From an optimization exercise on the open Yosys and OpenROAD flow, aimed at small area; shortcuts taken in it are not production practice. Function was checked by simulation only, so behaviour that the tests miss may differ from the original. The series may have gaps, and a smaller design here may also do less where the tests do not look.

$ cat config.mk
export PLATFORM = sky130hd
export DESIGN_NAME = FullyConnectedLayer
export DESIGN_NICKNAME = FullyConnectedLayer
export VERILOG_FILES = /design/flow/design.v
export SDC_FILE = /design/flow/constraint.sdc
export NUM_CORES = 4
export LEC_CHECK = 0
export CAP_MARGIN = 20
export CORE_MARGIN = 2
export CORE_UTILIZATION = 40
export SLEW_MARGIN = 20
$ cat constraint.sdc
create_clock -name core_clock -period 12.0 [get_ports {clk}]
set_input_delay 2.4000 -clock core_clock [delete_from_list [all_inputs] [get_ports {clk}]]
set_output_delay 2.4000 -clock core_clock [all_outputs]
set_load 0.01 [all_outputs]
$ cat design.v
module FullyConnectedLayer #(
    parameter N = 8,              
    parameter M = 4               
) (
    input clk,                    
    input rst_n,                  
    input [N*8-1:0] input_data,      
    input [M*N*8-1:0] weights,       
    input [M*8-1:0] biases,          
    output reg [M*8-1:0] output_data   
);
    integer i, j;
    reg [15:0] temp_sum;  
    always @(posedge clk or negedge rst_n) begin
        if (!rst_n) begin
            for (i = 0; i < M; i = i + 1)
                output_data[i*8 +: 8] <= 8'b0;
        end else begin
            for (i = 0; i < M; i = i + 1) begin
                temp_sum = 0;
                for (j = 0; j < N; j = j + 1) begin
                    temp_sum = temp_sum + (input_data[j*8 +: 8] * weights[(i*N+j)*8 +: 8]);
                end
                output_data[i*8 +: 8] <= temp_sum[15:8] + biases[i*8 +: 8];
            end
        end
    end
endmodule
$ cat run.sh
#!/bin/bash
# synth_recipe.tcl (not shown) runs the flow's synth.tcl, then flattens the netlist and writes it again
# the make line also repeats each setting of config.mk as NAME=value (left out here)
make -C /OpenROAD-flow-scripts/flow DESIGN_CONFIG=/design/flow/config.mk WORK_HOME=/design/flow/orfs CLKGATE_MAP_FILE= SYNTH_SCRIPT=/design/flow/synth_recipe.tcl finish
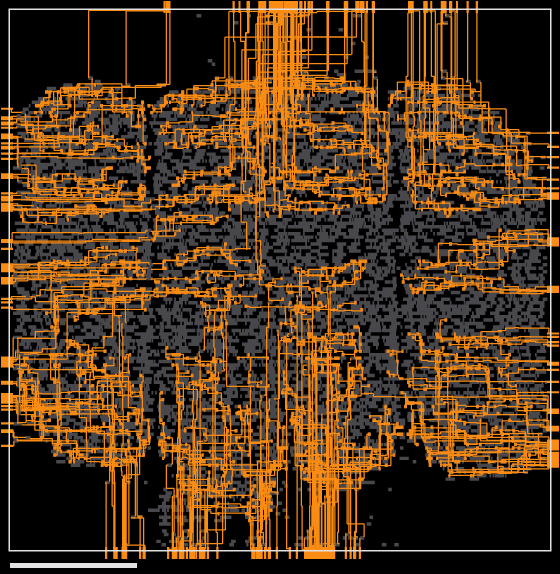
run_1/port_trees.png
Bar = 100 um.
orange -> `weights`  # direction input, end cells 2048, buffers 275, wire 47.2 mm
number of buffers inserted by port buffering: 385
I/O pin total: 386

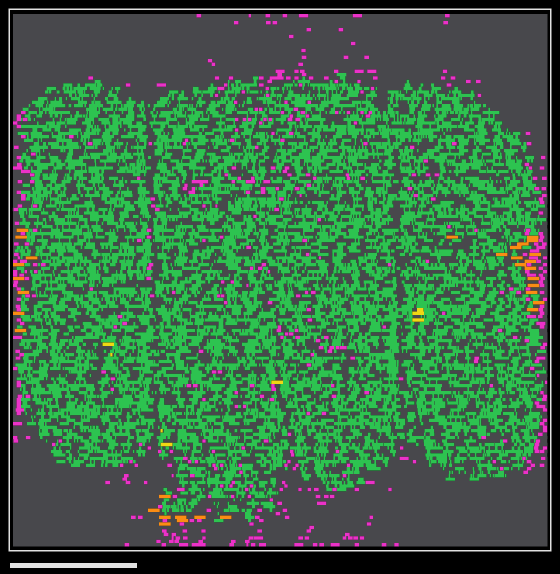
run_1/class_map.png
Bar = 100 um. Fill, decap, tap and diode cells in grey.
green -> remaining logic cells  # cells 7304
orange -> registers  # cells 32
yellow -> clock drivers and dummy loads  # cells 8
magenta -> remaining buffers and delay cells  # cells 545
final core occ: 44.5%
count of standard-cell rows: 154
Seq area share: 1.02%

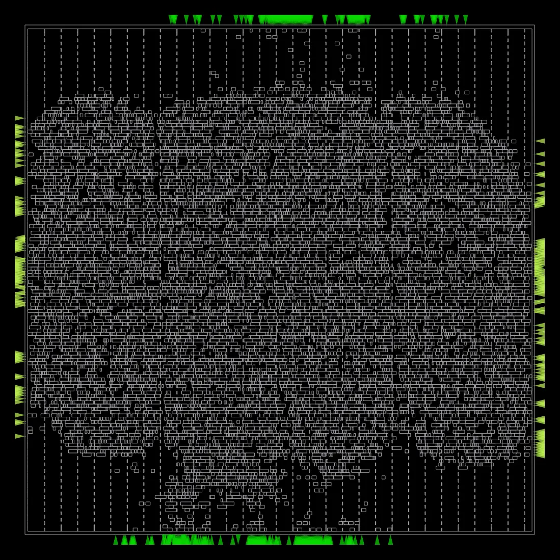
run_1/placed.png
FF+latch count: 32
number of non-filler instances in the completed layout: 10.3k

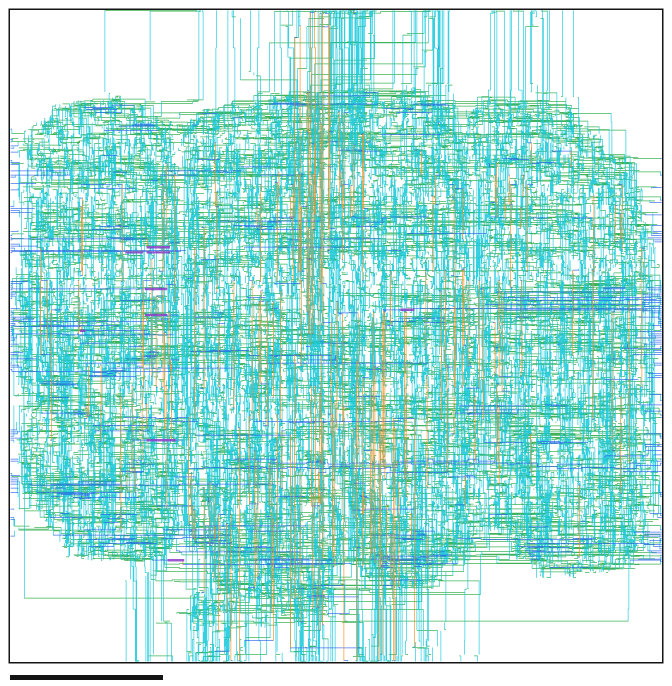
run_1/layers.png
Bar = 100 um.
purple -> M5  # wire length 99.4 um
cyan -> M2  # wire length 120 mm
blue -> M3  # wire length 8570 um
orange -> M4  # wire length 12600 um
green -> M1  # wire length 77.3 mm
Total Routing Usage GR: 25.2%
post-DR wirelength/cell: 21.2 um

==> flow_summary.rst, run 1 <==
.. list-table::
   :header-rows: 1

   * - Metric
     - Value
   * - Data arrival, critical path
     - 11.71 ns
   * - Share of cells above drive strength 1
     - 2.41%
   * - Maximum clock path buffer count
     - 2
   * - Via count of the first global-routing pass
     - 56.7k
   * - Multiplexer fraction of the synthesized cell area
     - 0%
   * - Fin. Hold Viols
     - 0
   * - Adder-cell share of the synthesized area
     - 67.4%
   * - Initial Util
     - 40.2%
   * - Library cells used by synthesis
     - 40
   * - Cell with the largest stage delay on the worst path
     - sky130_fd_sc_hd__fa_1
   * - Length of the first detailed-routing pass in iterations
     - 5
   * - Post-cts hold buffer count
     - 0
   * - Count of final max-slew check failures
     - 0
   * - Fin Hold WS
     - 2.15 ns
   * - Placed Area
     - 78100 sq um
   * - Count of clock tree sinks
     - 32
   * - Cell types with the largest area share after synthesis
     - sky130_fd_sc_hd__fa_1 (52%), sky130_fd_sc_hd__ha_1 (16%), sky130_fd_sc_hd__inv_1 (12%)
   * - Horizontal extent of the die
     - 425 um
   * - Number of nets in the final layout
     - 11.0k
   * - Biggest cell delay along the critical path
     - 0.58 ns
   * - Area occupied by multi-input gates
     - 60900 sq um
   * - Total Negative Setup Slacks
     - 0 ns
   * - Count of mapped cells out of synthesis
     - 7529
   * - Placed cell count
     - 10.2k
   * - Highest achievable clock rate
     - 0.0873 GHz
   * - Clk root buf
     - sky130_fd_sc_hd__clkbuf_16
   * - Leading register cell type out of synthesis
     - sky130_fd_sc_hd__dfrtp_1
   * - Non-clock buffers
     - 545
   * - Flip-flop and latch count after synthesis
     - 32
   * - Number of DRC markers in iteration 0
     - 2368
   * - Antenna violations before repair
     - 88
   * - Multi-input gates
     - 5072
   * - Run status
     - timing/DRC/antenna clean
   * - Dominant cell type by count on the critical path
     - sky130_fd_sc_hd__fa_1
   * - Portion of synthesized cell area occupied by the leading cell type
     - 51.9%
   * - Clk slew on worst S/H paths
     - 0.08 ns
   * - Area of the mapped netlist
     - 70800 sq um
   * - Endpoint type of the worst setup path
     - flop
   * - Total wirelength of the detailed-routed design
     - 218 mm
   * - Share of the synthesized netlist area taken by xor and xnor gates
     - 1.90%
   * - Register cell area after layout
     - 801 sq um
   * - Htree depth
     - 2
   * - Max transition margin
     - 52.9%
   * - Clock-cell share of area
     - 0.187%
   * - Non-clk invs
     - 2232
   * - Number of buffers inserted during clock tree synthesis
     - 5
   * - Number of diodes added for antenna fixing
     - 52
   * - Largest net degree at the start of global routing
     - 33
   * - Yosys synthesis warning count
     - 1
   * - Main combinational cell family by area after synthesis
     - adder cells
   * - Data required time of the critical path
     - 12.25 ns
   * - Area-dominant class
     - multi-input gates
   * - Fillcell total
     - 17.4k
   * - Reg with most FFs
     - output_data
   * - Detailed-route vias per instance
     - 4.84
   * - Crit path capture
     - output_data[7]
   * - Gp weighted congestion
     - 0.920
   * - Die boundary height
     - 425 um
   * - Number of design rule violations left after detail routing
     - 0
   * - Most numerous cell in the Yosys netlist
     - sky130_fd_sc_hd__inv_1
   * - Compound-Gate Fraction of Synth Area
     - 0.825%
   * - Pre-CTS WS
     - 0.139 ns
   * - Setup-violating endpoint count in the final report
     - 0
   * - Unrepaired setup endpoints after global routing
     - false
   * - Count of flip-flops with a built-in enable after synthesis
     - 0
   * - Transition time at the pin with the least slew margin
     - 0.706 ns
   * - Tap Count
     - 2340
   * - Type of the most critical hold path
     - input pin to async pin
   * - DR vias
     - 49.8k
   * - Global-route wire length before repair
     - 337 mm
   * - Startpoint types
     - input pin
   * - Startpoint-to-endpoint class of the critical path
     - input pin to flop
   * - Sequential share of the synthesized area
     - 1.13%
   * - Leading area contributor after synthesis
     - sky130_fd_sc_hd__fa_1
   * - Highest fanout seen on the critical path
     - 31
   * - Top cells by instance count after synthesis
     - sky130_fd_sc_hd__inv_1 (2232), sky130_fd_sc_hd__fa_1 (1836), sky130_fd_sc_hd__and2_1 (1297), sky130_fd_sc_hd__ha_1 (880), sky130_fd_sc_hd__nand2_1 (761)
   * - Cell area after layout
     - 78400 sq um
   * - Area of the core
     - 176000 sq um
   * - Non-clk buf share
     - 6.47%
[run 1: how the worst min path moves through the flow]
stage / from / endpoint / slack [ns] / cells past startpoint
after global routing: rst_n / output_data[1] / 2.20 / 2
final: rst_n / output_data[1] / 2.15 / 2
after detailed placement: rst_n / output_data[0] / 2.58 / 2
after global placement: rst_n / output_data[0] / 2.56 / 2
after floorplan: rst_n / output_data[0] / 2.10 / 0
after CTS: rst_n / output_data[1] / 2.19 / 2
[run 1: per-layer routing]
metal / up-vias / share of wire (%) / wire length [um] / track usage (%)
li1: 22014 / - / - / -
met1: 26208 / 35 / 77300 / 28.2
met2: 1162 / 55 / 120000 / 47.2
met3: 400 / 3.9 / 8570 / 2.53
met4: 18 / 5.8 / 12600 / 13.0
met5: - / 0.045 / 99 / 0
[run 1: repair_timing]
action | CTS | global route
buffers inserted | 0 | 0
gates resized for setup | 0 | 1
endpoints found under the setup margin | 0 | 1
[run 1: worst max-delay path: cells and delay by family]
| family | cells | cell delay, ns |
|---|---|---|
| AO/OA/AOI/OAI | 7 | 1.62 |
| XOR/XNOR | 2 | 0.29 |
| adder cells (fa/ha/maj) | 12 | 5.53 |
| buffers and inverters | 7 | 1.21 |
| AND/OR/NAND/NOR | 4 | 0.63 |
[run 1: logic make-up after synthesis]
logic type	Yosys count
fa+ha+maj	2716
xor+xnor	154
flops	32
buf+inv	2425
compound gates	91
simple gates	2111
[run 1: placed cells by master, fill, tap and decap left out, types with 11 or more instances in the layout]
cell type                         instances
sky130_fd_sc_hd__buf_4                  152
sky130_fd_sc_hd__a21oi_1                 32
sky130_fd_sc_hd__ha_1                   880
sky130_fd_sc_hd__o21ai_0                 15
sky130_fd_sc_hd__buf_2                   16
sky130_fd_sc_hd__nand2_1                761
sky130_fd_sc_hd__xnor2_1                130
sky130_fd_sc_hd__nor2_1                  22
sky130_fd_sc_hd__xor2_1                  24
sky130_fd_sc_hd__inv_1                 2232
sky130_fd_sc_hd__dfrtp_1                 32
sky130_fd_sc_hd__a21o_1                  11
sky130_fd_sc_hd__fa_1                  1836
sky130_fd_sc_hd__clkdlybuf4s50_1        369
sky130_fd_sc_hd__and2_1                1297
sky130_fd_sc_hd__diode_2                 52
run_1/m2.png
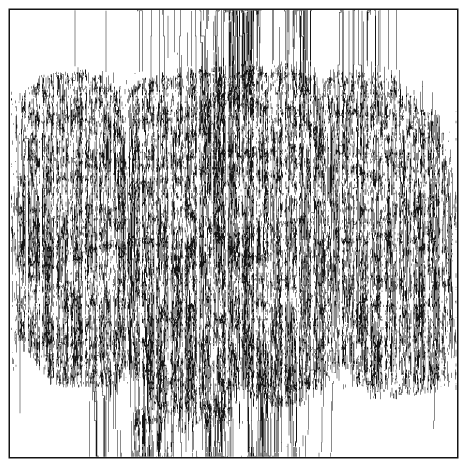

==> run 2: too many edits to list; what changed since run 1 <==
design.v: 28 -> 8836 lines; modules unchanged: 0
  FullyConnectedLayer: edited, 28 -> 8814 lines
  FA: new, 4 lines
  PPSEL: new, 3 lines
  AOI22: new, 3 lines
  AOI21B: new, 3 lines
  PPSEL2: new, 3 lines
  TRIPLE: new, 3 lines
  ADD8: new, 3 lines
==> module PPSEL as of run 2 <==
module PPSEL (input d1, input d2, input d3, input a, input b, input c, output y);
  assign y = ~((d1 & a) | (d2 & b) | (d3 & c));
endmodule
==> module FA as of run 2 <==
module FA (input a, input b, input c, output s, output co);
  assign s = a ^ b ^ c;
  assign co = (a & b) | (a & c) | (b & c);
endmodule
==> module PPSEL2 as of run 2 <==
module PPSEL2 (input d2, input d3, input b, input c, output y);
  assign y = ~((d2 & b) | (d3 & c));
endmodule
==> module AOI22 as of run 2 <==
module AOI22 (input a1, input a2, input b1, input b2, output y);
  assign y = ~((a1 & a2) | (b1 & b2));
endmodule
==> module AOI21B as of run 2 <==
module AOI21B (input a1, input a2, input bn, output y);
  assign y = ~((a1 & a2) | ~bn);
endmodule
==> module TRIPLE as of run 2 <==
module TRIPLE (input [7:0] x, output [9:0] t);
  assign t = {2'b00, x} + {1'b0, x, 1'b0};
endmodule
==> module ADD8 as of run 2 <==
module ADD8 (input [7:0] a, input [7:0] b, output [7:0] s);
  assign s = ~(a + b + 8'd1);
endmodule
==> flow/run.sh (new file) <==
#!/bin/bash
# Own layout flow: the standard flow (standard.sh), with two changes:
#  1. after the standard synthesis, combinational cells that synthesis mapped at a
#     higher drive strength are put back to the smallest drive strength of the
#     same function (the later timing repair sizes up whatever needs it);
#  2. the port buffers that placement adds use the smallest buffer cell.
set -euo pipefail
R=orfs/results/sky130hd/FullyConnectedLayer/base
PORTBUF="BUFFER_PORTS_ARGS=-buffer_cell sky130_fd_sc_hd__buf_1"
bash standard.sh "$PORTBUF" synth > flow_synth.log 2>&1
python3 flow/downsize.py $R/1_2_yosys.v > flow_downsize.log 2>&1
rm -f $R/1_synth.odb $R/1_synth.sdc
bash standard.sh "$PORTBUF" finish > flow_finish.log 2>&1
==> flow/downsize.py (new file) <==
"""Rewrite a mapped sky130hd netlist in place: each combinational cell whose type has a
smaller drive strength of the same function (same pins) is changed to the smallest one.
Flip-flops, buffers, inverters, clock cells and tie cells are left alone."""
import re
import sys

path = sys.argv[1]
src = open(path).read()
SMALLEST = {
    'a21boi': '0', 'a21oi': '1', 'a21o': '1', 'a22oi': '1', 'a22o': '1', 'a211oi': '1',
    'a211o': '1', 'a31oi': '1', 'a31o': '1', 'a311oi': '1', 'a311o': '1', 'a41oi': '1',
    'and2': '0', 'and3': '1', 'and4': '1', 'nand2': '1', 'nand3': '1', 'nand4': '1',
    'nand2b': '1', 'nand3b': '1', 'nor2': '1', 'nor3': '1', 'nor4': '1', 'nor2b': '1',
    'nor3b': '1', 'nor4b': '1', 'o21ai': '0', 'o21a': '1', 'o21bai': '1', 'o211ai': '1',
    'o211a': '1', 'o22ai': '1', 'o22a': '1', 'o31ai': '1', 'o31a': '1', 'o311a': '1',
    'o311ai': '0', 'or2': '0', 'or3': '1', 'or4': '1', 'xor2': '1', 'xnor2': '1',
    'xnor3': '1', 'xor3': '1', 'mux2i': '1', 'mux2': '1', 'maj3': '1', 'fa': '1', 'ha': '1',
    'a2111oi': '0', 'a221oi': '1', 'a222oi': '1',
}
count = {}


def repl(m):
    base, size = m.group(1), m.group(2)
    if base in SMALLEST and size != SMALLEST[base]:
        count[m.group(0)] = count.get(m.group(0), 0) + 1
        return 'sky130_fd_sc_hd__%s_%s ' % (base, SMALLEST[base])
    return m.group(0)


out = re.sub(r'\bsky130_fd_sc_hd__([a-z0-9]+)_(\d+) ', repl, src)
open(path, 'w').write(out)
for k, v in sorted(count.items()):
    print(v, k)
==> standard.sh (new file) <==
#!/bin/bash
# synth_recipe.tcl (not shown) runs the flow's synth.tcl, then flattens the netlist and writes it again
# the make line also repeats each setting of config.mk as NAME=value (left out here)
make -C /OpenROAD-flow-scripts/flow DESIGN_CONFIG=/design/flow/config.mk WORK_HOME=/design/flow/orfs CLKGATE_MAP_FILE= SYNTH_SCRIPT=/design/flow/synth_recipe.tcl "${@:-finish}"
--- a/config.mk
+++ b/config.mk
@@ -8,4 +8,5 @@
 export CAP_MARGIN = 20
 export CORE_MARGIN = 2
-export CORE_UTILIZATION = 40
+export CORE_UTILIZATION = 45
 export SLEW_MARGIN = 20
+export SYNTH_HIERARCHICAL = 1
removed: run.sh
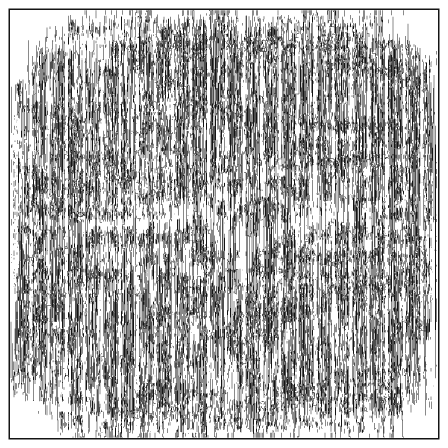
run_2/m2.png
main direction = vertical
longest straight run = 193 um
share of all routed wire = 40%
nets with wire on the layer = 5667

==> run 2 against run 1 <==
Net effect: via count is 7.0% lower; sequential share of layout area is 0.52 points higher; still clean; worst hold slack worse by 0.0046 ns; design area is 34% lower; fmax is 5.5% higher; first-iteration DRC count grew to 3.2 times the previous value; flip-flop and latch count stayed put; non-clock buffer count is 23 higher; global-route usage is 22 points higher; largest cell class unchanged.
==> flow_summary.rst, run 2 <==
.. list-table::
   :header-rows: 1

   * - Metric
     - Value
   * - Run status
     - timing/DRC/antenna clean
   * - TritonCTS clock tree
     - yes
   * - Highest achievable clock rate
     - 0.0921 GHz
   * - Yosys synthesis warning count
     - 7
   * - Number of max-cap violations
     - 0
   * - Startpoint-to-endpoint class of the critical path
     - input pin to flop
   * - Transition time at the pin with the least slew margin
     - 1.35 ns
   * - Setup-violating endpoint count in the final report
     - 0
   * - Dominant cell type by count on the critical path
     - sky130_fd_sc_hd__fa_1
   * - Fin. Hold Viols
     - 0
   * - Maximum clock path buffer count
     - 2
   * - Post CTS Setup Buffer Count
     - 0
   * - HPWL after detailed placement
     - 206 mm
   * - Via count of the first global-routing pass
     - 46.1k
   * - Length of the first detailed-routing pass in iterations
     - 9
   * - Horizontal extent of the die
     - 327 um
   * - Data required time of the critical path
     - 12.21 ns
   * - Post-layout minimum cycle time
     - 10.86 ns
   * - Biggest cell delay along the critical path
     - 1.03 ns
   * - Data arrival, critical path
     - 11.07 ns
   * - Number of nets in the final layout
     - 6597
   * - Portion of the clock cycle consumed by the worst path in the final layout
     - 90.5%
   * - Fin Hold WS
     - 2.15 ns
   * - Number of non-filler instances in the completed layout
     - 6379
   * - Total Negative Setup Slacks
     - 0 ns
   * - Count of mapped cells out of synthesis
     - 4417
   * - Area of the mapped netlist
     - 46900 sq um
   * - Top Registers
     - output_data x32
   * - Detailed-route vias per instance
     - 7.26
   * - Placed cell count
     - 6352
   * - Total wirelength of the detailed-routed design
     - 254 mm
   * - Max transition margin
     - 9.92%
   * - Post-synthesis to final-layout area growth
     - 10.7%
   * - Buf+Inv Stages, Crit Path
     - 1
   * - Initial Util
     - 45.3%
   * - Most frequent standard cell in the layout excluding fill and tap cells
     - sky130_fd_sc_hd__fa_1
   * - Count of clock tree sinks
     - 32
   * - Total overflow reported by the global router
     - 0
   * - Sequence of cells on the critical path
     - clkbuf_2 -> ha_1 -> nor3b_1 -> a31oi_1 -> o21ai_0 -> a311o_1 -> a21boi_0 -> fa_1 -> fa_1 -> fa_1 -> fa_1 -> fa_1 -> fa_1 -> fa_1 -> fa_1 -> fa_1 -> fa_1 -> xor2_1 -> xnor2_1 -> xnor2_1 -> xnor3_1 -> xnor2_1 -> xnor2_1
   * - Clk slew on worst S/H paths
     - 0.07 ns
   * - Gates resized, CTS repair
     - 0
   * - Endpoint type of the worst setup path
     - flop
   * - Critical path's top delay family
     - adder cells
   * - Final ANT Viol Nets
     - 0
   * - Gp weighted congestion
     - 1.08
   * - Type of the most critical hold path
     - input pin to async pin
   * - Count of standard-cell rows
     - 118
   * - Clk root buf
     - sky130_fd_sc_hd__clkbuf_16
   * - Unrepaired setup endpoints after global routing
     - false
   * - Mean instance size in the synthesized netlist
     - 10.6 sq um
   * - Reg with most FFs
     - output_data
   * - Number of DRC markers in iteration 0
     - 7532
   * - Fillcell total
     - 9816
   * - Total Routing Usage GR
     - 47.1%
   * - Post-cts hold buffer count
     - 0
   * - Cell with the largest stage delay on the worst path
     - sky130_fd_sc_hd__a311o_1
   * - Largest net degree at the start of global routing
     - 36
   * - Startpoint types
     - input pin
   * - Htree depth
     - 2
   * - Number of design rule violations left after detail routing
     - 0
   * - Number of buffers inserted by port buffering
     - 385
   * - Area of the core
     - 103000 sq um
   * - Number of buffers inserted during clock tree synthesis
     - 5
   * - Post-DR wirelength/cell
     - 39.9 um
   * - Antenna violations before repair
     - 28
   * - Die Footprint
     - 107000 sq um
   * - Most used cells in the layout excluding fill and tap cells
     - sky130_fd_sc_hd__fa_1 (1159), sky130_fd_sc_hd__a22oi_1 (1024), sky130_fd_sc_hd__a21boi_0 (896), sky130_fd_sc_hd__buf_1 (320), sky130_fd_sc_hd__nor2b_1 (268)
   * - Max reg flops
     - 32
   * - Count of final max-slew check failures
     - 0
   * - Global-route wire length before repair
     - 350 mm
   * - DR vias
     - 46.3k
   * - Die boundary height
     - 327 um
   * - Highest fanout seen on the critical path
     - 19
   * - I/O pin total
     - 386
   * - Share of cells above drive strength 1
     - 5.75%
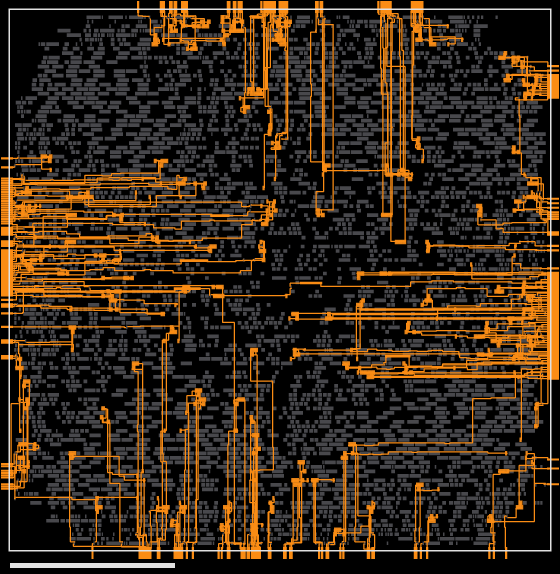
run_2/port_trees.png
Bar = 100 um.
orange -> `weights`  # direction input, end cells 544, buffers 256, wire 19000 um

-- run 2: layout make-up --
cell class,count,area (sq um),area share (%)
diodes,22,55.1,0.106
clock buffers,5,125,0.241
inverters,88,330,0.637
multi-input cells,4284,45900,88.5
flip-flops and latches,32,801,1.54
well taps,1380,1730,3.33
repair buffers,568,2930,5.64
-- run 2: worst paths after layout --
| path | to | startpoint | slack [ns] | cells past startpoint |
|---|---|---|---|---|
| max in group asynchronous | output_data[1] | rst_n | 9.26 | 2 |
| setup / recovery | output_data[15] | input_data[4] | 1.14 | 23 |
| min in group core_clock | output_data[23] | biases[23] | 3.00 | 7 |
| hold / removal | output_data[30] | rst_n | 2.15 | 2 |
-- run 2: per-layer routing --
layer | track usage [%] | share of wire [%]
met5 | 1.02 | 0.079
met4 | 27.9 | 7.7
met3 | 20.4 | 16
met2 | 64.4 | 40
met1 | 61.4 | 37
-- run 2: through the flow --
stage               setup slack [ns]  utilization [%]  cell area, sq um
detailed placement              1.09             50.0             51700
finish                          1.14             50.2             51800
global placement                1.12             50.0             51700
global route                    1.08             50.1             51800
floorplan                       2.26                -             46900
CTS                             1.42             50.1             51800
run_2/layers.png
Bar = 100 um.
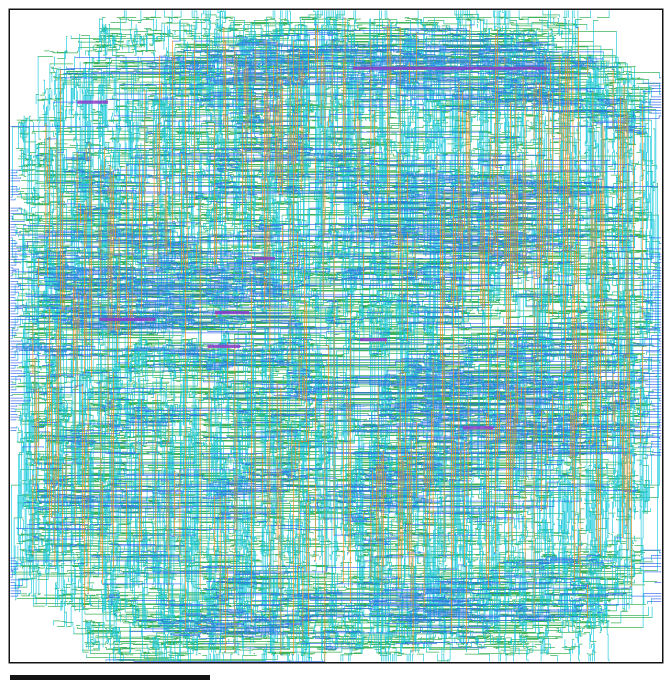

==> run 3, diff against run 2 <==
--- a/config.mk
+++ b/config.mk
@@ -9,3 +9,3 @@
 export CORE_MARGIN = 2
-export CORE_UTILIZATION = 45
+export CORE_UTILIZATION = 60
 export SLEW_MARGIN = 20
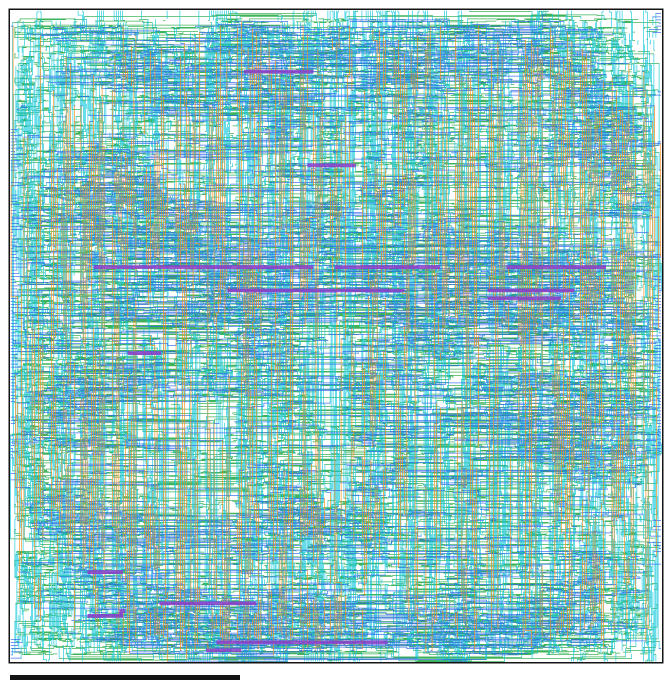
run_3/layers.png
Bar = 100 um.
blue -> M3  # wire length 46.0 mm
cyan -> M2  # wire length 92.9 mm
green -> M1  # wire length 77.1 mm
purple -> M5  # wire length 540 um
orange -> M4  # wire length 29.0 mm
DR vias: 48.7k
total wirelength of the detailed-routed design: 246 mm

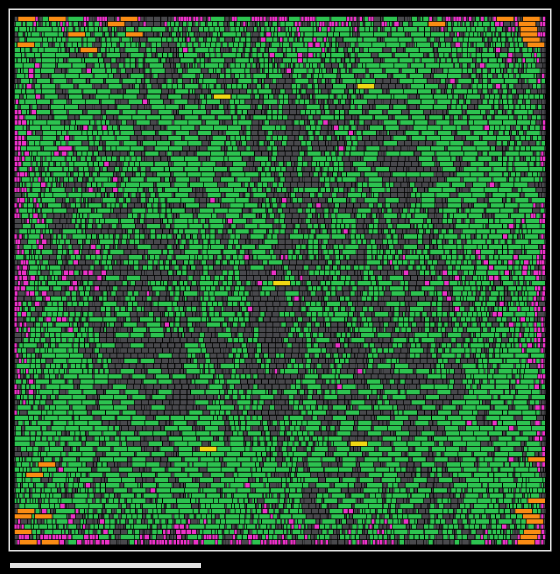
run_3/class_map.png
Bar = 100 um. Fill, decap, tap and diode cells in grey.
magenta -> remaining buffers and delay cells  # cells 558
yellow -> clock-net drivers  # cells 5
green -> remaining logic cells  # cells 4372
orange -> registers  # cells 32
count of standard-cell rows: 102
final core occ: 66.4%
Seq area share: 1.56%
area of the core: 77300 sq um
cell area after layout: 51400 sq um

==> run 3 against run 2 <==
Net effect: still clean on timing, DRC and antenna; worst hold slack better by 0.084 ns; via count up 5.1%; count of clock-buffer cells in the layout unchanged; design area down 0.92%; die area down 25%; wire length down 3.4%; critical endpoint unchanged; highest routed layer unchanged.
==> flow_summary.rst, run 3 <==
.. list-table::
   :header-rows: 1

   * - Metric
     - Value
   * - Run status
     - timing/DRC/antenna clean
   * - Unrepaired setup endpoints after global routing
     - false
   * - Largest net degree at the start of global routing
     - 39
   * - Die boundary height
     - 283 um
   * - Number of DRC markers in iteration 0
     - 9116
   * - Placed cell count
     - 6002
   * - Die Footprint
     - 80300 sq um
   * - Buf+Inv Stages, Crit Path
     - 2
   * - Top Registers
     - output_data x32
   * - Clk slew on worst S/H paths
     - 0.06 ns
   * - Gp weighted congestion
     - 1.10
   * - Number of nets in the final layout
     - 6587
   * - Fillcell total
     - 6135
   * - Transition time at the pin with the least slew margin
     - 1.32 ns
   * - Htree depth
     - 2
   * - I/O pin total
     - 386
   * - Global-route wire length before repair
     - 341 mm
   * - Clk root buf
     - sky130_fd_sc_hd__clkbuf_16
   * - Number of max-cap violations
     - 0
   * - Total Negative Setup Slacks
     - 0 ns
   * - Startpoint types
     - input pin
   * - Setup-violating endpoint count in the final report
     - 0
   * - Antenna violations before repair
     - 25
   * - Count of mapped cells out of synthesis
     - 4417
   * - Horizontal extent of the die
     - 283 um
   * - Launching instance or port of the critical path
     - input_data[3]
   * - Length of the first detailed-routing pass in iterations
     - 11
   * - Gates resized, CTS repair
     - 0
   * - Dominant cell type by count on the critical path
     - sky130_fd_sc_hd__fa_1
   * - Number of buffers inserted by port buffering
     - 385
   * - Share of cells above drive strength 1
     - 5.62%
   * - Post CTS Setup Buffer Count
     - 0
   * - Portion of the clock cycle consumed by the worst path in the final layout
     - 91.4%
   * - Post-cts hold buffer count
     - 0
   * - Total overflow reported by the global router
     - 0
   * - Max transition margin
     - 12.0%
   * - Pre-CTS WS
     - 1.01 ns
   * - Crit path depth
     - 24
   * - Fin. Hold Viols
     - 0
   * - Startpoint-to-endpoint class of the critical path
     - input pin to flop
   * - Most used cells in the layout excluding fill and tap cells
     - sky130_fd_sc_hd__fa_1 (1159), sky130_fd_sc_hd__a22oi_1 (1024), sky130_fd_sc_hd__a21boi_0 (896), sky130_fd_sc_hd__buf_1 (320), sky130_fd_sc_hd__nor2b_1 (268)
   * - Via count of the first global-routing pass
     - 48.5k
   * - Max reg flops
     - 32
   * - Cell with the largest stage delay on the worst path
     - sky130_fd_sc_hd__a311o_1
   * - Post-layout minimum cycle time
     - 10.97 ns
   * - Mean instance size in the synthesized netlist
     - 10.6 sq um
   * - Reg with most FFs
     - output_data
   * - Data arrival, critical path
     - 11.19 ns
   * - Area of the mapped netlist
     - 46900 sq um
   * - Initial Util
     - 60.6%
   * - Detailed-route vias per instance
     - 8.07
   * - Yosys synthesis warning count
     - 7
   * - Crit path capture
     - output_data[15]
   * - Highest fanout seen on the critical path
     - 19
   * - Total Routing Usage GR
     - 60.4%
   * - Endpoint type of the worst setup path
     - flop
   * - Sequence of cells on the critical path
     - clkbuf_2 -> ha_1 -> a21oi_1 -> a21oi_1 -> nor4_1 -> a311o_1 -> buf_4 -> a21boi_0 -> fa_1 -> fa_1 -> fa_1 -> fa_1 -> fa_1 -> fa_1 -> fa_1 -> fa_1 -> fa_1 -> fa_1 -> xor2_1 -> xnor2_1 -> xnor2_1 -> xnor3_1 -> xnor2_1 -> xnor2_1
   * - Post-synthesis to final-layout area growth
     - 9.64%
   * - Biggest cell delay along the critical path
     - 0.94 ns
   * - HPWL after detailed placement
     - 192 mm
   * - Count of final max-slew check failures
     - 0
   * - Number of design rule violations left after detail routing
     - 0
   * - Most frequent standard cell in the layout excluding fill and tap cells
     - sky130_fd_sc_hd__fa_1
   * - Maximum clock path buffer count
     - 2
   * - Number of buffers inserted during clock tree synthesis
     - 5
   * - Highest achievable clock rate
     - 0.0912 GHz
   * - Final ANT Viol Nets
     - 0
   * - Number of non-filler instances in the completed layout
     - 6036
   * - TritonCTS clock tree
     - yes
   * - Count of clock tree sinks
     - 32
   * - Type of the most critical hold path
     - input pin to async pin
   * - Data required time of the critical path
     - 12.22 ns
   * - Post-DR wirelength/cell
     - 40.7 um
   * - Critical path's top delay family
     - adder cells
   * - Worst-case setup margin in the final layout
     - 1.03 ns
   * - Placed Area
     - 51200 sq um
-- run 3: final cells by class --
| type | instances | area [sq um] | share of cell area [%] |
|---|---|---|---|
| multi-input combinational | 4284 | 45900 | 89.4 |
| timing repair buffer | 558 | 2840 | 5.52 |
| tap | 1040 | 1300 | 2.53 |
| sequential | 32 | 801 | 1.56 |
| inverter | 88 | 330 | 0.643 |
| clock buffer | 5 | 125 | 0.244 |
| antenna | 29 | 72.6 | 0.141 |
-- run 3: stage by stage --
stage | hold slack, ns
3_3_place_gp | 2.55
6_report | 2.23
4_1_cts | 2.20
2_1_floorplan | 2.10
3_5_place_dp | 2.57
5_1_grt | 2.27
-- run 3: worst min-delay path by stage --
stage | startpoint | endpoint | slack (ns)
global placement | rst_n | output_data[19] | 2.55
CTS | rst_n | output_data[20] | 2.20
detailed placement | rst_n | output_data[19] | 2.57
finish | rst_n | output_data[20] | 2.23
global route | rst_n | output_data[19] | 2.27
floorplan | rst_n | output_data[0] | 2.10
-- run 3: per-layer routing --
layer	GRT usage [%]	part of all wire, %	up-vias
met2	79.5	38	5656
met3	34.7	19	1766
met5	3.57	0.22	-
met1	70.2	31	23503
met4	50.6	12	28
li1	-	-	17735
run_3/routed.png
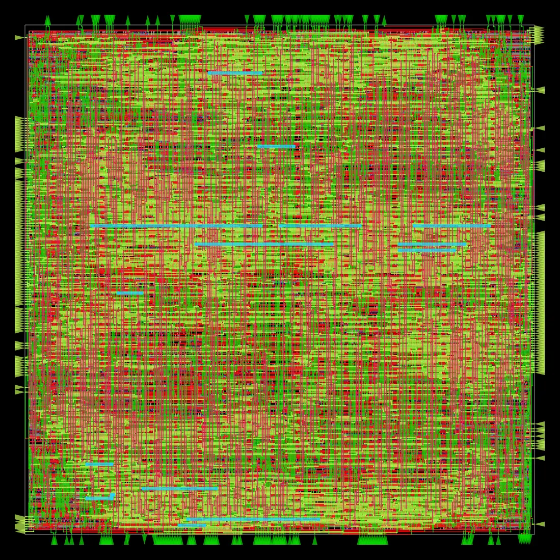

## Run 4: large edit since run 3, in outline
design.v: 8836 -> 8844 lines; modules unchanged: 6
  FullyConnectedLayer: edited, 8814 -> 8814 lines
  AO22: new, 3 lines
  AOI21: new, 3 lines
  TRIPLE: edited, 3 -> 5 lines
==> module AO22 as of run 4 <==
module AO22 (input a1, input a2, input b1, input b2, output y);
  assign y = (a1 & a2) | (b1 & b2);
endmodule
==> module TRIPLE as of run 4 <==
module TRIPLE (input [7:0] x, output [9:0] t);
  wire [4:0] lo = {1'b0, x[3:0]} + {1'b0, x[2:0], 1'b0};
  wire [5:0] hi = {2'b0, x[7:4]} + {1'b0, x[7:3]} + {5'b0, lo[4]};
  assign t = {hi, lo[3:0]};
endmodule
==> module AOI21 as of run 4 <==
module AOI21 (input a1, input a2, input b, output y);
  assign y = ~((a1 & a2) | b);
endmodule
--- a/config.mk
+++ b/config.mk
@@ -8,5 +8,5 @@
 export CAP_MARGIN = 20
 export CORE_MARGIN = 2
-export CORE_UTILIZATION = 60
+export CORE_UTILIZATION = 45
 export SLEW_MARGIN = 20
 export SYNTH_HIERARCHICAL = 1
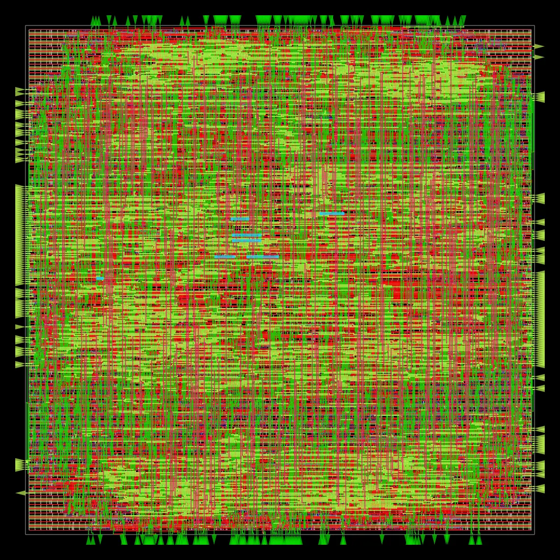
run_4/routed.png
DR vias: 44.6k
total wirelength of the detailed-routed design: 249 mm
Met3 Routed Length: 37.3 mm
routed wl met2: 99.6 mm

==> run 4 against run 3 <==
Net effect: still clean on timing, DRC and antenna; final cell count rose by 2.0%; synthesized cell count is 2.5% lower; non-clock buffer count fell by 3; wire length is 1.3% higher; fmax shrank 0.84%; first-iteration DRC count shrank 24%; via count shrank 8.3%; worst hold slack lost 0.094 ns; die area grew 28%; sequential share of layout area about the same; critical path type unchanged.
==> flow_summary.rst, run 4 <==
.. list-table::
   :header-rows: 1

   * - Metric
     - Value
   * - Setup-violating endpoint count in the final report
     - 0
   * - Post-layout minimum cycle time
     - 11.06 ns
   * - HPWL after detailed placement
     - 199 mm
   * - Count of mapped cells out of synthesis
     - 4305
   * - Count of clock tree sinks
     - 32
   * - Portion of the clock cycle consumed by the worst path in the final layout
     - 92.2%
   * - Data required time of the critical path
     - 12.22 ns
   * - Gp weighted congestion
     - 1.08
   * - Placed Area
     - 49800 sq um
   * - Clk slew on worst S/H paths
     - 0.08 ns
   * - Number of max-cap violations
     - 0
   * - Total Routing Usage GR
     - 47.9%
   * - Data arrival, critical path
     - 11.28 ns
   * - Count of final max-slew check failures
     - 0
   * - Initial Util
     - 45.3%
   * - Via count of the first global-routing pass
     - 44.4k
   * - Die boundary height
     - 321 um
   * - Number of design rule violations left after detail routing
     - 0
   * - Number of non-filler instances in the completed layout
     - 6156
   * - Cell area after layout
     - 50000 sq um
   * - Final core occ
     - 50.0%
   * - Yosys synthesis warning count
     - 7
   * - Share of cells above drive strength 1
     - 5.65%
   * - Post CTS Setup Buffer Count
     - 0
   * - Top Registers
     - output_data x32
   * - Most used cells in the layout excluding fill and tap cells
     - sky130_fd_sc_hd__fa_1 (1175), sky130_fd_sc_hd__a21oi_1 (924), sky130_fd_sc_hd__a22o_1 (896), sky130_fd_sc_hd__buf_1 (320), sky130_fd_sc_hd__nor2b_1 (268)
   * - Die Footprint
     - 103000 sq um
   * - Clk root buf
     - sky130_fd_sc_hd__clkbuf_16
   * - Max reg flops
     - 32
   * - Max transition margin
     - 15.3%
   * - Global-route wire length before repair
     - 341 mm
   * - Most frequent standard cell in the layout excluding fill and tap cells
     - sky130_fd_sc_hd__fa_1
   * - Count of standard-cell rows
     - 116
   * - Worst-case setup margin in the final layout
     - 0.937 ns
   * - Number of buffers inserted during clock tree synthesis
     - 5
   * - Number of buffers inserted by port buffering
     - 385
   * - Endpoint type of the worst setup path
     - flop
   * - Post-cts hold buffer count
     - 0
   * - Unrepaired setup endpoints after global routing
     - false
   * - Fin. Hold Viols
     - 0
   * - Detailed-route vias per instance
     - 7.25
   * - Number of DRC markers in iteration 0
     - 6943
   * - TritonCTS clock tree
     - yes
   * - Final ANT Viol Nets
     - 0
   * - Type of the most critical hold path
     - input pin to async pin
   * - Placed cell count
     - 6145
   * - Total Negative Setup Slacks
     - 0 ns
   * - Post-synthesis to final-layout area growth
     - 10.5%
   * - Area of the mapped netlist
     - 45200 sq um
   * - Transition time at the pin with the least slew margin
     - 1.27 ns
   * - Horizontal extent of the die
     - 321 um
   * - Mean instance size in the synthesized netlist
     - 10.5 sq um
   * - Run status
     - timing/DRC/antenna clean
   * - I/O pin total
     - 386
   * - Area of the core
     - 99900 sq um
   * - Startpoint-to-endpoint class of the critical path
     - input pin to flop
   * - Maximum clock path buffer count
     - 2
   * - Total overflow reported by the global router
     - 0
   * - Reg with most FFs
     - output_data
   * - Post-DR wirelength/cell
     - 40.4 um
   * - Gates resized, CTS repair
     - 0
   * - Htree depth
     - 2
   * - Antenna violations before repair
     - 11
   * - Highest fanout seen on the critical path
     - 16
   * - Largest net degree at the start of global routing
     - 36
   * - Highest achievable clock rate
     - 0.0904 GHz
   * - Number of nets in the final layout
     - 6480
   * - Length of the first detailed-routing pass in iterations
     - 7
   * - Fin Hold WS
     - 2.14 ns
   * - Pre-CTS WS
     - 0.784 ns
   * - Startpoint types
     - input pin
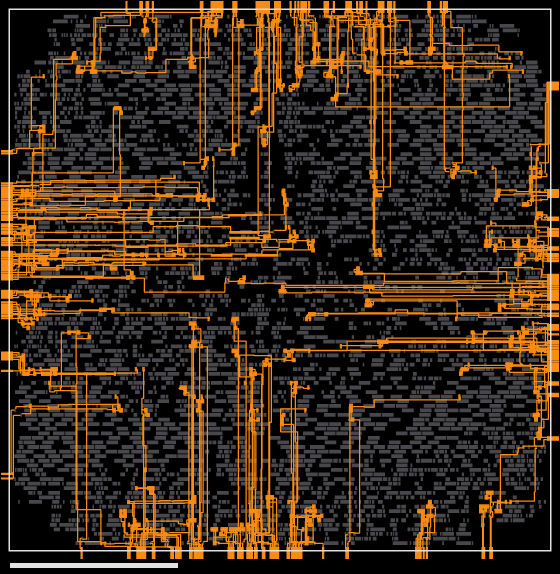
run_4/port_trees.png
Bar = 100 um.
orange -> `weights`  # direction input, end cells 544, buffers 256, wire 20.2 mm

run 4: worst max-delay path, cell delays in order:
cell and delay (ns):
sky130_fd_sc_hd__clkbuf_2 0.10, sky130_fd_sc_hd__buf_4 0.29, sky130_fd_sc_hd__ha_1 0.30, sky130_fd_sc_hd__a21o_1 0.18
sky130_fd_sc_hd__a21o_1 0.18, sky130_fd_sc_hd__fa_1 0.40, sky130_fd_sc_hd__fa_1 1.31, sky130_fd_sc_hd__buf_4 0.40
sky130_fd_sc_hd__a21oi_1 0.12, sky130_fd_sc_hd__fa_1 0.45, sky130_fd_sc_hd__fa_1 0.44, sky130_fd_sc_hd__fa_1 0.46
sky130_fd_sc_hd__fa_1 0.49, sky130_fd_sc_hd__fa_1 0.46, sky130_fd_sc_hd__fa_1 0.40, sky130_fd_sc_hd__fa_1 0.46
sky130_fd_sc_hd__fa_1 0.40, sky130_fd_sc_hd__fa_1 0.40, sky130_fd_sc_hd__fa_1 0.39, sky130_fd_sc_hd__xor2_1 0.17
sky130_fd_sc_hd__xnor2_1 0.21, sky130_fd_sc_hd__xnor2_1 0.14, sky130_fd_sc_hd__xnor3_1 0.44, sky130_fd_sc_hd__xnor2_1 0.15
sky130_fd_sc_hd__xnor2_1 0.12
run 4: final cells by class:
cell class | instances | area (sq um)
Timing Repair Buffer | 555 | 2830
Fill cell | 9450 | 49900
Inverter | 88 | 330
Clock buffer | 5 | 125
Sequential cell | 32 | 801
Tap cell | 1298 | 1620
Antenna cell | 6 | 15.0
Multi-Input combinational cell | 4172 | 44200
run 4: worst paths after layout:
check	startpoint	end	slack, ns
worst min-delay path	rst_n	output_data[28]	2.14
worst max-delay path	input_data[26]	output_data[23]	0.94
max in group asynchronous	rst_n	output_data[6]	9.27
min in group core_clock	biases[31]	output_data[31]	2.95
run 4: routing by layer:
layer / GRT usage (%) / routed length [um]
met3: 19.0 / 37300
met1: 62.6 / 90800
met5: 0 / 89
met2: 65.7 / 99600
met4: 31.2 / 20900
run_4/placed.png
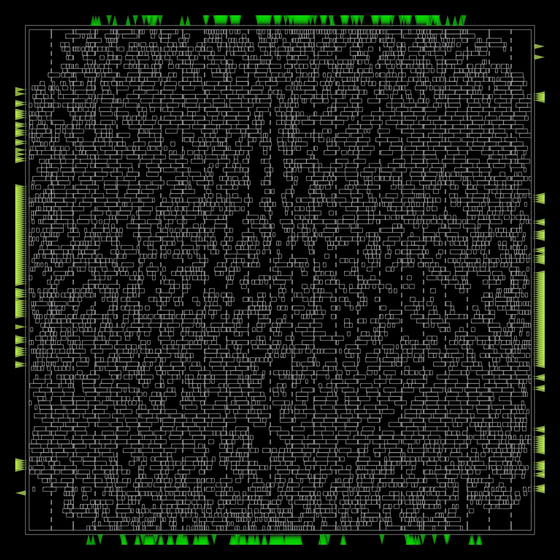

==> run 5, diff against run 4 <==
--- a/design.v
+++ b/design.v
@@ -8837,3 +8837,5 @@
 module ADD8 (input [7:0] a, input [7:0] b, output [7:0] s);
-  assign s = ~(a + b + 8'd1);
+  wire [4:0] lo = {1'b0, a[3:0]} + {1'b0, b[3:0]} + 5'd1;
+  wire [3:0] hi = a[7:4] + b[7:4] + {3'b0, lo[4]};
+  assign s = ~{hi, lo[3:0]};
 endmodule
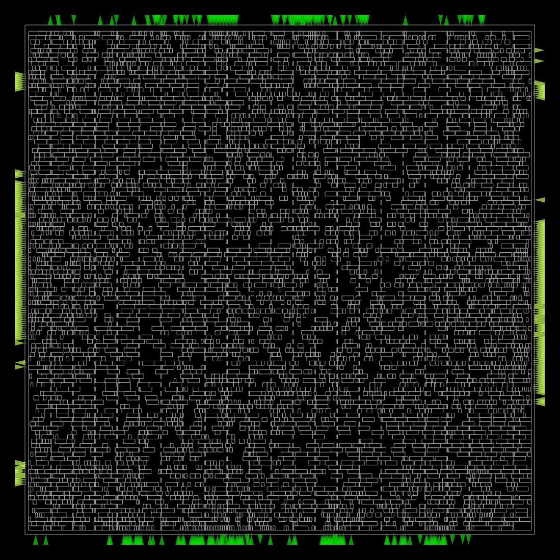
run_5/placed.png
area of the core: 98600 sq um
fillcell total: 9393
Seq area share: 1.60%
Tap Count: 1287

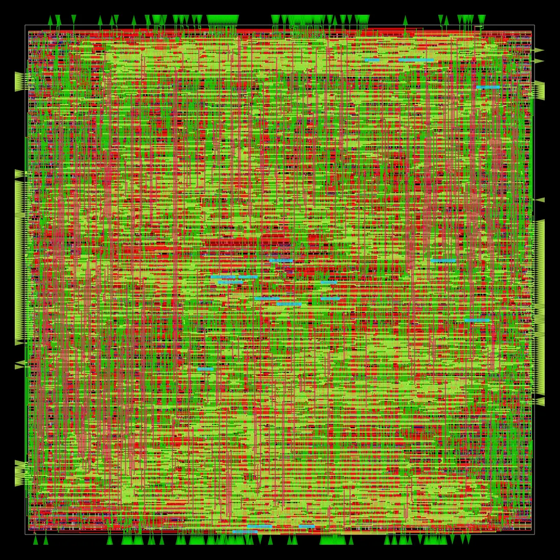
run_5/routed.png
total wirelength of the detailed-routed design: 266 mm
Total Routing Usage GR: 51.8%
routed wl met2: 104 mm

==> run 5 against run 4 <==
Net effect: worst hold slack improved by 0.022 ns; final cell count decreased by 0.54%; die area decreased by 0.90%; synthesized area decreased by 0.91%; fmax decreased by 0.35%; sequential share of layout area about the same; critical path type unchanged.
==> flow_summary.rst, run 5 <==
.. list-table::
   :header-rows: 1

   * - Metric
     - Value
   * - Run status
     - timing/DRC/antenna clean
   * - HPWL after detailed placement
     - 211 mm
   * - Global-route wire length before repair
     - 361 mm
   * - Horizontal extent of the die
     - 319 um
   * - Mean instance size in the synthesized netlist
     - 10.6 sq um
   * - Share of cells above drive strength 1
     - 6.46%
   * - Most used cells in the layout excluding fill and tap cells
     - sky130_fd_sc_hd__fa_1 (1183), sky130_fd_sc_hd__a21oi_1 (920), sky130_fd_sc_hd__a22o_1 (896), sky130_fd_sc_hd__buf_1 (320), sky130_fd_sc_hd__nor2b_1 (256)
   * - Type of the most critical hold path
     - input pin to async pin
   * - Max reg flops
     - 32
   * - I/O pin total
     - 386
   * - Total overflow reported by the global router
     - 0
   * - Gates resized, CTS repair
     - 0
   * - Reg with most FFs
     - output_data
   * - Buf+Inv Stages, Crit Path
     - 5
   * - Clk root buf
     - sky130_fd_sc_hd__clkbuf_16
   * - Yosys synthesis warning count
     - 7
   * - Count of final max-slew check failures
     - 0
   * - Setup-violating endpoint count in the final report
     - 0
   * - Number of buffers inserted during clock tree synthesis
     - 5
   * - Dominant cell type by count on the critical path
     - sky130_fd_sc_hd__fa_1
   * - Unrepaired setup endpoints after global routing
     - false
   * - Area of the mapped netlist
     - 44800 sq um
   * - Endpoint type of the worst setup path
     - flop
   * - Count of standard-cell rows
     - 115
   * - Cell with the largest stage delay on the worst path
     - sky130_fd_sc_hd__xor2_2
   * - Launching instance or port of the critical path
     - input_data[26]
   * - Number of max-cap violations
     - 0
   * - Crit path depth
     - 27
   * - Startpoint types
     - input pin
   * - Count of mapped cells out of synthesis
     - 4237
   * - Biggest cell delay along the critical path
     - 0.78 ns
   * - Maximum clock path buffer count
     - 2
   * - Antenna violations before repair
     - 22
   * - Die Footprint
     - 102000 sq um
   * - Data required time of the critical path
     - 12.34 ns
   * - Length of the first detailed-routing pass in iterations
     - 6
   * - Number of nets in the final layout
     - 6451
   * - TritonCTS clock tree
     - yes
   * - Gp weighted congestion
     - 1.08
   * - Fin. Hold Viols
     - 0
   * - Number of design rule violations left after detail routing
     - 0
   * - Number of buffers inserted by port buffering
     - 385
   * - Max transition margin
     - 15.9%
   * - Startpoint-to-endpoint class of the critical path
     - input pin to flop
   * - Critical path's top delay family
     - adder cells
   * - DR vias
     - 45.4k
   * - Largest net degree at the start of global routing
     - 37
   * - Post-layout minimum cycle time
     - 11.10 ns
   * - Number of DRC markers in iteration 0
     - 7268
   * - Portion of the clock cycle consumed by the worst path in the final layout
     - 92.5%
   * - Htree depth
     - 2
   * - Final ANT Viol Nets
     - 0
   * - Clk slew on worst S/H paths
     - 0.11 ns
   * - Crit path capture
     - output_data[21]
   * - Post-DR wirelength/cell
     - 43.4 um
   * - Count of clock tree sinks
     - 32
   * - Post CTS Setup Buffer Count
     - 0
   * - Via count of the first global-routing pass
     - 44.6k
   * - Post-cts hold buffer count
     - 0
   * - Total Negative Setup Slacks
     - 0 ns
   * - Top Registers
     - output_data x32
   * - Most frequent standard cell in the layout excluding fill and tap cells
     - sky130_fd_sc_hd__fa_1
   * - Transition time at the pin with the least slew margin
     - 1.26 ns
   * - Data arrival, critical path
     - 11.44 ns
   * - Initial Util
     - 45.4%
   * - Highest fanout seen on the critical path
     - 11
   * - Highest achievable clock rate
     - 0.0901 GHz
   * - Post-synthesis to final-layout area growth
     - 11.5%
   * - Detailed-route vias per instance
     - 7.41
   * - Die boundary height
     - 319 um
## run 5: area by class of cell
class                      count  area (sq um)  area share, %
multi-input combinational   4092         43800           87.6
tap                         1287          1610           3.22
inverter                     104           390          0.782
sequential                    32           801           1.60
timing repair buffer         590          3200           6.41
clock buffer                   8           146          0.293
antenna                       10          25.0         0.0501
## run 5: through the flow
stage | hold slack [ns] | setup WS [ns] | instance area, sq um | util (%) | std cells
final | 2.16 | 0.899 | 49900 | 50.7 | 6123
after global routing | 2.20 | 0.781 | 49900 | 50.6 | 6114
after CTS | 2.17 | 1.10 | 49900 | 50.6 | 6113
after detailed placement | 2.60 | 0.718 | 49800 | 50.5 | 6105
after global placement | 2.59 | 0.775 | 49800 | 50.5 | 6105
after floorplan | 2.10 | 1.64 | 44900 | - | 4260
## run 5: worst min path at each step
stage	to	slack, ns
floorplan	output_data[0]	2.10
global placement	output_data[21]	2.59
detailed placement	output_data[22]	2.60
CTS	output_data[22]	2.17
global route	output_data[22]	2.20
finish	output_data[22]	2.16
## run 5: per-layer routing
metal / wire length [um] / track usage, % / vias to the layer above
li1: - / - / 16913
met1: 98100 / 67.8 / 23112
met2: 104000 / 69.4 / 4468
met3: 45500 / 26.4 / 866
met4: 17600 / 27.2 / 34
met5: 208 / 0.993 / -
run_5/layers.png
Bar = 100 um.
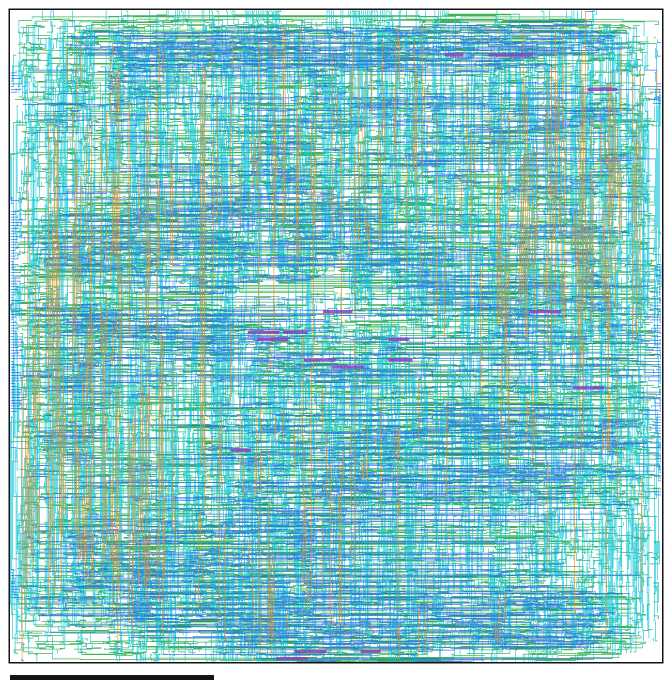

==> run 6, diff against run 5 <==
--- a/design.v
+++ b/design.v
@@ -8842,5 +8842,6 @@
 module TRIPLE (input [7:0] x, output [9:0] t);
-  wire [4:0] lo = {1'b0, x[3:0]} + {1'b0, x[2:0], 1'b0};
-  wire [5:0] hi = {2'b0, x[7:4]} + {1'b0, x[7:3]} + {5'b0, lo[4]};
-  assign t = {hi, lo[3:0]};
+  wire [3:0] a = {1'b0, x[2:0]} + {1'b0, x[1:0], 1'b0};
+  wire [3:0] b = {1'b0, x[5:3]} + {1'b0, x[4:2]} + {3'b0, a[3]};
+  wire [3:0] c = {2'b0, x[7:6]} + {1'b0, x[7:5]} + {3'b0, b[3]};
+  assign t = {c, b[2:0], a[2:0]};
 endmodule
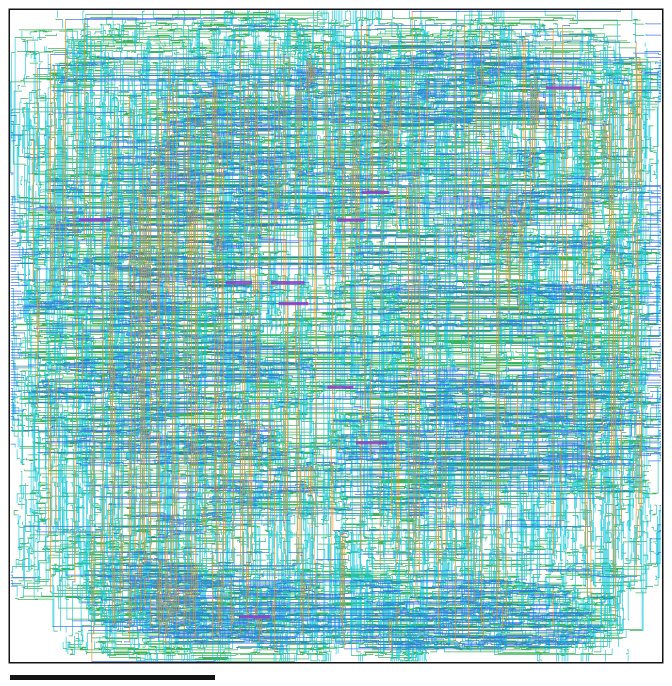
run_6/layers.png
Bar = 100 um.
green -> M1  # wire length 91.7 mm
purple -> M5  # wire length 131 um
blue -> M3  # wire length 39.2 mm
orange -> M4  # wire length 21.1 mm
cyan -> M2  # wire length 96.2 mm
total wirelength of the detailed-routed design: 248 mm
post-DR wirelength/cell: 41.0 um

==> run 6 against run 5 <==
Net effect: count of clock-buffer cells in the layout is 3 lower; final cell count is 1.0% lower; worst hold slack better by 0.054 ns; critical path depth is 1 higher; fmax is 0.73% lower; largest cell class unchanged; flip-flop and latch count stayed put.
==> flow_summary.rst, run 6 <==
.. list-table::
   :header-rows: 1

   * - Metric
     - Value
   * - Biggest cell delay along the critical path
     - 0.74 ns
   * - Type of the most critical hold path
     - input pin to async pin
   * - Length of the first detailed-routing pass in iterations
     - 8
   * - Global-route wire length before repair
     - 342 mm
   * - Post-cts hold buffer count
     - 0
   * - Highest achievable clock rate
     - 0.0894 GHz
   * - Post-layout minimum cycle time
     - 11.18 ns
   * - Cell with the largest stage delay on the worst path
     - sky130_fd_sc_hd__inv_1
   * - Number of nets in the final layout
     - 6385
   * - Horizontal extent of the die
     - 319 um
   * - Run status
     - timing/DRC/antenna clean
   * - Fin. Hold Viols
     - 0
   * - Htree depth
     - 2
   * - Total Negative Setup Slacks
     - 0 ns
   * - Count of clock tree sinks
     - 32
   * - Number of non-filler instances in the completed layout
     - 6059
   * - Post-synthesis to final-layout area growth
     - 10.8%
   * - Most frequent standard cell in the layout excluding fill and tap cells
     - sky130_fd_sc_hd__fa_1
   * - Number of design rule violations left after detail routing
     - 0
   * - Number of buffers inserted during clock tree synthesis
     - 5
   * - Critical path's top delay family
     - adder cells
   * - Total Routing Usage GR
     - 48.8%
   * - DR vias
     - 44.2k
   * - Max transition margin
     - 12.6%
   * - Unrepaired setup endpoints after global routing
     - false
   * - Gates resized, CTS repair
     - 0
   * - Top Registers
     - output_data x32
   * - I/O pin total
     - 386
   * - Area of the core
     - 98300 sq um
   * - Maximum clock path buffer count
     - 2
   * - Share of cells above drive strength 1
     - 5.73%
   * - Clk slew on worst S/H paths
     - 0.07 ns
   * - Startpoint types
     - input pin
   * - Number of buffers inserted by port buffering
     - 385
   * - Portion of the clock cycle consumed by the worst path in the final layout
     - 93.2%
   * - Most used cells in the layout excluding fill and tap cells
     - sky130_fd_sc_hd__fa_1 (1196), sky130_fd_sc_hd__a21oi_1 (912), sky130_fd_sc_hd__a22o_1 (896), sky130_fd_sc_hd__buf_1 (320), sky130_fd_sc_hd__nor2b_1 (256)
   * - Antenna violations before repair
     - 17
   * - Data required time of the critical path
     - 12.32 ns
   * - Count of final max-slew check failures
     - 0
   * - Mean instance size in the synthesized netlist
     - 10.6 sq um
   * - Count of standard-cell rows
     - 115
   * - Final ANT Viol Nets
     - 0
   * - Endpoint type of the worst setup path
     - flop
   * - Transition time at the pin with the least slew margin
     - 1.31 ns
   * - Pre-CTS WS
     - 0.626 ns
   * - Worst-case setup margin in the final layout
     - 0.817 ns
   * - Via count of the first global-routing pass
     - 44.0k
   * - Max reg flops
     - 32
   * - Die Footprint
     - 101000 sq um
   * - TritonCTS clock tree
     - yes
   * - Clk root buf
     - sky130_fd_sc_hd__clkbuf_16
   * - Count of mapped cells out of synthesis
     - 4205
   * - Gp weighted congestion
     - 1.08
   * - Reg with most FFs
     - output_data
   * - Highest fanout seen on the critical path
     - 11
   * - Largest net degree at the start of global routing
     - 36
   * - Die boundary height
     - 319 um
   * - Data arrival, critical path
     - 11.51 ns
   * - Area of the mapped netlist
     - 44500 sq um
   * - Detailed-route vias per instance
     - 7.29
   * - Number of DRC markers in iteration 0
     - 7307
   * - Initial Util
     - 45.3%
   * - Dominant cell type by count on the critical path
     - sky130_fd_sc_hd__fa_1
   * - HPWL after detailed placement
     - 199 mm
   * - Placed cell count
     - 6047
   * - Setup-violating endpoint count in the final report
     - 0
   * - Post CTS Setup Buffer Count
     - 0
   * - Fin Hold WS
     - 2.22 ns
   * - Startpoint-to-endpoint class of the critical path
     - input pin to flop
   * - Final core occ
     - 50.2%
   * - Total overflow reported by the global router
     - 0
   * - Yosys synthesis warning count
     - 7
   * - Buf+Inv Stages, Crit Path
     - 7
   * - Number of max-cap violations
     - 0
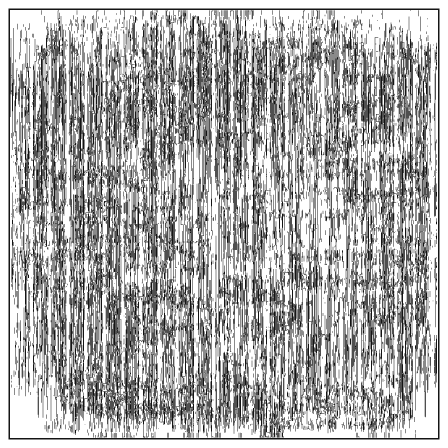
run_6/m2.png
main direction = vertical
wire length on this layer = 96.2 mm
nets with wire on the layer = 5386
share of all routed wire = 39%
longest straight run = 185 um

-- run 6: routing by layer --
metal / up-vias / global-route usage (%) / wire, um
met5: - / 0 / 130
li1: 16706 / - / -
met3: 830 / 20.2 / 39200
met2: 4244 / 64.1 / 96200
met4: 20 / 32.6 / 21100
met1: 22395 / 65.3 / 91700
-- run 6: final timing paths --
kind                                from         endpoint  slack [ns]  depth (start not counted)
setup / recovery           input_data[9]  output_data[29]        0.82                         28
hold / removal                     rst_n  output_data[10]        2.22                          2
max in group asynchronous          rst_n  output_data[31]        9.25                          2
min in group core_clock       biases[31]  output_data[31]        2.93                          7
-- run 6: metrics by stage --
stage | area [sq um]
2_1_floorplan | 44600
3_3_place_gp | 49200
3_5_place_dp | 49200
4_1_cts | 49300
5_1_grt | 49300
6_report | 49300
-- run 6: final cells by class --
cell class / count / area (sq um)
timing repair buffer: 564 / 2920
tap: 1287 / 1610
clock buffer: 5 / 125
fill: 9283 / 49000
inverter: 128 / 480
sequential: 32 / 801
antenna: 7 / 17.5
multi-input combinational: 4036 / 43400
run_6/placed.png
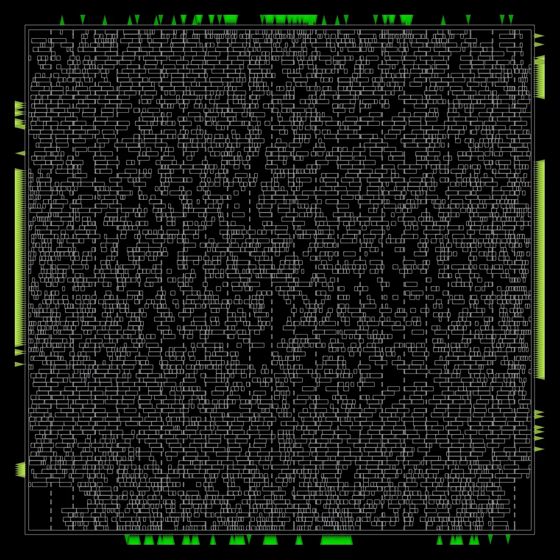

==> run 7, diff against run 6 <==
--- a/design.v
+++ b/design.v
@@ -8837,5 +8837,6 @@
 module ADD8 (input [7:0] a, input [7:0] b, output [7:0] s);
-  wire [4:0] lo = {1'b0, a[3:0]} + {1'b0, b[3:0]} + 5'd1;
-  wire [3:0] hi = a[7:4] + b[7:4] + {3'b0, lo[4]};
-  assign s = ~{hi, lo[3:0]};
+  wire [3:0] lo = {1'b0, a[2:0]} + {1'b0, b[2:0]} + 4'd1;
+  wire [3:0] mi = {1'b0, a[5:3]} + {1'b0, b[5:3]} + {3'b0, lo[3]};
+  wire [1:0] hi = a[7:6] + b[7:6] + {1'b0, mi[3]};
+  assign s = ~{hi, mi[2:0], lo[2:0]};
 endmodule
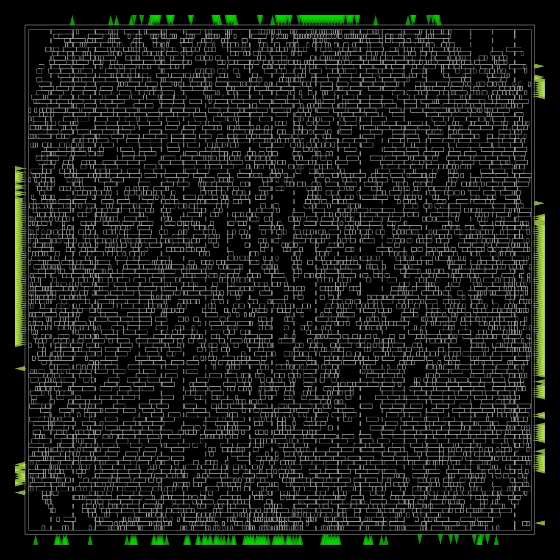
run_7/placed.png
number of non-filler instances in the completed layout: 6069
fillcell total: 9287
count of standard-cell rows: 115
final core occ: 50.3%

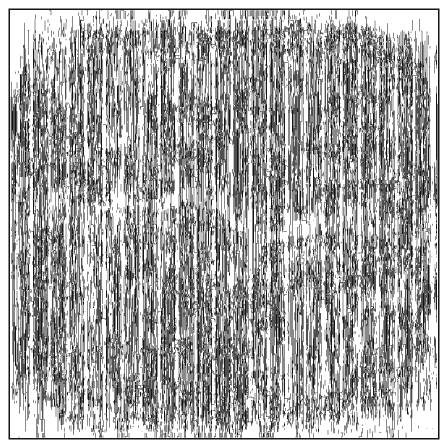
run_7/m2.png
longest straight run = 137 um
share of all routed wire = 41%
main direction = vertical
nets with wire on the layer = 5430
wire length on this layer = 105 mm
DR vias: 44.4k
global-route met2 utilization: 71.0%
total wirelength of the detailed-routed design: 255 mm

==> run 7 against run 6 <==
Net effect: still clean; first-iteration DRC count down 8.0%; wire length up 2.7%; via count up 0.53%; design area up 0.15%; worst setup slack better by 0.10 ns; critical path depth down 1; non-clock buffer count up 13; count of clock-buffer cells in the layout unchanged; synthesized area about the same.
==> flow_summary.rst, run 7 <==
.. list-table::
   :header-rows: 1

   * - Metric
     - Value
   * - Biggest cell delay along the critical path
     - 0.59 ns
   * - Count of clock tree sinks
     - 32
   * - Most used cells in the layout excluding fill and tap cells
     - sky130_fd_sc_hd__fa_1 (1204), sky130_fd_sc_hd__a21oi_1 (912), sky130_fd_sc_hd__a22o_1 (896), sky130_fd_sc_hd__buf_1 (320), sky130_fd_sc_hd__nor2b_1 (256)
   * - Count of mapped cells out of synthesis
     - 4201
   * - Post-layout minimum cycle time
     - 11.08 ns
   * - Area of the core
     - 98300 sq um
   * - Final ANT Viol Nets
     - 0
   * - Max transition margin
     - 11.6%
   * - Post-DR wirelength/cell
     - 42.0 um
   * - Number of DRC markers in iteration 0
     - 6721
   * - Gates resized, CTS repair
     - 0
   * - Crit path capture
     - output_data[22]
   * - Number of max-cap violations
     - 0
   * - Clk slew on worst S/H paths
     - 0.06 ns
   * - Count of final max-slew check failures
     - 0
   * - Yosys synthesis warning count
     - 7
   * - Mean instance size in the synthesized netlist
     - 10.6 sq um
   * - Number of buffers inserted during clock tree synthesis
     - 5
   * - Unrepaired setup endpoints after global routing
     - false
   * - Global-route wire length before repair
     - 350 mm
   * - Dominant cell type by count on the critical path
     - sky130_fd_sc_hd__fa_1
   * - Detailed-route vias per instance
     - 7.32
   * - I/O pin total
     - 386
   * - Max reg flops
     - 32
   * - Total Routing Usage GR
     - 49.9%
   * - Highest achievable clock rate
     - 0.0902 GHz
   * - Transition time at the pin with the least slew margin
     - 1.33 ns
   * - Run status
     - timing/DRC/antenna clean
   * - Length of the first detailed-routing pass in iterations
     - 7
   * - HPWL after detailed placement
     - 204 mm
   * - Data required time of the critical path
     - 12.22 ns
   * - Cell with the largest stage delay on the worst path
     - sky130_fd_sc_hd__inv_1
   * - Startpoint-to-endpoint class of the critical path
     - input pin to flop
   * - Horizontal extent of the die
     - 318 um
   * - Number of buffers inserted by port buffering
     - 385
   * - Portion of the clock cycle consumed by the worst path in the final layout
     - 92.3%
   * - Post-synthesis to final-layout area growth
     - 11.0%
   * - Via count of the first global-routing pass
     - 44.8k
   * - Startpoint types
     - input pin
   * - Highest fanout seen on the critical path
     - 11
   * - TritonCTS clock tree
     - yes
   * - Top Registers
     - output_data x32
   * - Endpoint type of the worst setup path
     - flop
   * - Antenna violations before repair
     - 30
   * - Post-cts hold buffer count
     - 0
   * - Type of the most critical hold path
     - input pin to async pin
   * - Total overflow reported by the global router
     - 0
   * - Gp weighted congestion
     - 1.06
   * - Maximum clock path buffer count
     - 2
   * - Reg with most FFs
     - output_data
   * - Total Negative Setup Slacks
     - 0 ns
   * - Share of cells above drive strength 1
     - 5.85%
   * - Initial Util
     - 45.3%
   * - Launching instance or port of the critical path
     - input_data[33]
   * - Number of design rule violations left after detail routing
     - 0
   * - Die boundary height
     - 318 um
   * - Buf+Inv Stages, Crit Path
     - 4
   * - Largest net degree at the start of global routing
     - 36
   * - Critical path's top delay family
     - adder cells
   * - Htree depth
     - 2
   * - Area of the mapped netlist
     - 44500 sq um
   * - Fin. Hold Viols
     - 0
   * - Number of nets in the final layout
     - 6390
   * - Die Footprint
     - 101000 sq um
   * - Data arrival, critical path
     - 11.30 ns
   * - Setup-violating endpoint count in the final report
     - 0
   * - Crit path depth
     - 27
   * - Post CTS Setup Buffer Count
     - 0
   * - Clk root buf
     - sky130_fd_sc_hd__clkbuf_16
   * - Most frequent standard cell in the layout excluding fill and tap cells
     - sky130_fd_sc_hd__fa_1
-- run 7: area by class of cell --
type	instances	area (sq um)
diodes	12	30.0
multi-input cells	4016	43200
repair buffers	577	3080
flip-flops and latches	32	801
clock buffers	5	125
well taps	1287	1610
fillers	9287	48900
inverters	140	526
-- run 7: metal layers --
| metal | track usage, % | vias up | part of all wire [%] |
|---|---|---|---|
| li1 | - | 16683 | - |
| met1 | 61.1 | 22674 | 35 |
| met2 | 71.0 | 3993 | 41 |
| met3 | 23.3 | 1037 | 15 |
| met4 | 31.0 | 42 | 8.0 |
| met5 | 0.709 | - | 0.14 |
-- run 7: how the worst min path moves through the flow --
| stage | endpoint | slack [ns] | start |
|---|---|---|---|
| 3_3_place_gp | output_data[25] | 2.57 | rst_n |
| 2_1_floorplan | output_data[0] | 2.10 | rst_n |
| 4_1_cts | output_data[25] | 2.20 | rst_n |
| 5_1_grt | output_data[0] | 2.25 | rst_n |
| 3_5_place_dp | output_data[25] | 2.58 | rst_n |
| 6_report | output_data[0] | 2.21 | rst_n |
-- run 7: metrics by stage --
step / area, sq um / worst slack, ns / hold slack [ns] / cells
after floorplan: 44600 / 1.70 / 2.10 / 4220
after global placement: 49200 / 0.786 / 2.57 / 6052
after detailed placement: 49200 / 0.686 / 2.58 / 6052
after CTS: 49400 / 1.07 / 2.20 / 6057
after global routing: 49400 / 0.738 / 2.25 / 6058
final: 49400 / 0.919 / 2.21 / 6069
run_7/routed.png
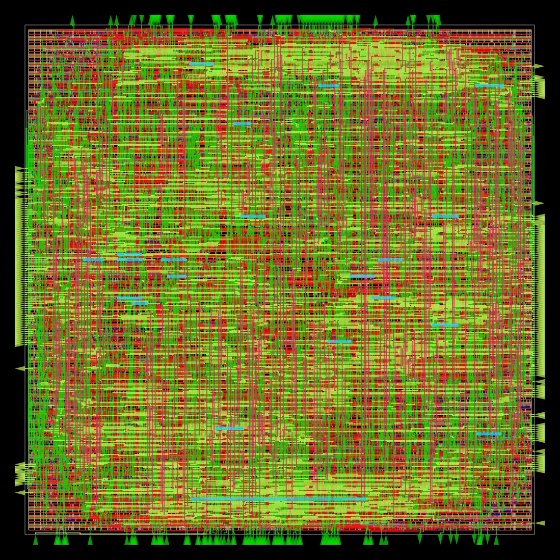

==> run 8, diff against run 7 <==
--- a/design.v
+++ b/design.v
@@ -8837,12 +8837,12 @@
 module ADD8 (input [7:0] a, input [7:0] b, output [7:0] s);
-  wire [3:0] lo = {1'b0, a[2:0]} + {1'b0, b[2:0]} + 4'd1;
-  wire [3:0] mi = {1'b0, a[5:3]} + {1'b0, b[5:3]} + {3'b0, lo[3]};
-  wire [1:0] hi = a[7:6] + b[7:6] + {1'b0, mi[3]};
-  assign s = ~{hi, mi[2:0], lo[2:0]};
+  wire [4:0] lo = {1'b0, a[3:0]} + {1'b0, b[3:0]} + 5'd1;
+  wire [3:0] hi = a[7:4] + b[7:4] + {3'b0, lo[4]};
+  assign s = ~{hi, lo[3:0]};
 endmodule
 module TRIPLE (input [7:0] x, output [9:0] t);
-  wire [3:0] a = {1'b0, x[2:0]} + {1'b0, x[1:0], 1'b0};
-  wire [3:0] b = {1'b0, x[5:3]} + {1'b0, x[4:2]} + {3'b0, a[3]};
-  wire [3:0] c = {2'b0, x[7:6]} + {1'b0, x[7:5]} + {3'b0, b[3]};
-  assign t = {c, b[2:0], a[2:0]};
+  wire [2:0] a = {1'b0, x[1:0]} + {1'b0, x[0], 1'b0};
+  wire [2:0] b = {1'b0, x[3:2]} + {1'b0, x[2:1]} + {2'b0, a[2]};
+  wire [2:0] c = {1'b0, x[5:4]} + {1'b0, x[4:3]} + {2'b0, b[2]};
+  wire [3:0] d = {2'b0, x[7:6]} + {1'b0, x[7:5]} + {3'b0, c[2]};
+  assign t = {d, c[1:0], b[1:0], a[1:0]};
 endmodule
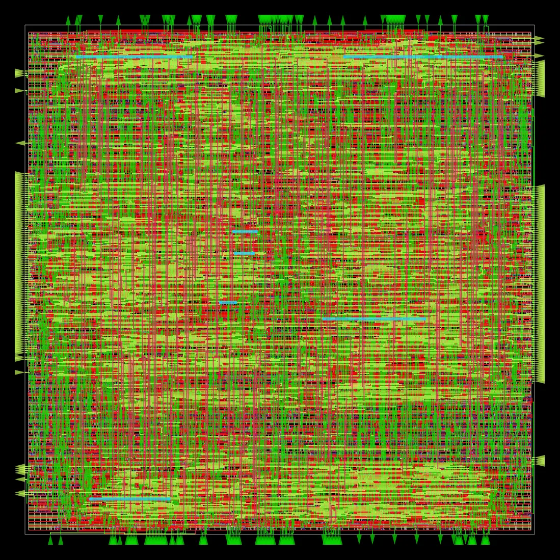
run_8/routed.png
Total Routing Usage GR: 48.5%
routed wl met2: 96.9 mm
post-DR wirelength/cell: 40.8 um

==> run 8 against run 7 <==
Net effect: via count decreased by 2.6%; still clean on timing, DRC and antenna; design area decreased by 0.88%; wire length decreased by 4.4%; critical path type unchanged; worst hold slack got worse by 0.064 ns; flip-flop and latch count unchanged; first-iteration DRC count decreased by 0.85%; count of clock-buffer cells in the layout unchanged.
==> flow_summary.rst, run 8 <==
.. list-table::
   :header-rows: 1

   * - Metric
     - Value
   * - Run status
     - timing/DRC/antenna clean
   * - Cell area after layout
     - 49000 sq um
   * - Data required time of the critical path
     - 12.24 ns
   * - Total wirelength of the detailed-routed design
     - 244 mm
   * - Global-route wire length before repair
     - 332 mm
   * - Number of nets in the final layout
     - 6309
   * - Via count of the first global-routing pass
     - 43.1k
   * - Placed Area
     - 48800 sq um
   * - Mean instance size in the synthesized netlist
     - 10.7 sq um
   * - Final ANT Viol Nets
     - 0
   * - Initial Util
     - 45.6%
   * - Top Registers
     - output_data x32
   * - Post-synthesis to final-layout area growth
     - 10.8%
   * - TritonCTS clock tree
     - yes
   * - Total Negative Setup Slacks
     - 0 ns
   * - Maximum clock path buffer count
     - 2
   * - Data arrival, critical path
     - 11.82 ns
   * - Number of DRC markers in iteration 0
     - 6664
   * - Total overflow reported by the global router
     - 0
   * - Cell with the largest stage delay on the worst path
     - sky130_fd_sc_hd__fa_1
   * - Dominant cell type by count on the critical path
     - sky130_fd_sc_hd__fa_1
   * - Biggest cell delay along the critical path
     - 0.56 ns
   * - Gates resized, CTS repair
     - 0
   * - Gp weighted congestion
     - 1.07
   * - Fin Hold WS
     - 2.15 ns
   * - Most frequent standard cell in the layout excluding fill and tap cells
     - sky130_fd_sc_hd__fa_1
   * - Portion of the clock cycle consumed by the worst path in the final layout
     - 96.5%
   * - HPWL after detailed placement
     - 199 mm
   * - Count of mapped cells out of synthesis
     - 4133
   * - DR vias
     - 43.3k
   * - I/O pin total
     - 386
   * - Htree depth
     - 2
   * - Count of clock tree sinks
     - 32
   * - Number of max-cap violations
     - 0
   * - Max transition margin
     - 8.15%
   * - Area of the mapped netlist
     - 44200 sq um
   * - Post-layout minimum cycle time
     - 11.58 ns
   * - Number of buffers inserted by port buffering
     - 385
   * - Horizontal extent of the die
     - 317 um
   * - Endpoint type of the worst setup path
     - flop
   * - Yosys synthesis warning count
     - 7
   * - Count of final max-slew check failures
     - 0
   * - Count of standard-cell rows
     - 114
   * - Transition time at the pin with the least slew margin
     - 1.38 ns
   * - Detailed-route vias per instance
     - 7.23
   * - Max reg flops
     - 32
   * - Startpoint-to-endpoint class of the critical path
     - input pin to flop
   * - Highest achievable clock rate
     - 0.0864 GHz
   * - Startpoint types
     - input pin
   * - Share of cells above drive strength 1
     - 5.71%
   * - Type of the most critical hold path
     - input pin to async pin
   * - Post CTS Setup Buffer Count
     - 0
   * - Antenna violations before repair
     - 9
   * - Unrepaired setup endpoints after global routing
     - false
   * - Largest net degree at the start of global routing
     - 37
   * - Die Footprint
     - 101000 sq um
   * - Number of design rule violations left after detail routing
     - 0
   * - Length of the first detailed-routing pass in iterations
     - 9
   * - Area of the core
     - 97000 sq um
   * - Die boundary height
     - 317 um
   * - Final core occ
     - 50.5%
   * - Reg with most FFs
     - output_data
   * - Setup-violating endpoint count in the final report
     - 0
   * - Most used cells in the layout excluding fill and tap cells
     - sky130_fd_sc_hd__fa_1 (1205), sky130_fd_sc_hd__a21oi_1 (904), sky130_fd_sc_hd__a22o_1 (896), sky130_fd_sc_hd__buf_1 (320), sky130_fd_sc_hd__nor2b_1 (256)
   * - Clk slew on worst S/H paths
     - 0.07 ns
   * - Post-cts hold buffer count
     - 0
   * - Number of buffers inserted during clock tree synthesis
     - 5
   * - Fin. Hold Viols
     - 0
   * - Clk root buf
     - sky130_fd_sc_hd__clkbuf_16
   * - Highest fanout seen on the critical path
     - 7
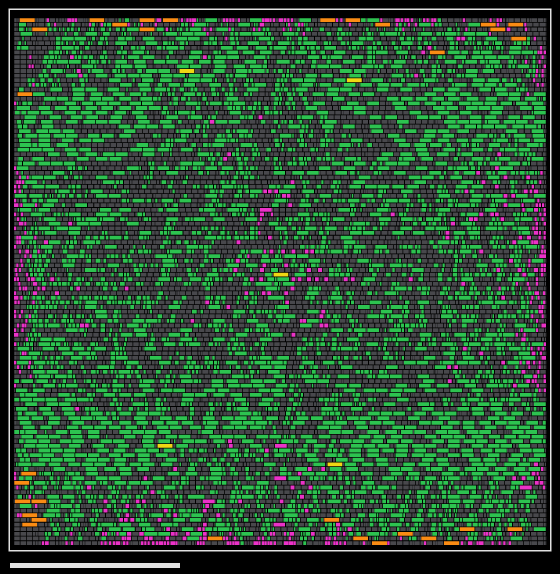
run_8/class_map.png
Bar = 100 um. Fill, decap, tap and diode cells in grey.
green -> remaining logic cells  # cells 4092
yellow -> clock-net drivers  # cells 5
magenta -> remaining buffers and delay cells  # cells 568
orange -> registers  # cells 32

==> run 8: worst paths after layout <==
check                      slack [ns]          start               to
max in group asynchronous        9.29          rst_n  output_data[13]
worst max-delay path             0.42  input_data[1]  output_data[23]
worst min-delay path             2.15          rst_n  output_data[26]
min in group core_clock          2.97     biases[31]  output_data[31]
==> run 8: through the flow <==
stage | cells | setup WS [ns]
after floorplan | 4156 | 1.12
after global placement | 5968 | 0.277
after detailed placement | 5968 | 0.157
after CTS | 5973 | 0.552
after global routing | 5973 | 0.128
final | 5985 | 0.422
==> run 8: critical path: cells and delay by family <==
family	cells	cell delay [ns]
buffers and inverters	3	0.73
adders and majority gates	17	7.11
xor gates and xnor gates	6	1.27
AOI/OAI and AO/OA	1	0.29
==> run 8: layout make-up <==
| type | instances | area [sq um] |
|---|---|---|
| antenna | 12 | 30.0 |
| sequential | 32 | 801 |
| inverter | 96 | 360 |
| clock buffer | 5 | 125 |
| multi-input combinational | 3996 | 43100 |
| tap | 1276 | 1600 |
| timing repair buffer | 568 | 2980 |
| fill | 9199 | 48000 |
==> run 8: metal layers <==
metal	up-vias	routed length (um)	track usage, %
met3	672	38800	22.2
met4	15	18200	28.8
met1	22154	89900	63.3
met5	-	313	2.08
met2	3951	96900	65.2
li1	16482	-	-
run_8/m2.png
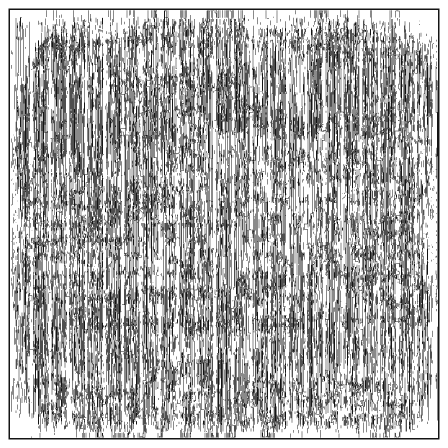

==> run 9, diff against run 8 <==
--- a/config.mk
+++ b/config.mk
@@ -10,2 +10,3 @@
 export CORE_UTILIZATION = 45
+export PLACE_DENSITY = 0.7
 export SLEW_MARGIN = 20
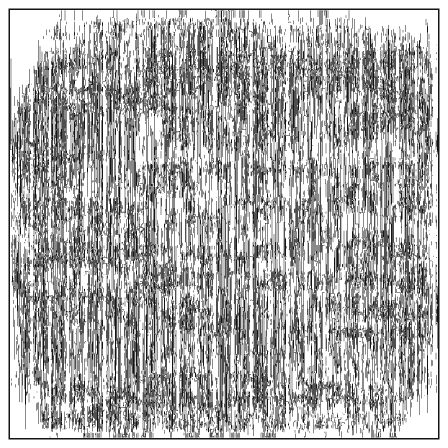
run_9/m2.png
nets with wire on the layer = 5429
wire length on this layer = 96.3 mm
longest straight run = 111 um
share of all routed wire = 38%

==> run 9 against run 8 <==
Net effect: critical path depth up 1; synthesized area unchanged; count of clock-buffer cells in the layout unchanged; final cell count about the same; die area unchanged; fmax up 0.35%; still clean on timing, DRC and antenna; critical endpoint is now output_data[29]; first-iteration DRC count up 11%.
==> flow_summary.rst, run 9 <==
.. list-table::
   :header-rows: 1

   * - Metric
     - Value
   * - Area of the mapped netlist
     - 44200 sq um
   * - Mean instance size in the synthesized netlist
     - 10.7 sq um
   * - Placed cell count
     - 5966
   * - Met1 wire length
     - 90.8 mm
   * - Total wirelength of the detailed-routed design
     - 253 mm
   * - Worst-case setup margin in the final layout
     - 0.462 ns
   * - Area of the core
     - 97000 sq um
   * - Share of cells above drive strength 1
     - 5.79%
   * - Global-route wire length before repair
     - 342 mm
   * - Met3 Routed Length
     - 43.0 mm
   * - Fin Hold WS
     - 2.01 ns
   * - Biggest cell delay along the critical path
     - 0.64 ns
   * - Top Registers
     - output_data x32
   * - Number of design rule violations left after detail routing
     - 0
   * - Count of standard-cell rows
     - 114
   * - Die Footprint
     - 101000 sq um
   * - Reg with most FFs
     - output_data
   * - Clk slew on worst S/H paths
     - 0.07 ns
   * - Max reg flops
     - 32
   * - Clk root buf
     - sky130_fd_sc_hd__clkbuf_16
   * - Data required time of the critical path
     - 12.30 ns
   * - Transition time at the pin with the least slew margin
     - 1.32 ns
   * - Portion of the clock cycle consumed by the worst path in the final layout
     - 96.2%
   * - Fillcell total
     - 9088
   * - Number of max-cap violations
     - 0
   * - Count of mapped cells out of synthesis
     - 4133
   * - DR vias
     - 44.5k
   * - Highest fanout seen on the critical path
     - 8
   * - Endpoint type of the worst setup path
     - flop
   * - Die boundary height
     - 317 um
   * - Routed wl met2
     - 96.3 mm
   * - Detailed-route vias per instance
     - 7.44
   * - Final ANT Viol Nets
     - 0
   * - Run status
     - timing/DRC/antenna clean
   * - Post-layout minimum cycle time
     - 11.54 ns
   * - Gp weighted congestion
     - 1.07
   * - Length of the first detailed-routing pass in iterations
     - 8
   * - Gates resized, CTS repair
     - 0
   * - Largest net degree at the start of global routing
     - 36
   * - TritonCTS clock tree
     - yes
   * - Post-DR wirelength/cell
     - 42.3 um
   * - Startpoint-to-endpoint class of the critical path
     - input pin to flop
   * - Number of nets in the final layout
     - 6307
   * - Top routing layer in use
     - met5
   * - Maximum clock path buffer count
     - 2
   * - Fin. Hold Viols
     - 0
   * - Total overflow reported by the global router
     - 0
   * - Post-cts hold buffer count
     - 0
   * - Htree depth
     - 2
   * - Type of the most critical hold path
     - input pin to async pin
   * - Number of buffers inserted by port buffering
     - 385
   * - Startpoint types
     - input pin
   * - Dominant cell type by count on the critical path
     - sky130_fd_sc_hd__fa_1
   * - Setup-violating endpoint count in the final report
     - 0
   * - Horizontal extent of the die
     - 317 um
   * - Number of non-filler instances in the completed layout
     - 5982
   * - Max transition margin
     - 11.4%
   * - Count of final max-slew check failures
     - 0
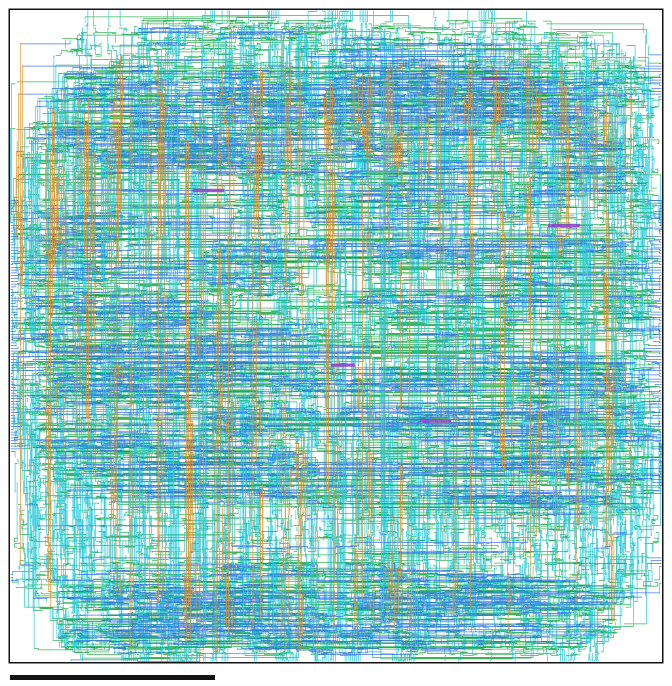
run_9/layers.png
Bar = 100 um.
cyan -> M2  # wire length 96.3 mm
orange -> M4  # wire length 23.1 mm
green -> M1  # wire length 90.8 mm
purple -> M5  # wire length 62.6 um
blue -> M3  # wire length 43.0 mm

run 9: per-stage QoR:
| step | instance area [sq um] | utilization, % |
|---|---|---|
| global route | 48900 | 50.4 |
| CTS | 48900 | 50.4 |
| global placement | 48700 | 50.3 |
| detailed placement | 48700 | 50.3 |
| finish | 48900 | 50.4 |
| floorplan | 44300 | - |
run 9: per-layer routing:
| layer | vias to the layer above | global-route usage [%] |
|---|---|---|
| met2 | 4561 | 65.2 |
| met1 | 22491 | 64.8 |
| met5 | - | 0 |
| li1 | 16487 | - |
| met4 | 10 | 34.0 |
| met3 | 969 | 24.2 |
run 9: cell type report:
type                       count  area [sq um]  area share (%)
multi-input combinational   3996         43000            88.0
timing repair buffer         566          2950            6.03
tap                         1276          1600            3.26
sequential                    32           801            1.64
inverter                      96           360           0.737
clock buffer                   5           125           0.256
antenna                       11          27.5          0.0563
run 9: path summary, 6_finish.rpt:
check,from,end,slack (ns),cells after the start
max,input_data[17],output_data[29],0.46,28
max in group asynchronous,rst_n,output_data[13],9.13,2
min in group core_clock,biases[31],output_data[31],3.01,7
min,rst_n,output_data[28],2.01,1
run_9/port_trees.png
Bar = 100 um.
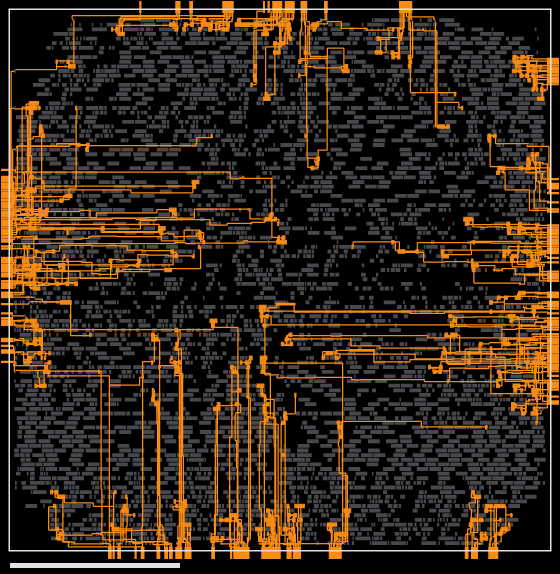

==> run 10, diff against run 9 <==
--- a/config.mk
+++ b/config.mk
@@ -9,4 +9,3 @@
 export CORE_MARGIN = 2
-export CORE_UTILIZATION = 45
-export PLACE_DENSITY = 0.7
+export CORE_UTILIZATION = 50
 export SLEW_MARGIN = 20
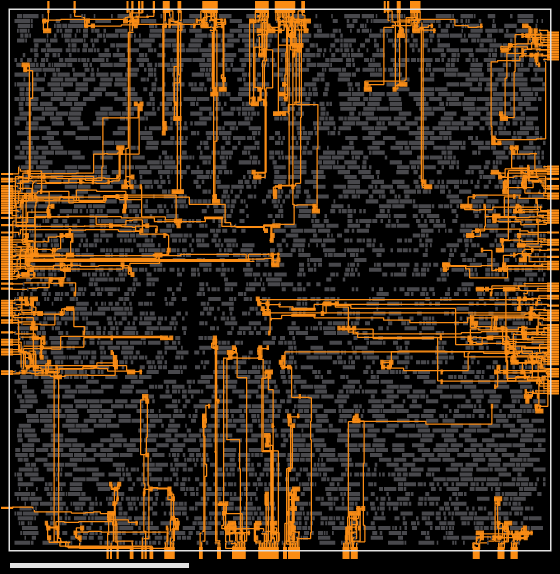
run_10/port_trees.png
Bar = 100 um.
orange -> `weights`  # direction input, end cells 544, buffers 256, wire 16300 um

==> run 10 against run 9 <==
Net effect: highest routed layer unchanged; fmax up 0.63%; still clean; global-route usage grew 1.4 points; synthesized area is the same; critical endpoint unchanged.
==> flow_summary.rst, run 10 <==
.. list-table::
   :header-rows: 1

   * - Metric
     - Value
   * - Run status
     - timing/DRC/antenna clean
   * - Transition time at the pin with the least slew margin
     - 1.30 ns
   * - Max transition margin
     - 13.2%
   * - Number of DRC markers in iteration 0
     - 7317
   * - Type of the most critical hold path
     - input pin to async pin
   * - Cell with the largest stage delay on the worst path
     - sky130_fd_sc_hd__fa_1
   * - Post-layout minimum cycle time
     - 11.47 ns
   * - Max reg flops
     - 32
   * - Number of buffers inserted by port buffering
     - 385
   * - Critical path's top delay family
     - adder cells
   * - Area of the mapped netlist
     - 44200 sq um
   * - Mean instance size in the synthesized netlist
     - 10.7 sq um
   * - Pre-CTS WS
     - 0.171 ns
   * - Die Footprint
     - 90800 sq um
   * - Count of mapped cells out of synthesis
     - 4133
   * - Total Negative Setup Slacks
     - 0 ns
   * - Via count of the first global-routing pass
     - 43.3k
   * - Initial Util
     - 50.2%
   * - Data arrival, critical path
     - 11.77 ns
   * - Fin. Hold Viols
     - 0
   * - Count of final max-slew check failures
     - 0
   * - Highest fanout seen on the critical path
     - 7
   * - Buf+Inv Stages, Crit Path
     - 7
   * - Endpoint type of the worst setup path
     - flop
   * - Final ANT Viol Nets
     - 0
   * - Die boundary height
     - 301 um
   * - HPWL after detailed placement
     - 186 mm
   * - Startpoint-to-endpoint class of the critical path
     - input pin to flop
   * - Setup-violating endpoint count in the final report
     - 0
   * - Horizontal extent of the die
     - 301 um
   * - Portion of the clock cycle consumed by the worst path in the final layout
     - 95.6%
   * - Detailed-route vias per instance
     - 7.44
   * - Most frequent standard cell in the layout excluding fill and tap cells
     - sky130_fd_sc_hd__fa_1
   * - Startpoint types
     - input pin
   * - Post-DR wirelength/cell
     - 39.8 um
   * - Length of the first detailed-routing pass in iterations
     - 9
   * - Unrepaired setup endpoints after global routing
     - false
   * - Htree depth
     - 2
   * - Launching instance or port of the critical path
     - input_data[1]
   * - Antenna violations before repair
     - 6
   * - Post-synthesis to final-layout area growth
     - 10.1%
   * - Post-cts hold buffer count
     - 0
   * - Dominant cell type by count on the critical path
     - sky130_fd_sc_hd__fa_1
   * - Crit path depth
     - 28
   * - Biggest cell delay along the critical path
     - 0.62 ns
   * - TritonCTS clock tree
     - yes
   * - Largest net degree at the start of global routing
     - 36
   * - Yosys synthesis warning count
     - 7
   * - Total Routing Usage GR
     - 51.4%
   * - Number of max-cap violations
     - 0
   * - Top Registers
     - output_data x32
   * - Total wirelength of the detailed-routed design
     - 233 mm
   * - Global-route wire length before repair
     - 322 mm
   * - Most used cells in the layout excluding fill and tap cells
     - sky130_fd_sc_hd__fa_1 (1203), sky130_fd_sc_hd__a21oi_1 (904), sky130_fd_sc_hd__a22o_1 (896), sky130_fd_sc_hd__buf_1 (320), sky130_fd_sc_hd__nor2b_1 (256)
   * - Worst-case setup margin in the final layout
     - 0.533 ns
   * - Post CTS Setup Buffer Count
     - 0
   * - Count of clock tree sinks
     - 32
   * - Count of standard-cell rows
     - 109
   * - Number of design rule violations left after detail routing
     - 0
   * - Number of non-filler instances in the completed layout
     - 5850
   * - Highest achievable clock rate
     - 0.0872 GHz
   * - Data required time of the critical path
     - 12.30 ns
   * - Clk slew on worst S/H paths
     - 0.06 ns
   * - Reg with most FFs
     - output_data
   * - Gates resized, CTS repair
     - 0
   * - I/O pin total
     - 386
   * - Crit path capture
     - output_data[29]
   * - Share of cells above drive strength 1
     - 5.38%
   * - Total overflow reported by the global router
     - 0
   * - Number of nets in the final layout
     - 6295
   * - Fin Hold WS
     - 2.16 ns
   * - Maximum clock path buffer count
     - 2
   * - Number of buffers inserted during clock tree synthesis
     - 5
   * - Gp weighted congestion
     - 1.10
   * - Placed cell count
     - 5843
   * - DR vias
     - 43.5k
   * - Clk root buf
     - sky130_fd_sc_hd__clkbuf_16
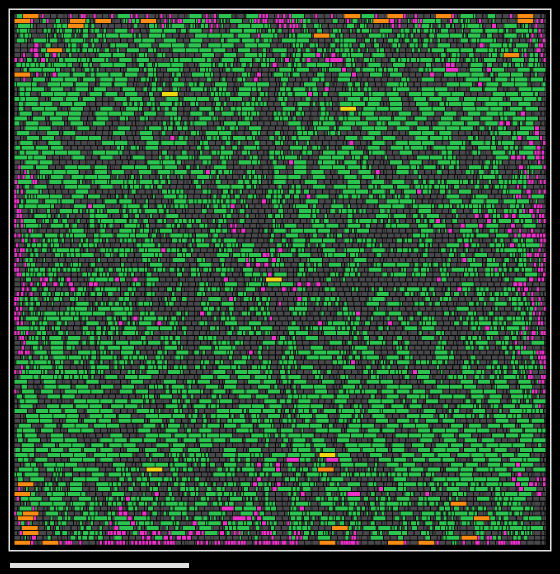
run_10/class_map.png
Bar = 100 um. Fill, decap, tap and diode cells in grey.
yellow -> clock-net drivers  # cells 5
green -> remaining logic cells  # cells 4092
orange -> registers  # cells 32
magenta -> remaining buffers and delay cells  # cells 554
final core occ: 55.3%
cell area after layout: 48700 sq um
area of the core: 88000 sq um
Seq area share: 1.65%

==> run 10: layout make-up <==
class	instances	area (sq um)
Fill cell	7962	39300
Antenna cell	2	5.00
Tap cell	1165	1460
Timing Repair Buffer	554	2880
Clock buffer	5	125
Sequential cell	32	801
Inverter	96	360
Multi-Input combinational cell	3996	43000
==> run 10: through the flow <==
step	instance area (sq um)
6_report	48700
4_1_cts	48700
3_3_place_gp	48500
3_5_place_dp	48500
5_1_grt	48700
2_1_floorplan	44300
==> run 10: how the worst min path moves through the flow <==
stage                     slack [ns]              end   from
after floorplan                 2.10   output_data[0]  rst_n
after CTS                       2.19  output_data[25]  rst_n
after global placement          2.55  output_data[27]  rst_n
after detailed placement        2.57  output_data[25]  rst_n
final                           2.16  output_data[25]  rst_n
after global routing            2.21  output_data[25]  rst_n
==> run 10: metal layers <==
layer | global-route usage (%) | vias up | part of all wire (%)
met5 | 0.582 | - | 0.088
met4 | 34.1 | 12 | 8.6
met3 | 23.4 | 772 | 17
met2 | 67.7 | 4210 | 39
met1 | 67.5 | 22065 | 35
li1 | - | 16465 | -
run_10/m2.png
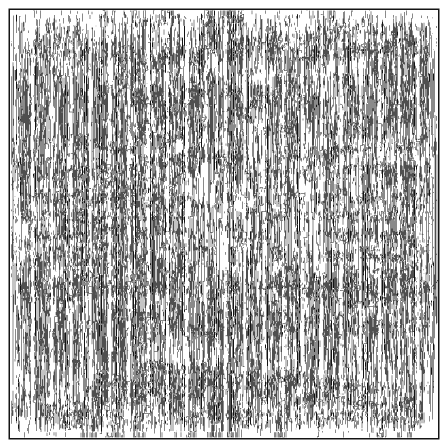

==> run 11, diff against run 10 <==
--- a/config.mk
+++ b/config.mk
@@ -10,2 +10,3 @@
 export CORE_UTILIZATION = 50
+export PLACE_DENSITY = 0.7
 export SLEW_MARGIN = 20
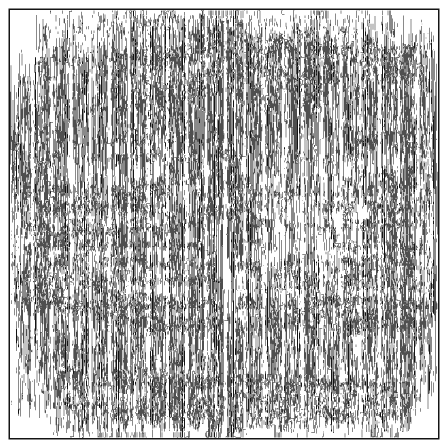
run_11/m2.png
main direction = vertical
longest straight run = 211 um
share of all routed wire = 39%
nets with wire on the layer = 5384
total wirelength of the detailed-routed design: 234 mm
DR vias: 44.2k

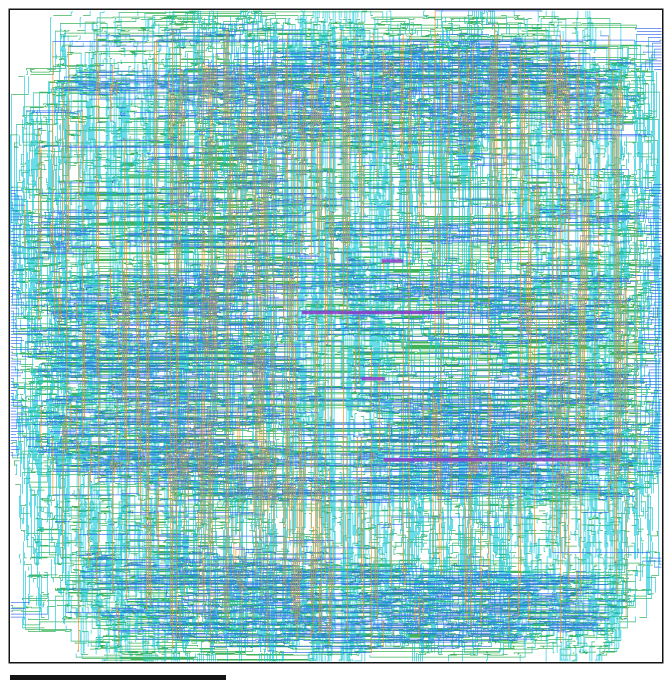
run_11/layers.png
Bar = 100 um.
purple -> M5  # wire length 176 um
green -> M1  # wire length 79.4 mm
cyan -> M2  # wire length 91.0 mm
orange -> M4  # wire length 21.2 mm
blue -> M3  # wire length 42.3 mm

==> run 11 against run 10 <==
Net effect: still clean on timing, DRC and antenna; synthesized area did not move; non-clock buffer count rose by 13; final cell count rose by 0.34%; worst hold slack improved by 0.028 ns; synthesized cell count did not move; critical path depth did not move; first-iteration DRC count rose by 5.2%; die area did not move; count of clock-buffer cells in the layout did not move; critical path type unchanged; critical endpoint unchanged; highest routed layer unchanged.
==> flow_summary.rst, run 11 <==
.. list-table::
   :header-rows: 1

   * - Metric
     - Value
   * - Number of max-cap violations
     - 0
   * - Antenna violations before repair
     - 7
   * - Non-clk buf share
     - 5.99%
   * - Max transition margin
     - 14.7%
   * - Startpoint types
     - input pin
   * - Met1 wire length
     - 79.4 mm
   * - I/O pin total
     - 386
   * - Unrepaired setup endpoints after global routing
     - false
   * - Post CTS Setup Buffer Count
     - 0
   * - Count of clock tree sinks
     - 32
   * - Routed wl met2
     - 91.0 mm
   * - Most used cells in the layout excluding fill and tap cells
     - sky130_fd_sc_hd__fa_1 (1200), sky130_fd_sc_hd__a21oi_1 (904), sky130_fd_sc_hd__a22o_1 (896), sky130_fd_sc_hd__buf_1 (320), sky130_fd_sc_hd__nor2b_1 (256)
   * - Global-route met2 utilization
     - 67.9%
   * - Clk slew on worst S/H paths
     - 0.06 ns
   * - Endpoint type of the worst setup path
     - flop
   * - Most used routing layer
     - met2
   * - Startpoint-to-endpoint class of the critical path
     - input pin to flop
   * - Top routing layer in use
     - met5
   * - Placed cell count
     - 5856
   * - Setup-violating endpoint count in the final report
     - 0
   * - Met3 Routed Length
     - 42.3 mm
   * - Die boundary height
     - 301 um
   * - Non-clock buffers
     - 567
   * - Largest net degree at the start of global routing
     - 36
   * - TritonCTS clock tree
     - yes
   * - Post-synthesis to final-layout area growth
     - 10.3%
   * - Tap Count
     - 1165
   * - GR Util met1
     - 64.4%
   * - Number of DRC markers in iteration 0
     - 7699
   * - Number of design rule violations left after detail routing
     - 0
   * - Multi-input gates
     - 3996
   * - Reg with most FFs
     - output_data
   * - Gp weighted congestion
     - 1.10
   * - Via count of the first global-routing pass
     - 43.3k
   * - Highest achievable clock rate
     - 0.0867 GHz
   * - Placed Area
     - 48600 sq um
   * - Number of buffers inserted by port buffering
     - 385
   * - Global-route wire length before repair
     - 321 mm
   * - Number of non-filler instances in the completed layout
     - 5870
   * - Post-layout minimum cycle time
     - 11.54 ns
   * - Area of the core
     - 88000 sq um
   * - Most frequent standard cell in the layout excluding fill and tap cells
     - sky130_fd_sc_hd__fa_1
   * - Horizontal extent of the die
     - 301 um
   * - Type of the most critical hold path
     - input pin to async pin
   * - Htree depth
     - 2
   * - FF+latch count
     - 32
   * - Total Routing Usage GR
     - 51.3%
   * - Data arrival, critical path
     - 11.82 ns
   * - Initial Util
     - 50.2%
   * - Final ANT Viol Nets
     - 0
   * - Count of final max-slew check failures
     - 0
   * - Top Registers
     - output_data x32
   * - Number of buffers inserted during clock tree synthesis
     - 5
   * - Mean instance size in the synthesized netlist
     - 10.7 sq um
   * - Detailed-route vias per instance
     - 7.52
   * - Total Negative Setup Slacks
     - 0 ns
   * - Share of cells above drive strength 1
     - 5.75%
   * - Area occupied by multi-input gates
     - 43100 sq um
   * - Share of cell area taken by multi-input logic gates
     - 88.3%
   * - Transition time at the pin with the least slew margin
     - 1.27 ns
   * - Total overflow reported by the global router
     - 0
   * - Run status
     - timing/DRC/antenna clean
   * - Length of the first detailed-routing pass in iterations
     - 10
   * - Area-dominant class
     - multi-input gates
   * - Clock-cell share of area
     - 0.257%
   * - Die Footprint
     - 90800 sq um
   * - Portion of the clock cycle consumed by the worst path in the final layout
     - 96.1%
   * - Max reg flops
     - 32
   * - Number of diodes added for antenna fixing
     - 9
   * - Post-cts hold buffer count
     - 0
   * - Gates resized, CTS repair
     - 0
   * - Count of standard-cell rows
     - 109
   * - Met3 demand-to-capacity share in global routing
     - 26.8%
   * - Non-clk invs
     - 96
   * - Fillcell total
     - 8001
   * - Data required time of the critical path
     - 12.29 ns
   * - Cell area after layout
     - 48700 sq um
   * - Yosys synthesis warning count
     - 7
   * - Seq area share
     - 1.64%
   * - Highest fanout seen on the critical path
     - 7
   * - Register cell area after layout
     - 801 sq um
   * - Number of nets in the final layout
     - 6308
   * - Clk root buf
     - sky130_fd_sc_hd__clkbuf_16
   * - HPWL after detailed placement
     - 186 mm
   * - Area of the mapped netlist
     - 44200 sq um
   * - Post-DR wirelength/cell
     - 39.9 um
   * - Maximum clock path buffer count
     - 2
   * - Count of mapped cells out of synthesis
     - 4133
   * - Fin. Hold Viols
     - 0
   * - Count of clock-net buffers in the final layout
     - 5
## run 11: cell types whose count changed in the layout (fill, tap and decap cells not counted), sizes merged
cell and delta:
buf +13, diode +7
## run 11: how the worst max path moves through the flow
stage / startpoint / to / cells after the start
5_1_grt: input_data[17] / output_data[15] / 27
3_5_place_dp: input_data[17] / output_data[15] / 27
2_1_floorplan: input_data[40] / output_data[15] / 26
4_1_cts: input_data[17] / output_data[15] / 27
6_report: input_data[17] / output_data[29] / 28
3_3_place_gp: input_data[17] / output_data[7] / 27
## run 11: critical path, cell delays in order
cell                       delay [ns]
sky130_fd_sc_hd__clkbuf_2        0.12
sky130_fd_sc_hd__ha_1            0.20
sky130_fd_sc_hd__fa_2            0.34
sky130_fd_sc_hd__fa_2            0.36
sky130_fd_sc_hd__fa_1            0.38
sky130_fd_sc_hd__fa_1            0.38
sky130_fd_sc_hd__fa_1            0.39
sky130_fd_sc_hd__inv_1           0.08
sky130_fd_sc_hd__fa_1            0.41
sky130_fd_sc_hd__inv_1           0.67
sky130_fd_sc_hd__a21oi_1         0.20
sky130_fd_sc_hd__fa_1            0.55
sky130_fd_sc_hd__fa_1            0.58
sky130_fd_sc_hd__fa_1            0.44
sky130_fd_sc_hd__fa_1            0.57
sky130_fd_sc_hd__fa_1            0.43
sky130_fd_sc_hd__fa_1            0.47
sky130_fd_sc_hd__fa_1            0.47
sky130_fd_sc_hd__fa_1            0.61
sky130_fd_sc_hd__inv_1           0.09
sky130_fd_sc_hd__fa_1            0.45
sky130_fd_sc_hd__inv_1           0.07
sky130_fd_sc_hd__a21o_1          0.11
sky130_fd_sc_hd__a21oi_1         0.07
sky130_fd_sc_hd__fa_1            0.35
sky130_fd_sc_hd__inv_1           0.10
sky130_fd_sc_hd__fa_1            0.42
sky130_fd_sc_hd__inv_1           0.08
## run 11: metrics by stage
step | hold WS, ns | worst slack (ns) | utilization, %
2_1_floorplan | 2.10 | 1.12 | -
3_3_place_gp | 2.54 | 0.338 | 55.2
3_5_place_dp | 2.55 | 0.223 | 55.2
4_1_cts | 2.19 | 0.574 | 55.4
5_1_grt | 2.22 | 0.199 | 55.4
6_report | 2.19 | 0.465 | 55.4
run_11/class_map.png
Bar = 100 um. Fill, decap, tap and diode cells in grey.
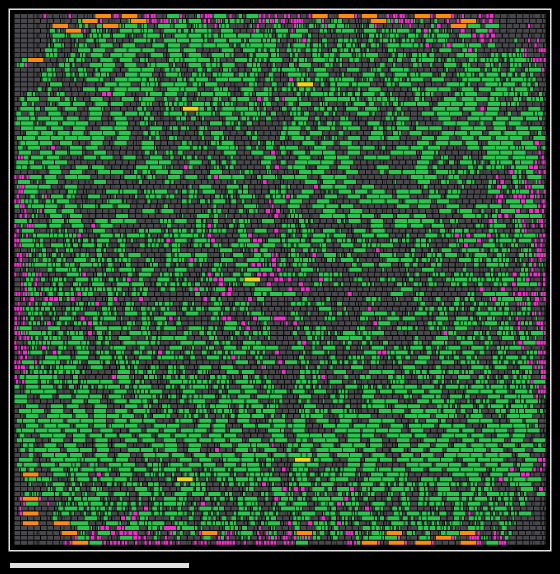

==> run 12, diff against run 11 <==
--- a/config.mk
+++ b/config.mk
@@ -9,4 +9,3 @@
 export CORE_MARGIN = 2
-export CORE_UTILIZATION = 50
-export PLACE_DENSITY = 0.7
+export CORE_UTILIZATION = 55
 export SLEW_MARGIN = 20
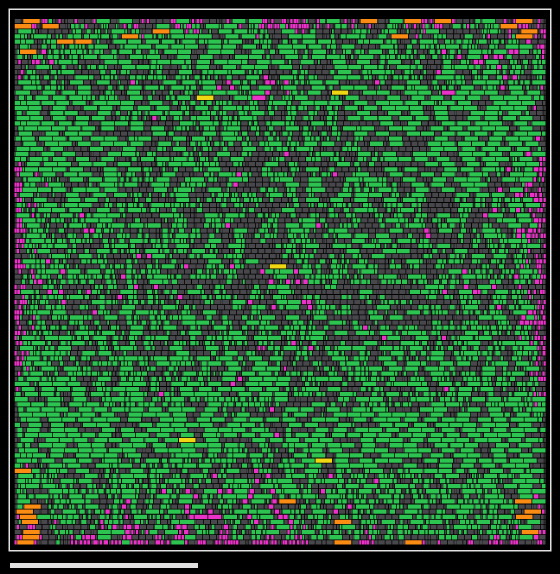
run_12/class_map.png
Bar = 100 um. Fill, decap, tap and diode cells in grey.
green -> remaining logic cells  # cells 4092
magenta -> remaining buffers and delay cells  # cells 547
orange -> registers  # cells 32
yellow -> clock-net drivers  # cells 5
final core occ: 61.1%
Seq area share: 1.65%

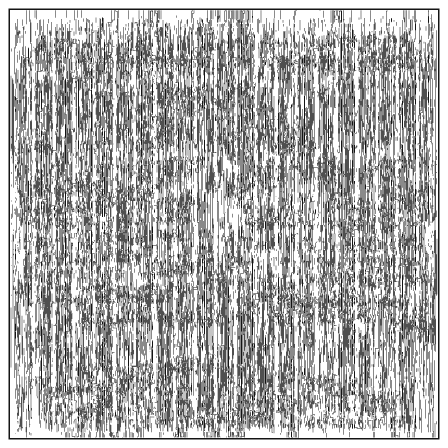
run_12/m2.png
longest straight run = 129 um
main direction = vertical
nets with wire on the layer = 5389

==> run 12 against run 11 <==
Net effect: largest cell class unchanged; first-iteration DRC count is 2.5% higher; via count is 0.14% higher; critical endpoint is now output_data[5]; still clean; flip-flop and latch count stayed put; die area is 9.0% lower; design area is 0.59% lower; fmax is 1.5% lower; final cell count is 2.4% lower; global-route usage is 3.4 points higher; synthesized area stayed put; wire length is 3.6% lower.
==> flow_summary.rst, run 12 <==
.. list-table::
   :header-rows: 1

   * - Metric
     - Value
   * - Number of max-cap violations
     - 0
   * - Unrepaired setup endpoints after global routing
     - false
   * - Fin Hold WS
     - 2.19 ns
   * - Area of the mapped netlist
     - 44200 sq um
   * - Count of clock tree sinks
     - 32
   * - Reg with most FFs
     - output_data
   * - Maximum clock path buffer count
     - 2
   * - Total Negative Setup Slacks
     - 0 ns
   * - Cell area after layout
     - 48500 sq um
   * - Total overflow reported by the global router
     - 0
   * - Fin. Hold Viols
     - 0
   * - Startpoint-to-endpoint class of the critical path
     - input pin to flop
   * - Total Routing Usage GR
     - 54.8%
   * - Startpoint types
     - input pin
   * - Placed Area
     - 48300 sq um
   * - Clk root buf
     - sky130_fd_sc_hd__clkbuf_16
   * - Largest net degree at the start of global routing
     - 36
   * - DR vias
     - 44.2k
   * - Post-DR wirelength/cell
     - 39.4 um
   * - Most used cells in the layout excluding fill and tap cells
     - sky130_fd_sc_hd__fa_1 (1204), sky130_fd_sc_hd__a21oi_1 (904), sky130_fd_sc_hd__a22o_1 (896), sky130_fd_sc_hd__buf_1 (320), sky130_fd_sc_hd__nor2b_1 (256)
   * - Run status
     - timing/DRC/antenna clean
   * - Count of standard-cell rows
     - 103
   * - Data arrival, critical path
     - 12.00 ns
   * - Highest achievable clock rate
     - 0.0854 GHz
   * - Post-synthesis to final-layout area growth
     - 9.67%
   * - Via count of the first global-routing pass
     - 43.5k
   * - Gates resized, CTS repair
     - 0
   * - Global-route wire length before repair
     - 314 mm
   * - Final ANT Viol Nets
     - 0
   * - Data required time of the critical path
     - 12.29 ns
   * - TritonCTS clock tree
     - yes
   * - Total wirelength of the detailed-routed design
     - 226 mm
   * - Max reg flops
     - 32
   * - Length of the first detailed-routing pass in iterations
     - 12
   * - Buf+Inv Stages, Crit Path
     - 7
   * - Fillcell total
     - 6866
   * - Area of the core
     - 79300 sq um
   * - Number of non-filler instances in the completed layout
     - 5731
   * - Cell with the largest stage delay on the worst path
     - sky130_fd_sc_hd__inv_1
   * - Most frequent standard cell in the layout excluding fill and tap cells
     - sky130_fd_sc_hd__fa_1
   * - Endpoint type of the worst setup path
     - flop
   * - Number of nets in the final layout
     - 6288
   * - Number of buffers inserted by port buffering
     - 385
   * - Max transition margin
     - 10.9%
   * - Clk slew on worst S/H paths
     - 0.07 ns
   * - HPWL after detailed placement
     - 179 mm
   * - Critical path's top delay family
     - adder cells
   * - Share of cells above drive strength 1
     - 5.26%
   * - Die Footprint
     - 82600 sq um
   * - Initial Util
     - 55.7%
   * - Count of final max-slew check failures
     - 0
   * - Horizontal extent of the die
     - 287 um
   * - Htree depth
     - 2
   * - Dominant cell type by count on the critical path
     - sky130_fd_sc_hd__fa_1
   * - I/O pin total
     - 386
   * - Detailed-route vias per instance
     - 7.71
   * - Number of DRC markers in iteration 0
     - 7888
   * - Gp weighted congestion
     - 1.08
   * - Post-layout minimum cycle time
     - 11.71 ns
   * - Setup-violating endpoint count in the final report
     - 0
   * - Worst-case setup margin in the final layout
     - 0.291 ns
   * - Post CTS Setup Buffer Count
     - 0
   * - Post-cts hold buffer count
     - 0
   * - Number of design rule violations left after detail routing
     - 0
   * - Highest fanout seen on the critical path
     - 11
   * - Pre-CTS WS
     - 0.142 ns
   * - Number of buffers inserted during clock tree synthesis
     - 5
   * - Count of mapped cells out of synthesis
     - 4133
   * - Portion of the clock cycle consumed by the worst path in the final layout
     - 97.6%
   * - Transition time at the pin with the least slew margin
     - 1.33 ns
   * - Mean instance size in the synthesized netlist
     - 10.7 sq um
   * - Placed cell count
     - 5721
   * - Yosys synthesis warning count
     - 7
   * - Antenna violations before repair
     - 4
   * - Die boundary height
     - 287 um
## run 12: metal layers
metal	part of all wire, %	routed length (um)	global-route usage, %
met5	0.024	54	0.930
met4	10	22800	41.0
met3	18	41700	27.6
met2	38	86100	70.7
met1	33	75000	69.6
## run 12: how the worst max path moves through the flow
| stage | startpoint | end | slack, ns | cells after the start |
|---|---|---|---|---|
| 2_1_floorplan | input_data[40] | output_data[15] | 1.12 | 26 |
| 3_3_place_gp | input_data[9] | output_data[5] | 0.25 | 28 |
| 3_5_place_dp | input_data[9] | output_data[5] | 0.14 | 28 |
| 6_report | input_data[9] | output_data[5] | 0.29 | 28 |
| 4_1_cts | input_data[9] | output_data[5] | 0.49 | 28 |
| 5_1_grt | input_data[9] | output_data[29] | 0.14 | 28 |
## run 12: through the flow
stage | util (%)
2_1_floorplan | -
3_3_place_gp | 60.9
3_5_place_dp | 60.9
4_1_cts | 61.1
5_1_grt | 61.1
6_report | 61.1
## run 12: layout make-up
cell class / instances / area, sq um / share of cell area [%]
Timing Repair Buffer: 547 / 2790 / 5.76
Inverter: 96 / 360 / 0.744
Antenna cell: 5 / 12.5 / 0.0258
Tap cell: 1050 / 1310 / 2.71
Multi-Input combinational cell: 3996 / 43100 / 88.8
Clock buffer: 5 / 125 / 0.258
Sequential cell: 32 / 801 / 1.65

==> layout pictures side by side <==
Routing view.
image #1
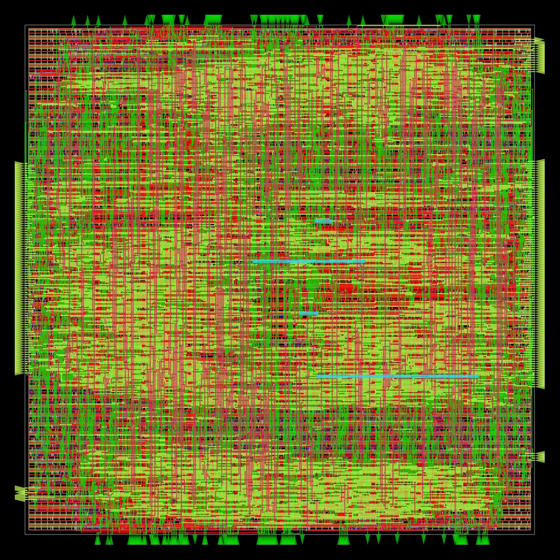
image #2
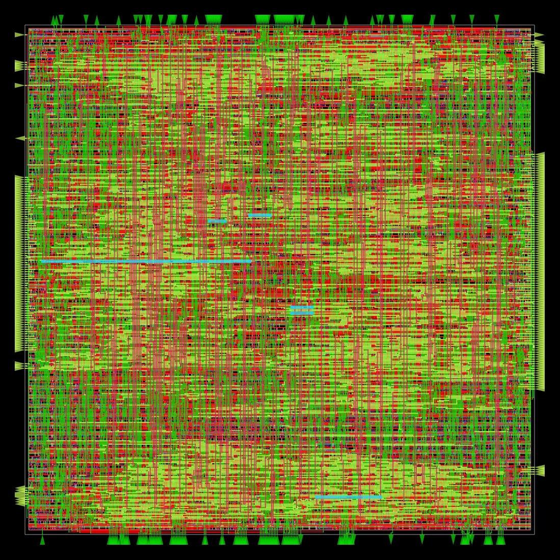
image #3
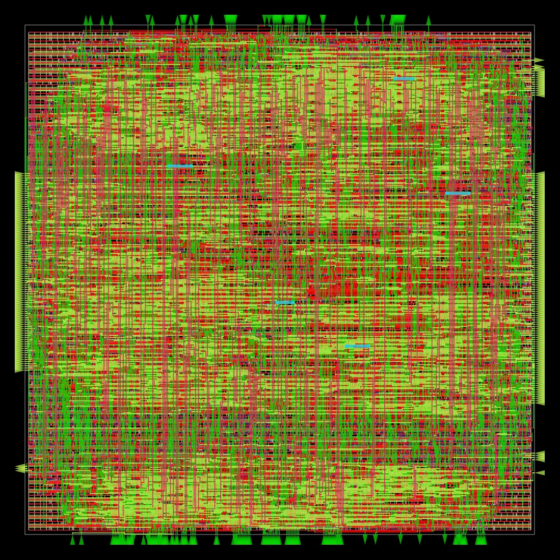
image #4
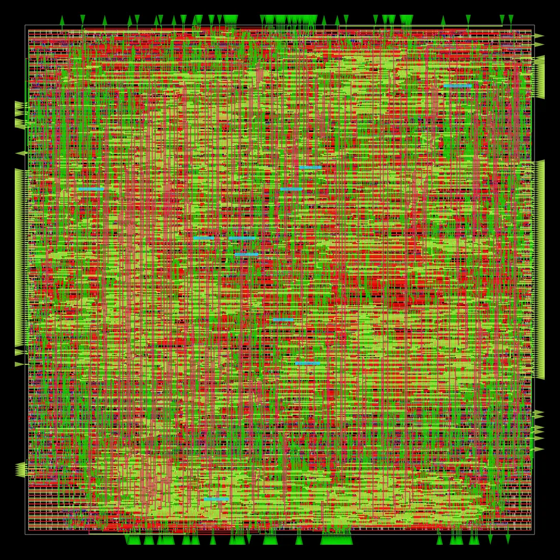
image #5
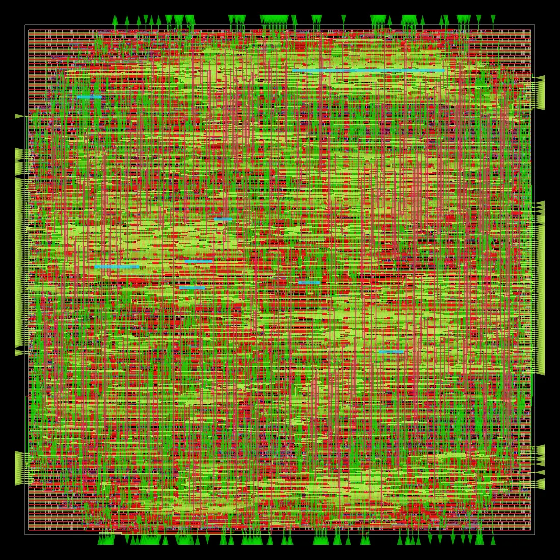
image #6
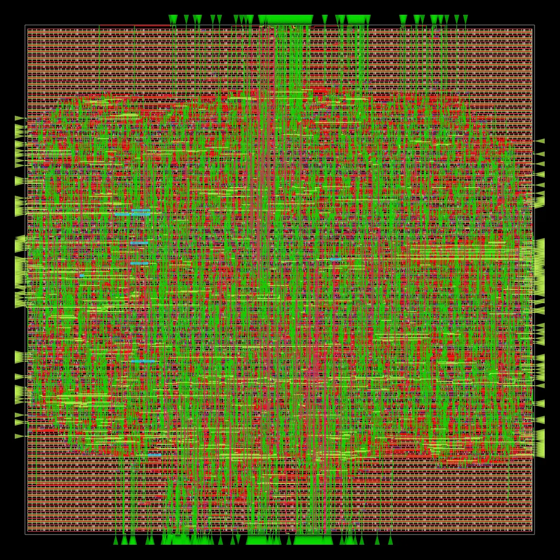
For run 1, see image #6.
For run 9, see image #3.
For run 11, see image #1.
For run 6, see image #4.
For run 2, see image #5.
For run 10, see image #2.
Of these, lowest track usage: image #6


==> notes/layouts.md <==
Pictures saved along the way, in no particular order.

Port wiring.
Bar = 100 um.
(a)
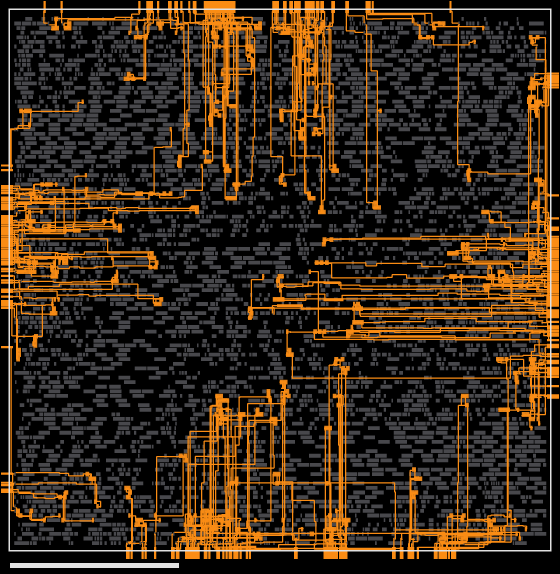
(b)
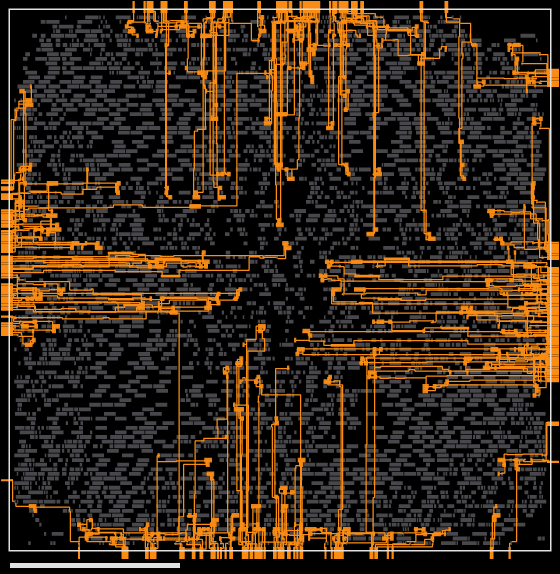
(c)
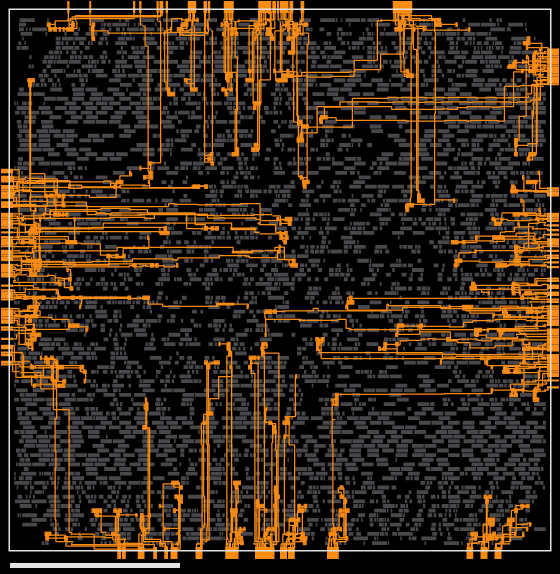
(d)
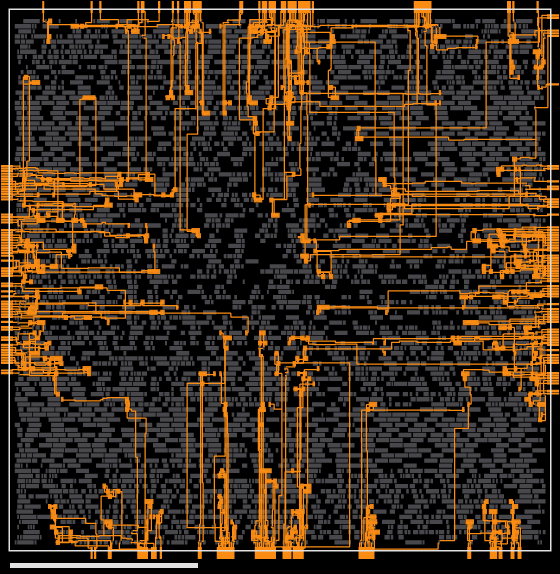
(e)
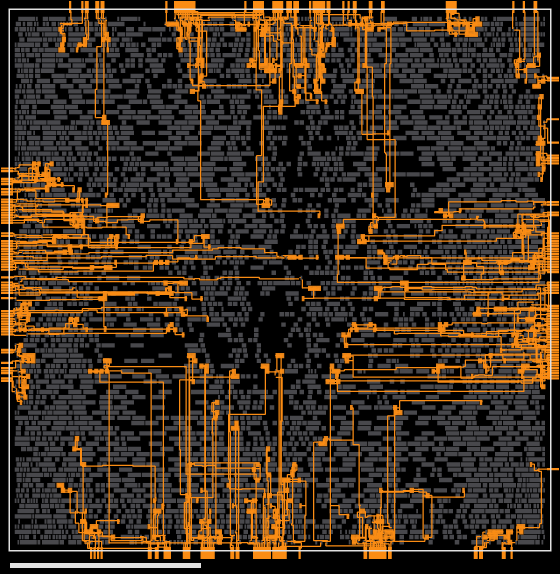
(a): run 5
(e): run 3
(d): run 12
(c): run 8
(b): run 7

Key to (e):
orange -> `weights`  # direction input, end cells 544, buffers 256, wire 16600 um

## afterwards: timing with drivers on the ports
Ports are ideal in the flow. The routed layouts listed here were re-timed in OpenROAD.
Step 1 assumes that a clkbuf_16 drives the clock port and a buf_2 every other input.
Step 2 times the ports against the registers' clock, not the clock port: input delays grow and output delays shrink by t, the midpoint of the rising clock arrivals with the driver on.
Slacks: ideal / step 1 / step 2; pairs: ideal / step 1.
| run | t, ns | setup WS [ns] | worst setup path after step 2 | worst slew at a driven data input, ns |
|---|---|---|---|---|
| run 1 | 0.416 | 0.543 / 0.479 / 0.063 | input to register | 0.22 |
| run 2 | 0.402 | 1.144 / 1.190 / 0.789 | input to register | 0.31 |
| run 3 | 0.421 | 1.030 / 1.080 / 0.659 | input to register | 0.20 |
| run 4 | 0.416 | 0.937 / 0.981 / 0.565 | input to register | 0.22 |
| run 5 | 0.455 | 0.899 / 0.956 / 0.501 | input to register | 0.19 |
| run 6 | 0.443 | 0.817 / 0.869 / 0.427 | input to register | 0.19 |
| run 7 | 0.429 | 0.919 / 0.973 / 0.544 | input to register | 0.17 |
| run 8 | 0.442 | 0.422 / 0.472 / 0.030 | input to register | 0.19 |
| run 9 | 0.415 | 0.462 / 0.508 / 0.093 | input to register | 0.22 |
| run 10 | 0.436 | 0.533 / 0.586 / 0.150 | input to register | 0.20 |
| run 11 | 0.412 | 0.465 / 0.501 / 0.089 | input to register | 0.19 |
| run 12 | 0.422 | 0.291 / 0.321 / -0.101 | input to register | 0.13 |
Met with ideal ports but missed after step 2: setup timing in run 12. The setup slack of run 1, which loses most, moves by -0.064 ns with the drivers and by -0.480 ns with both steps.
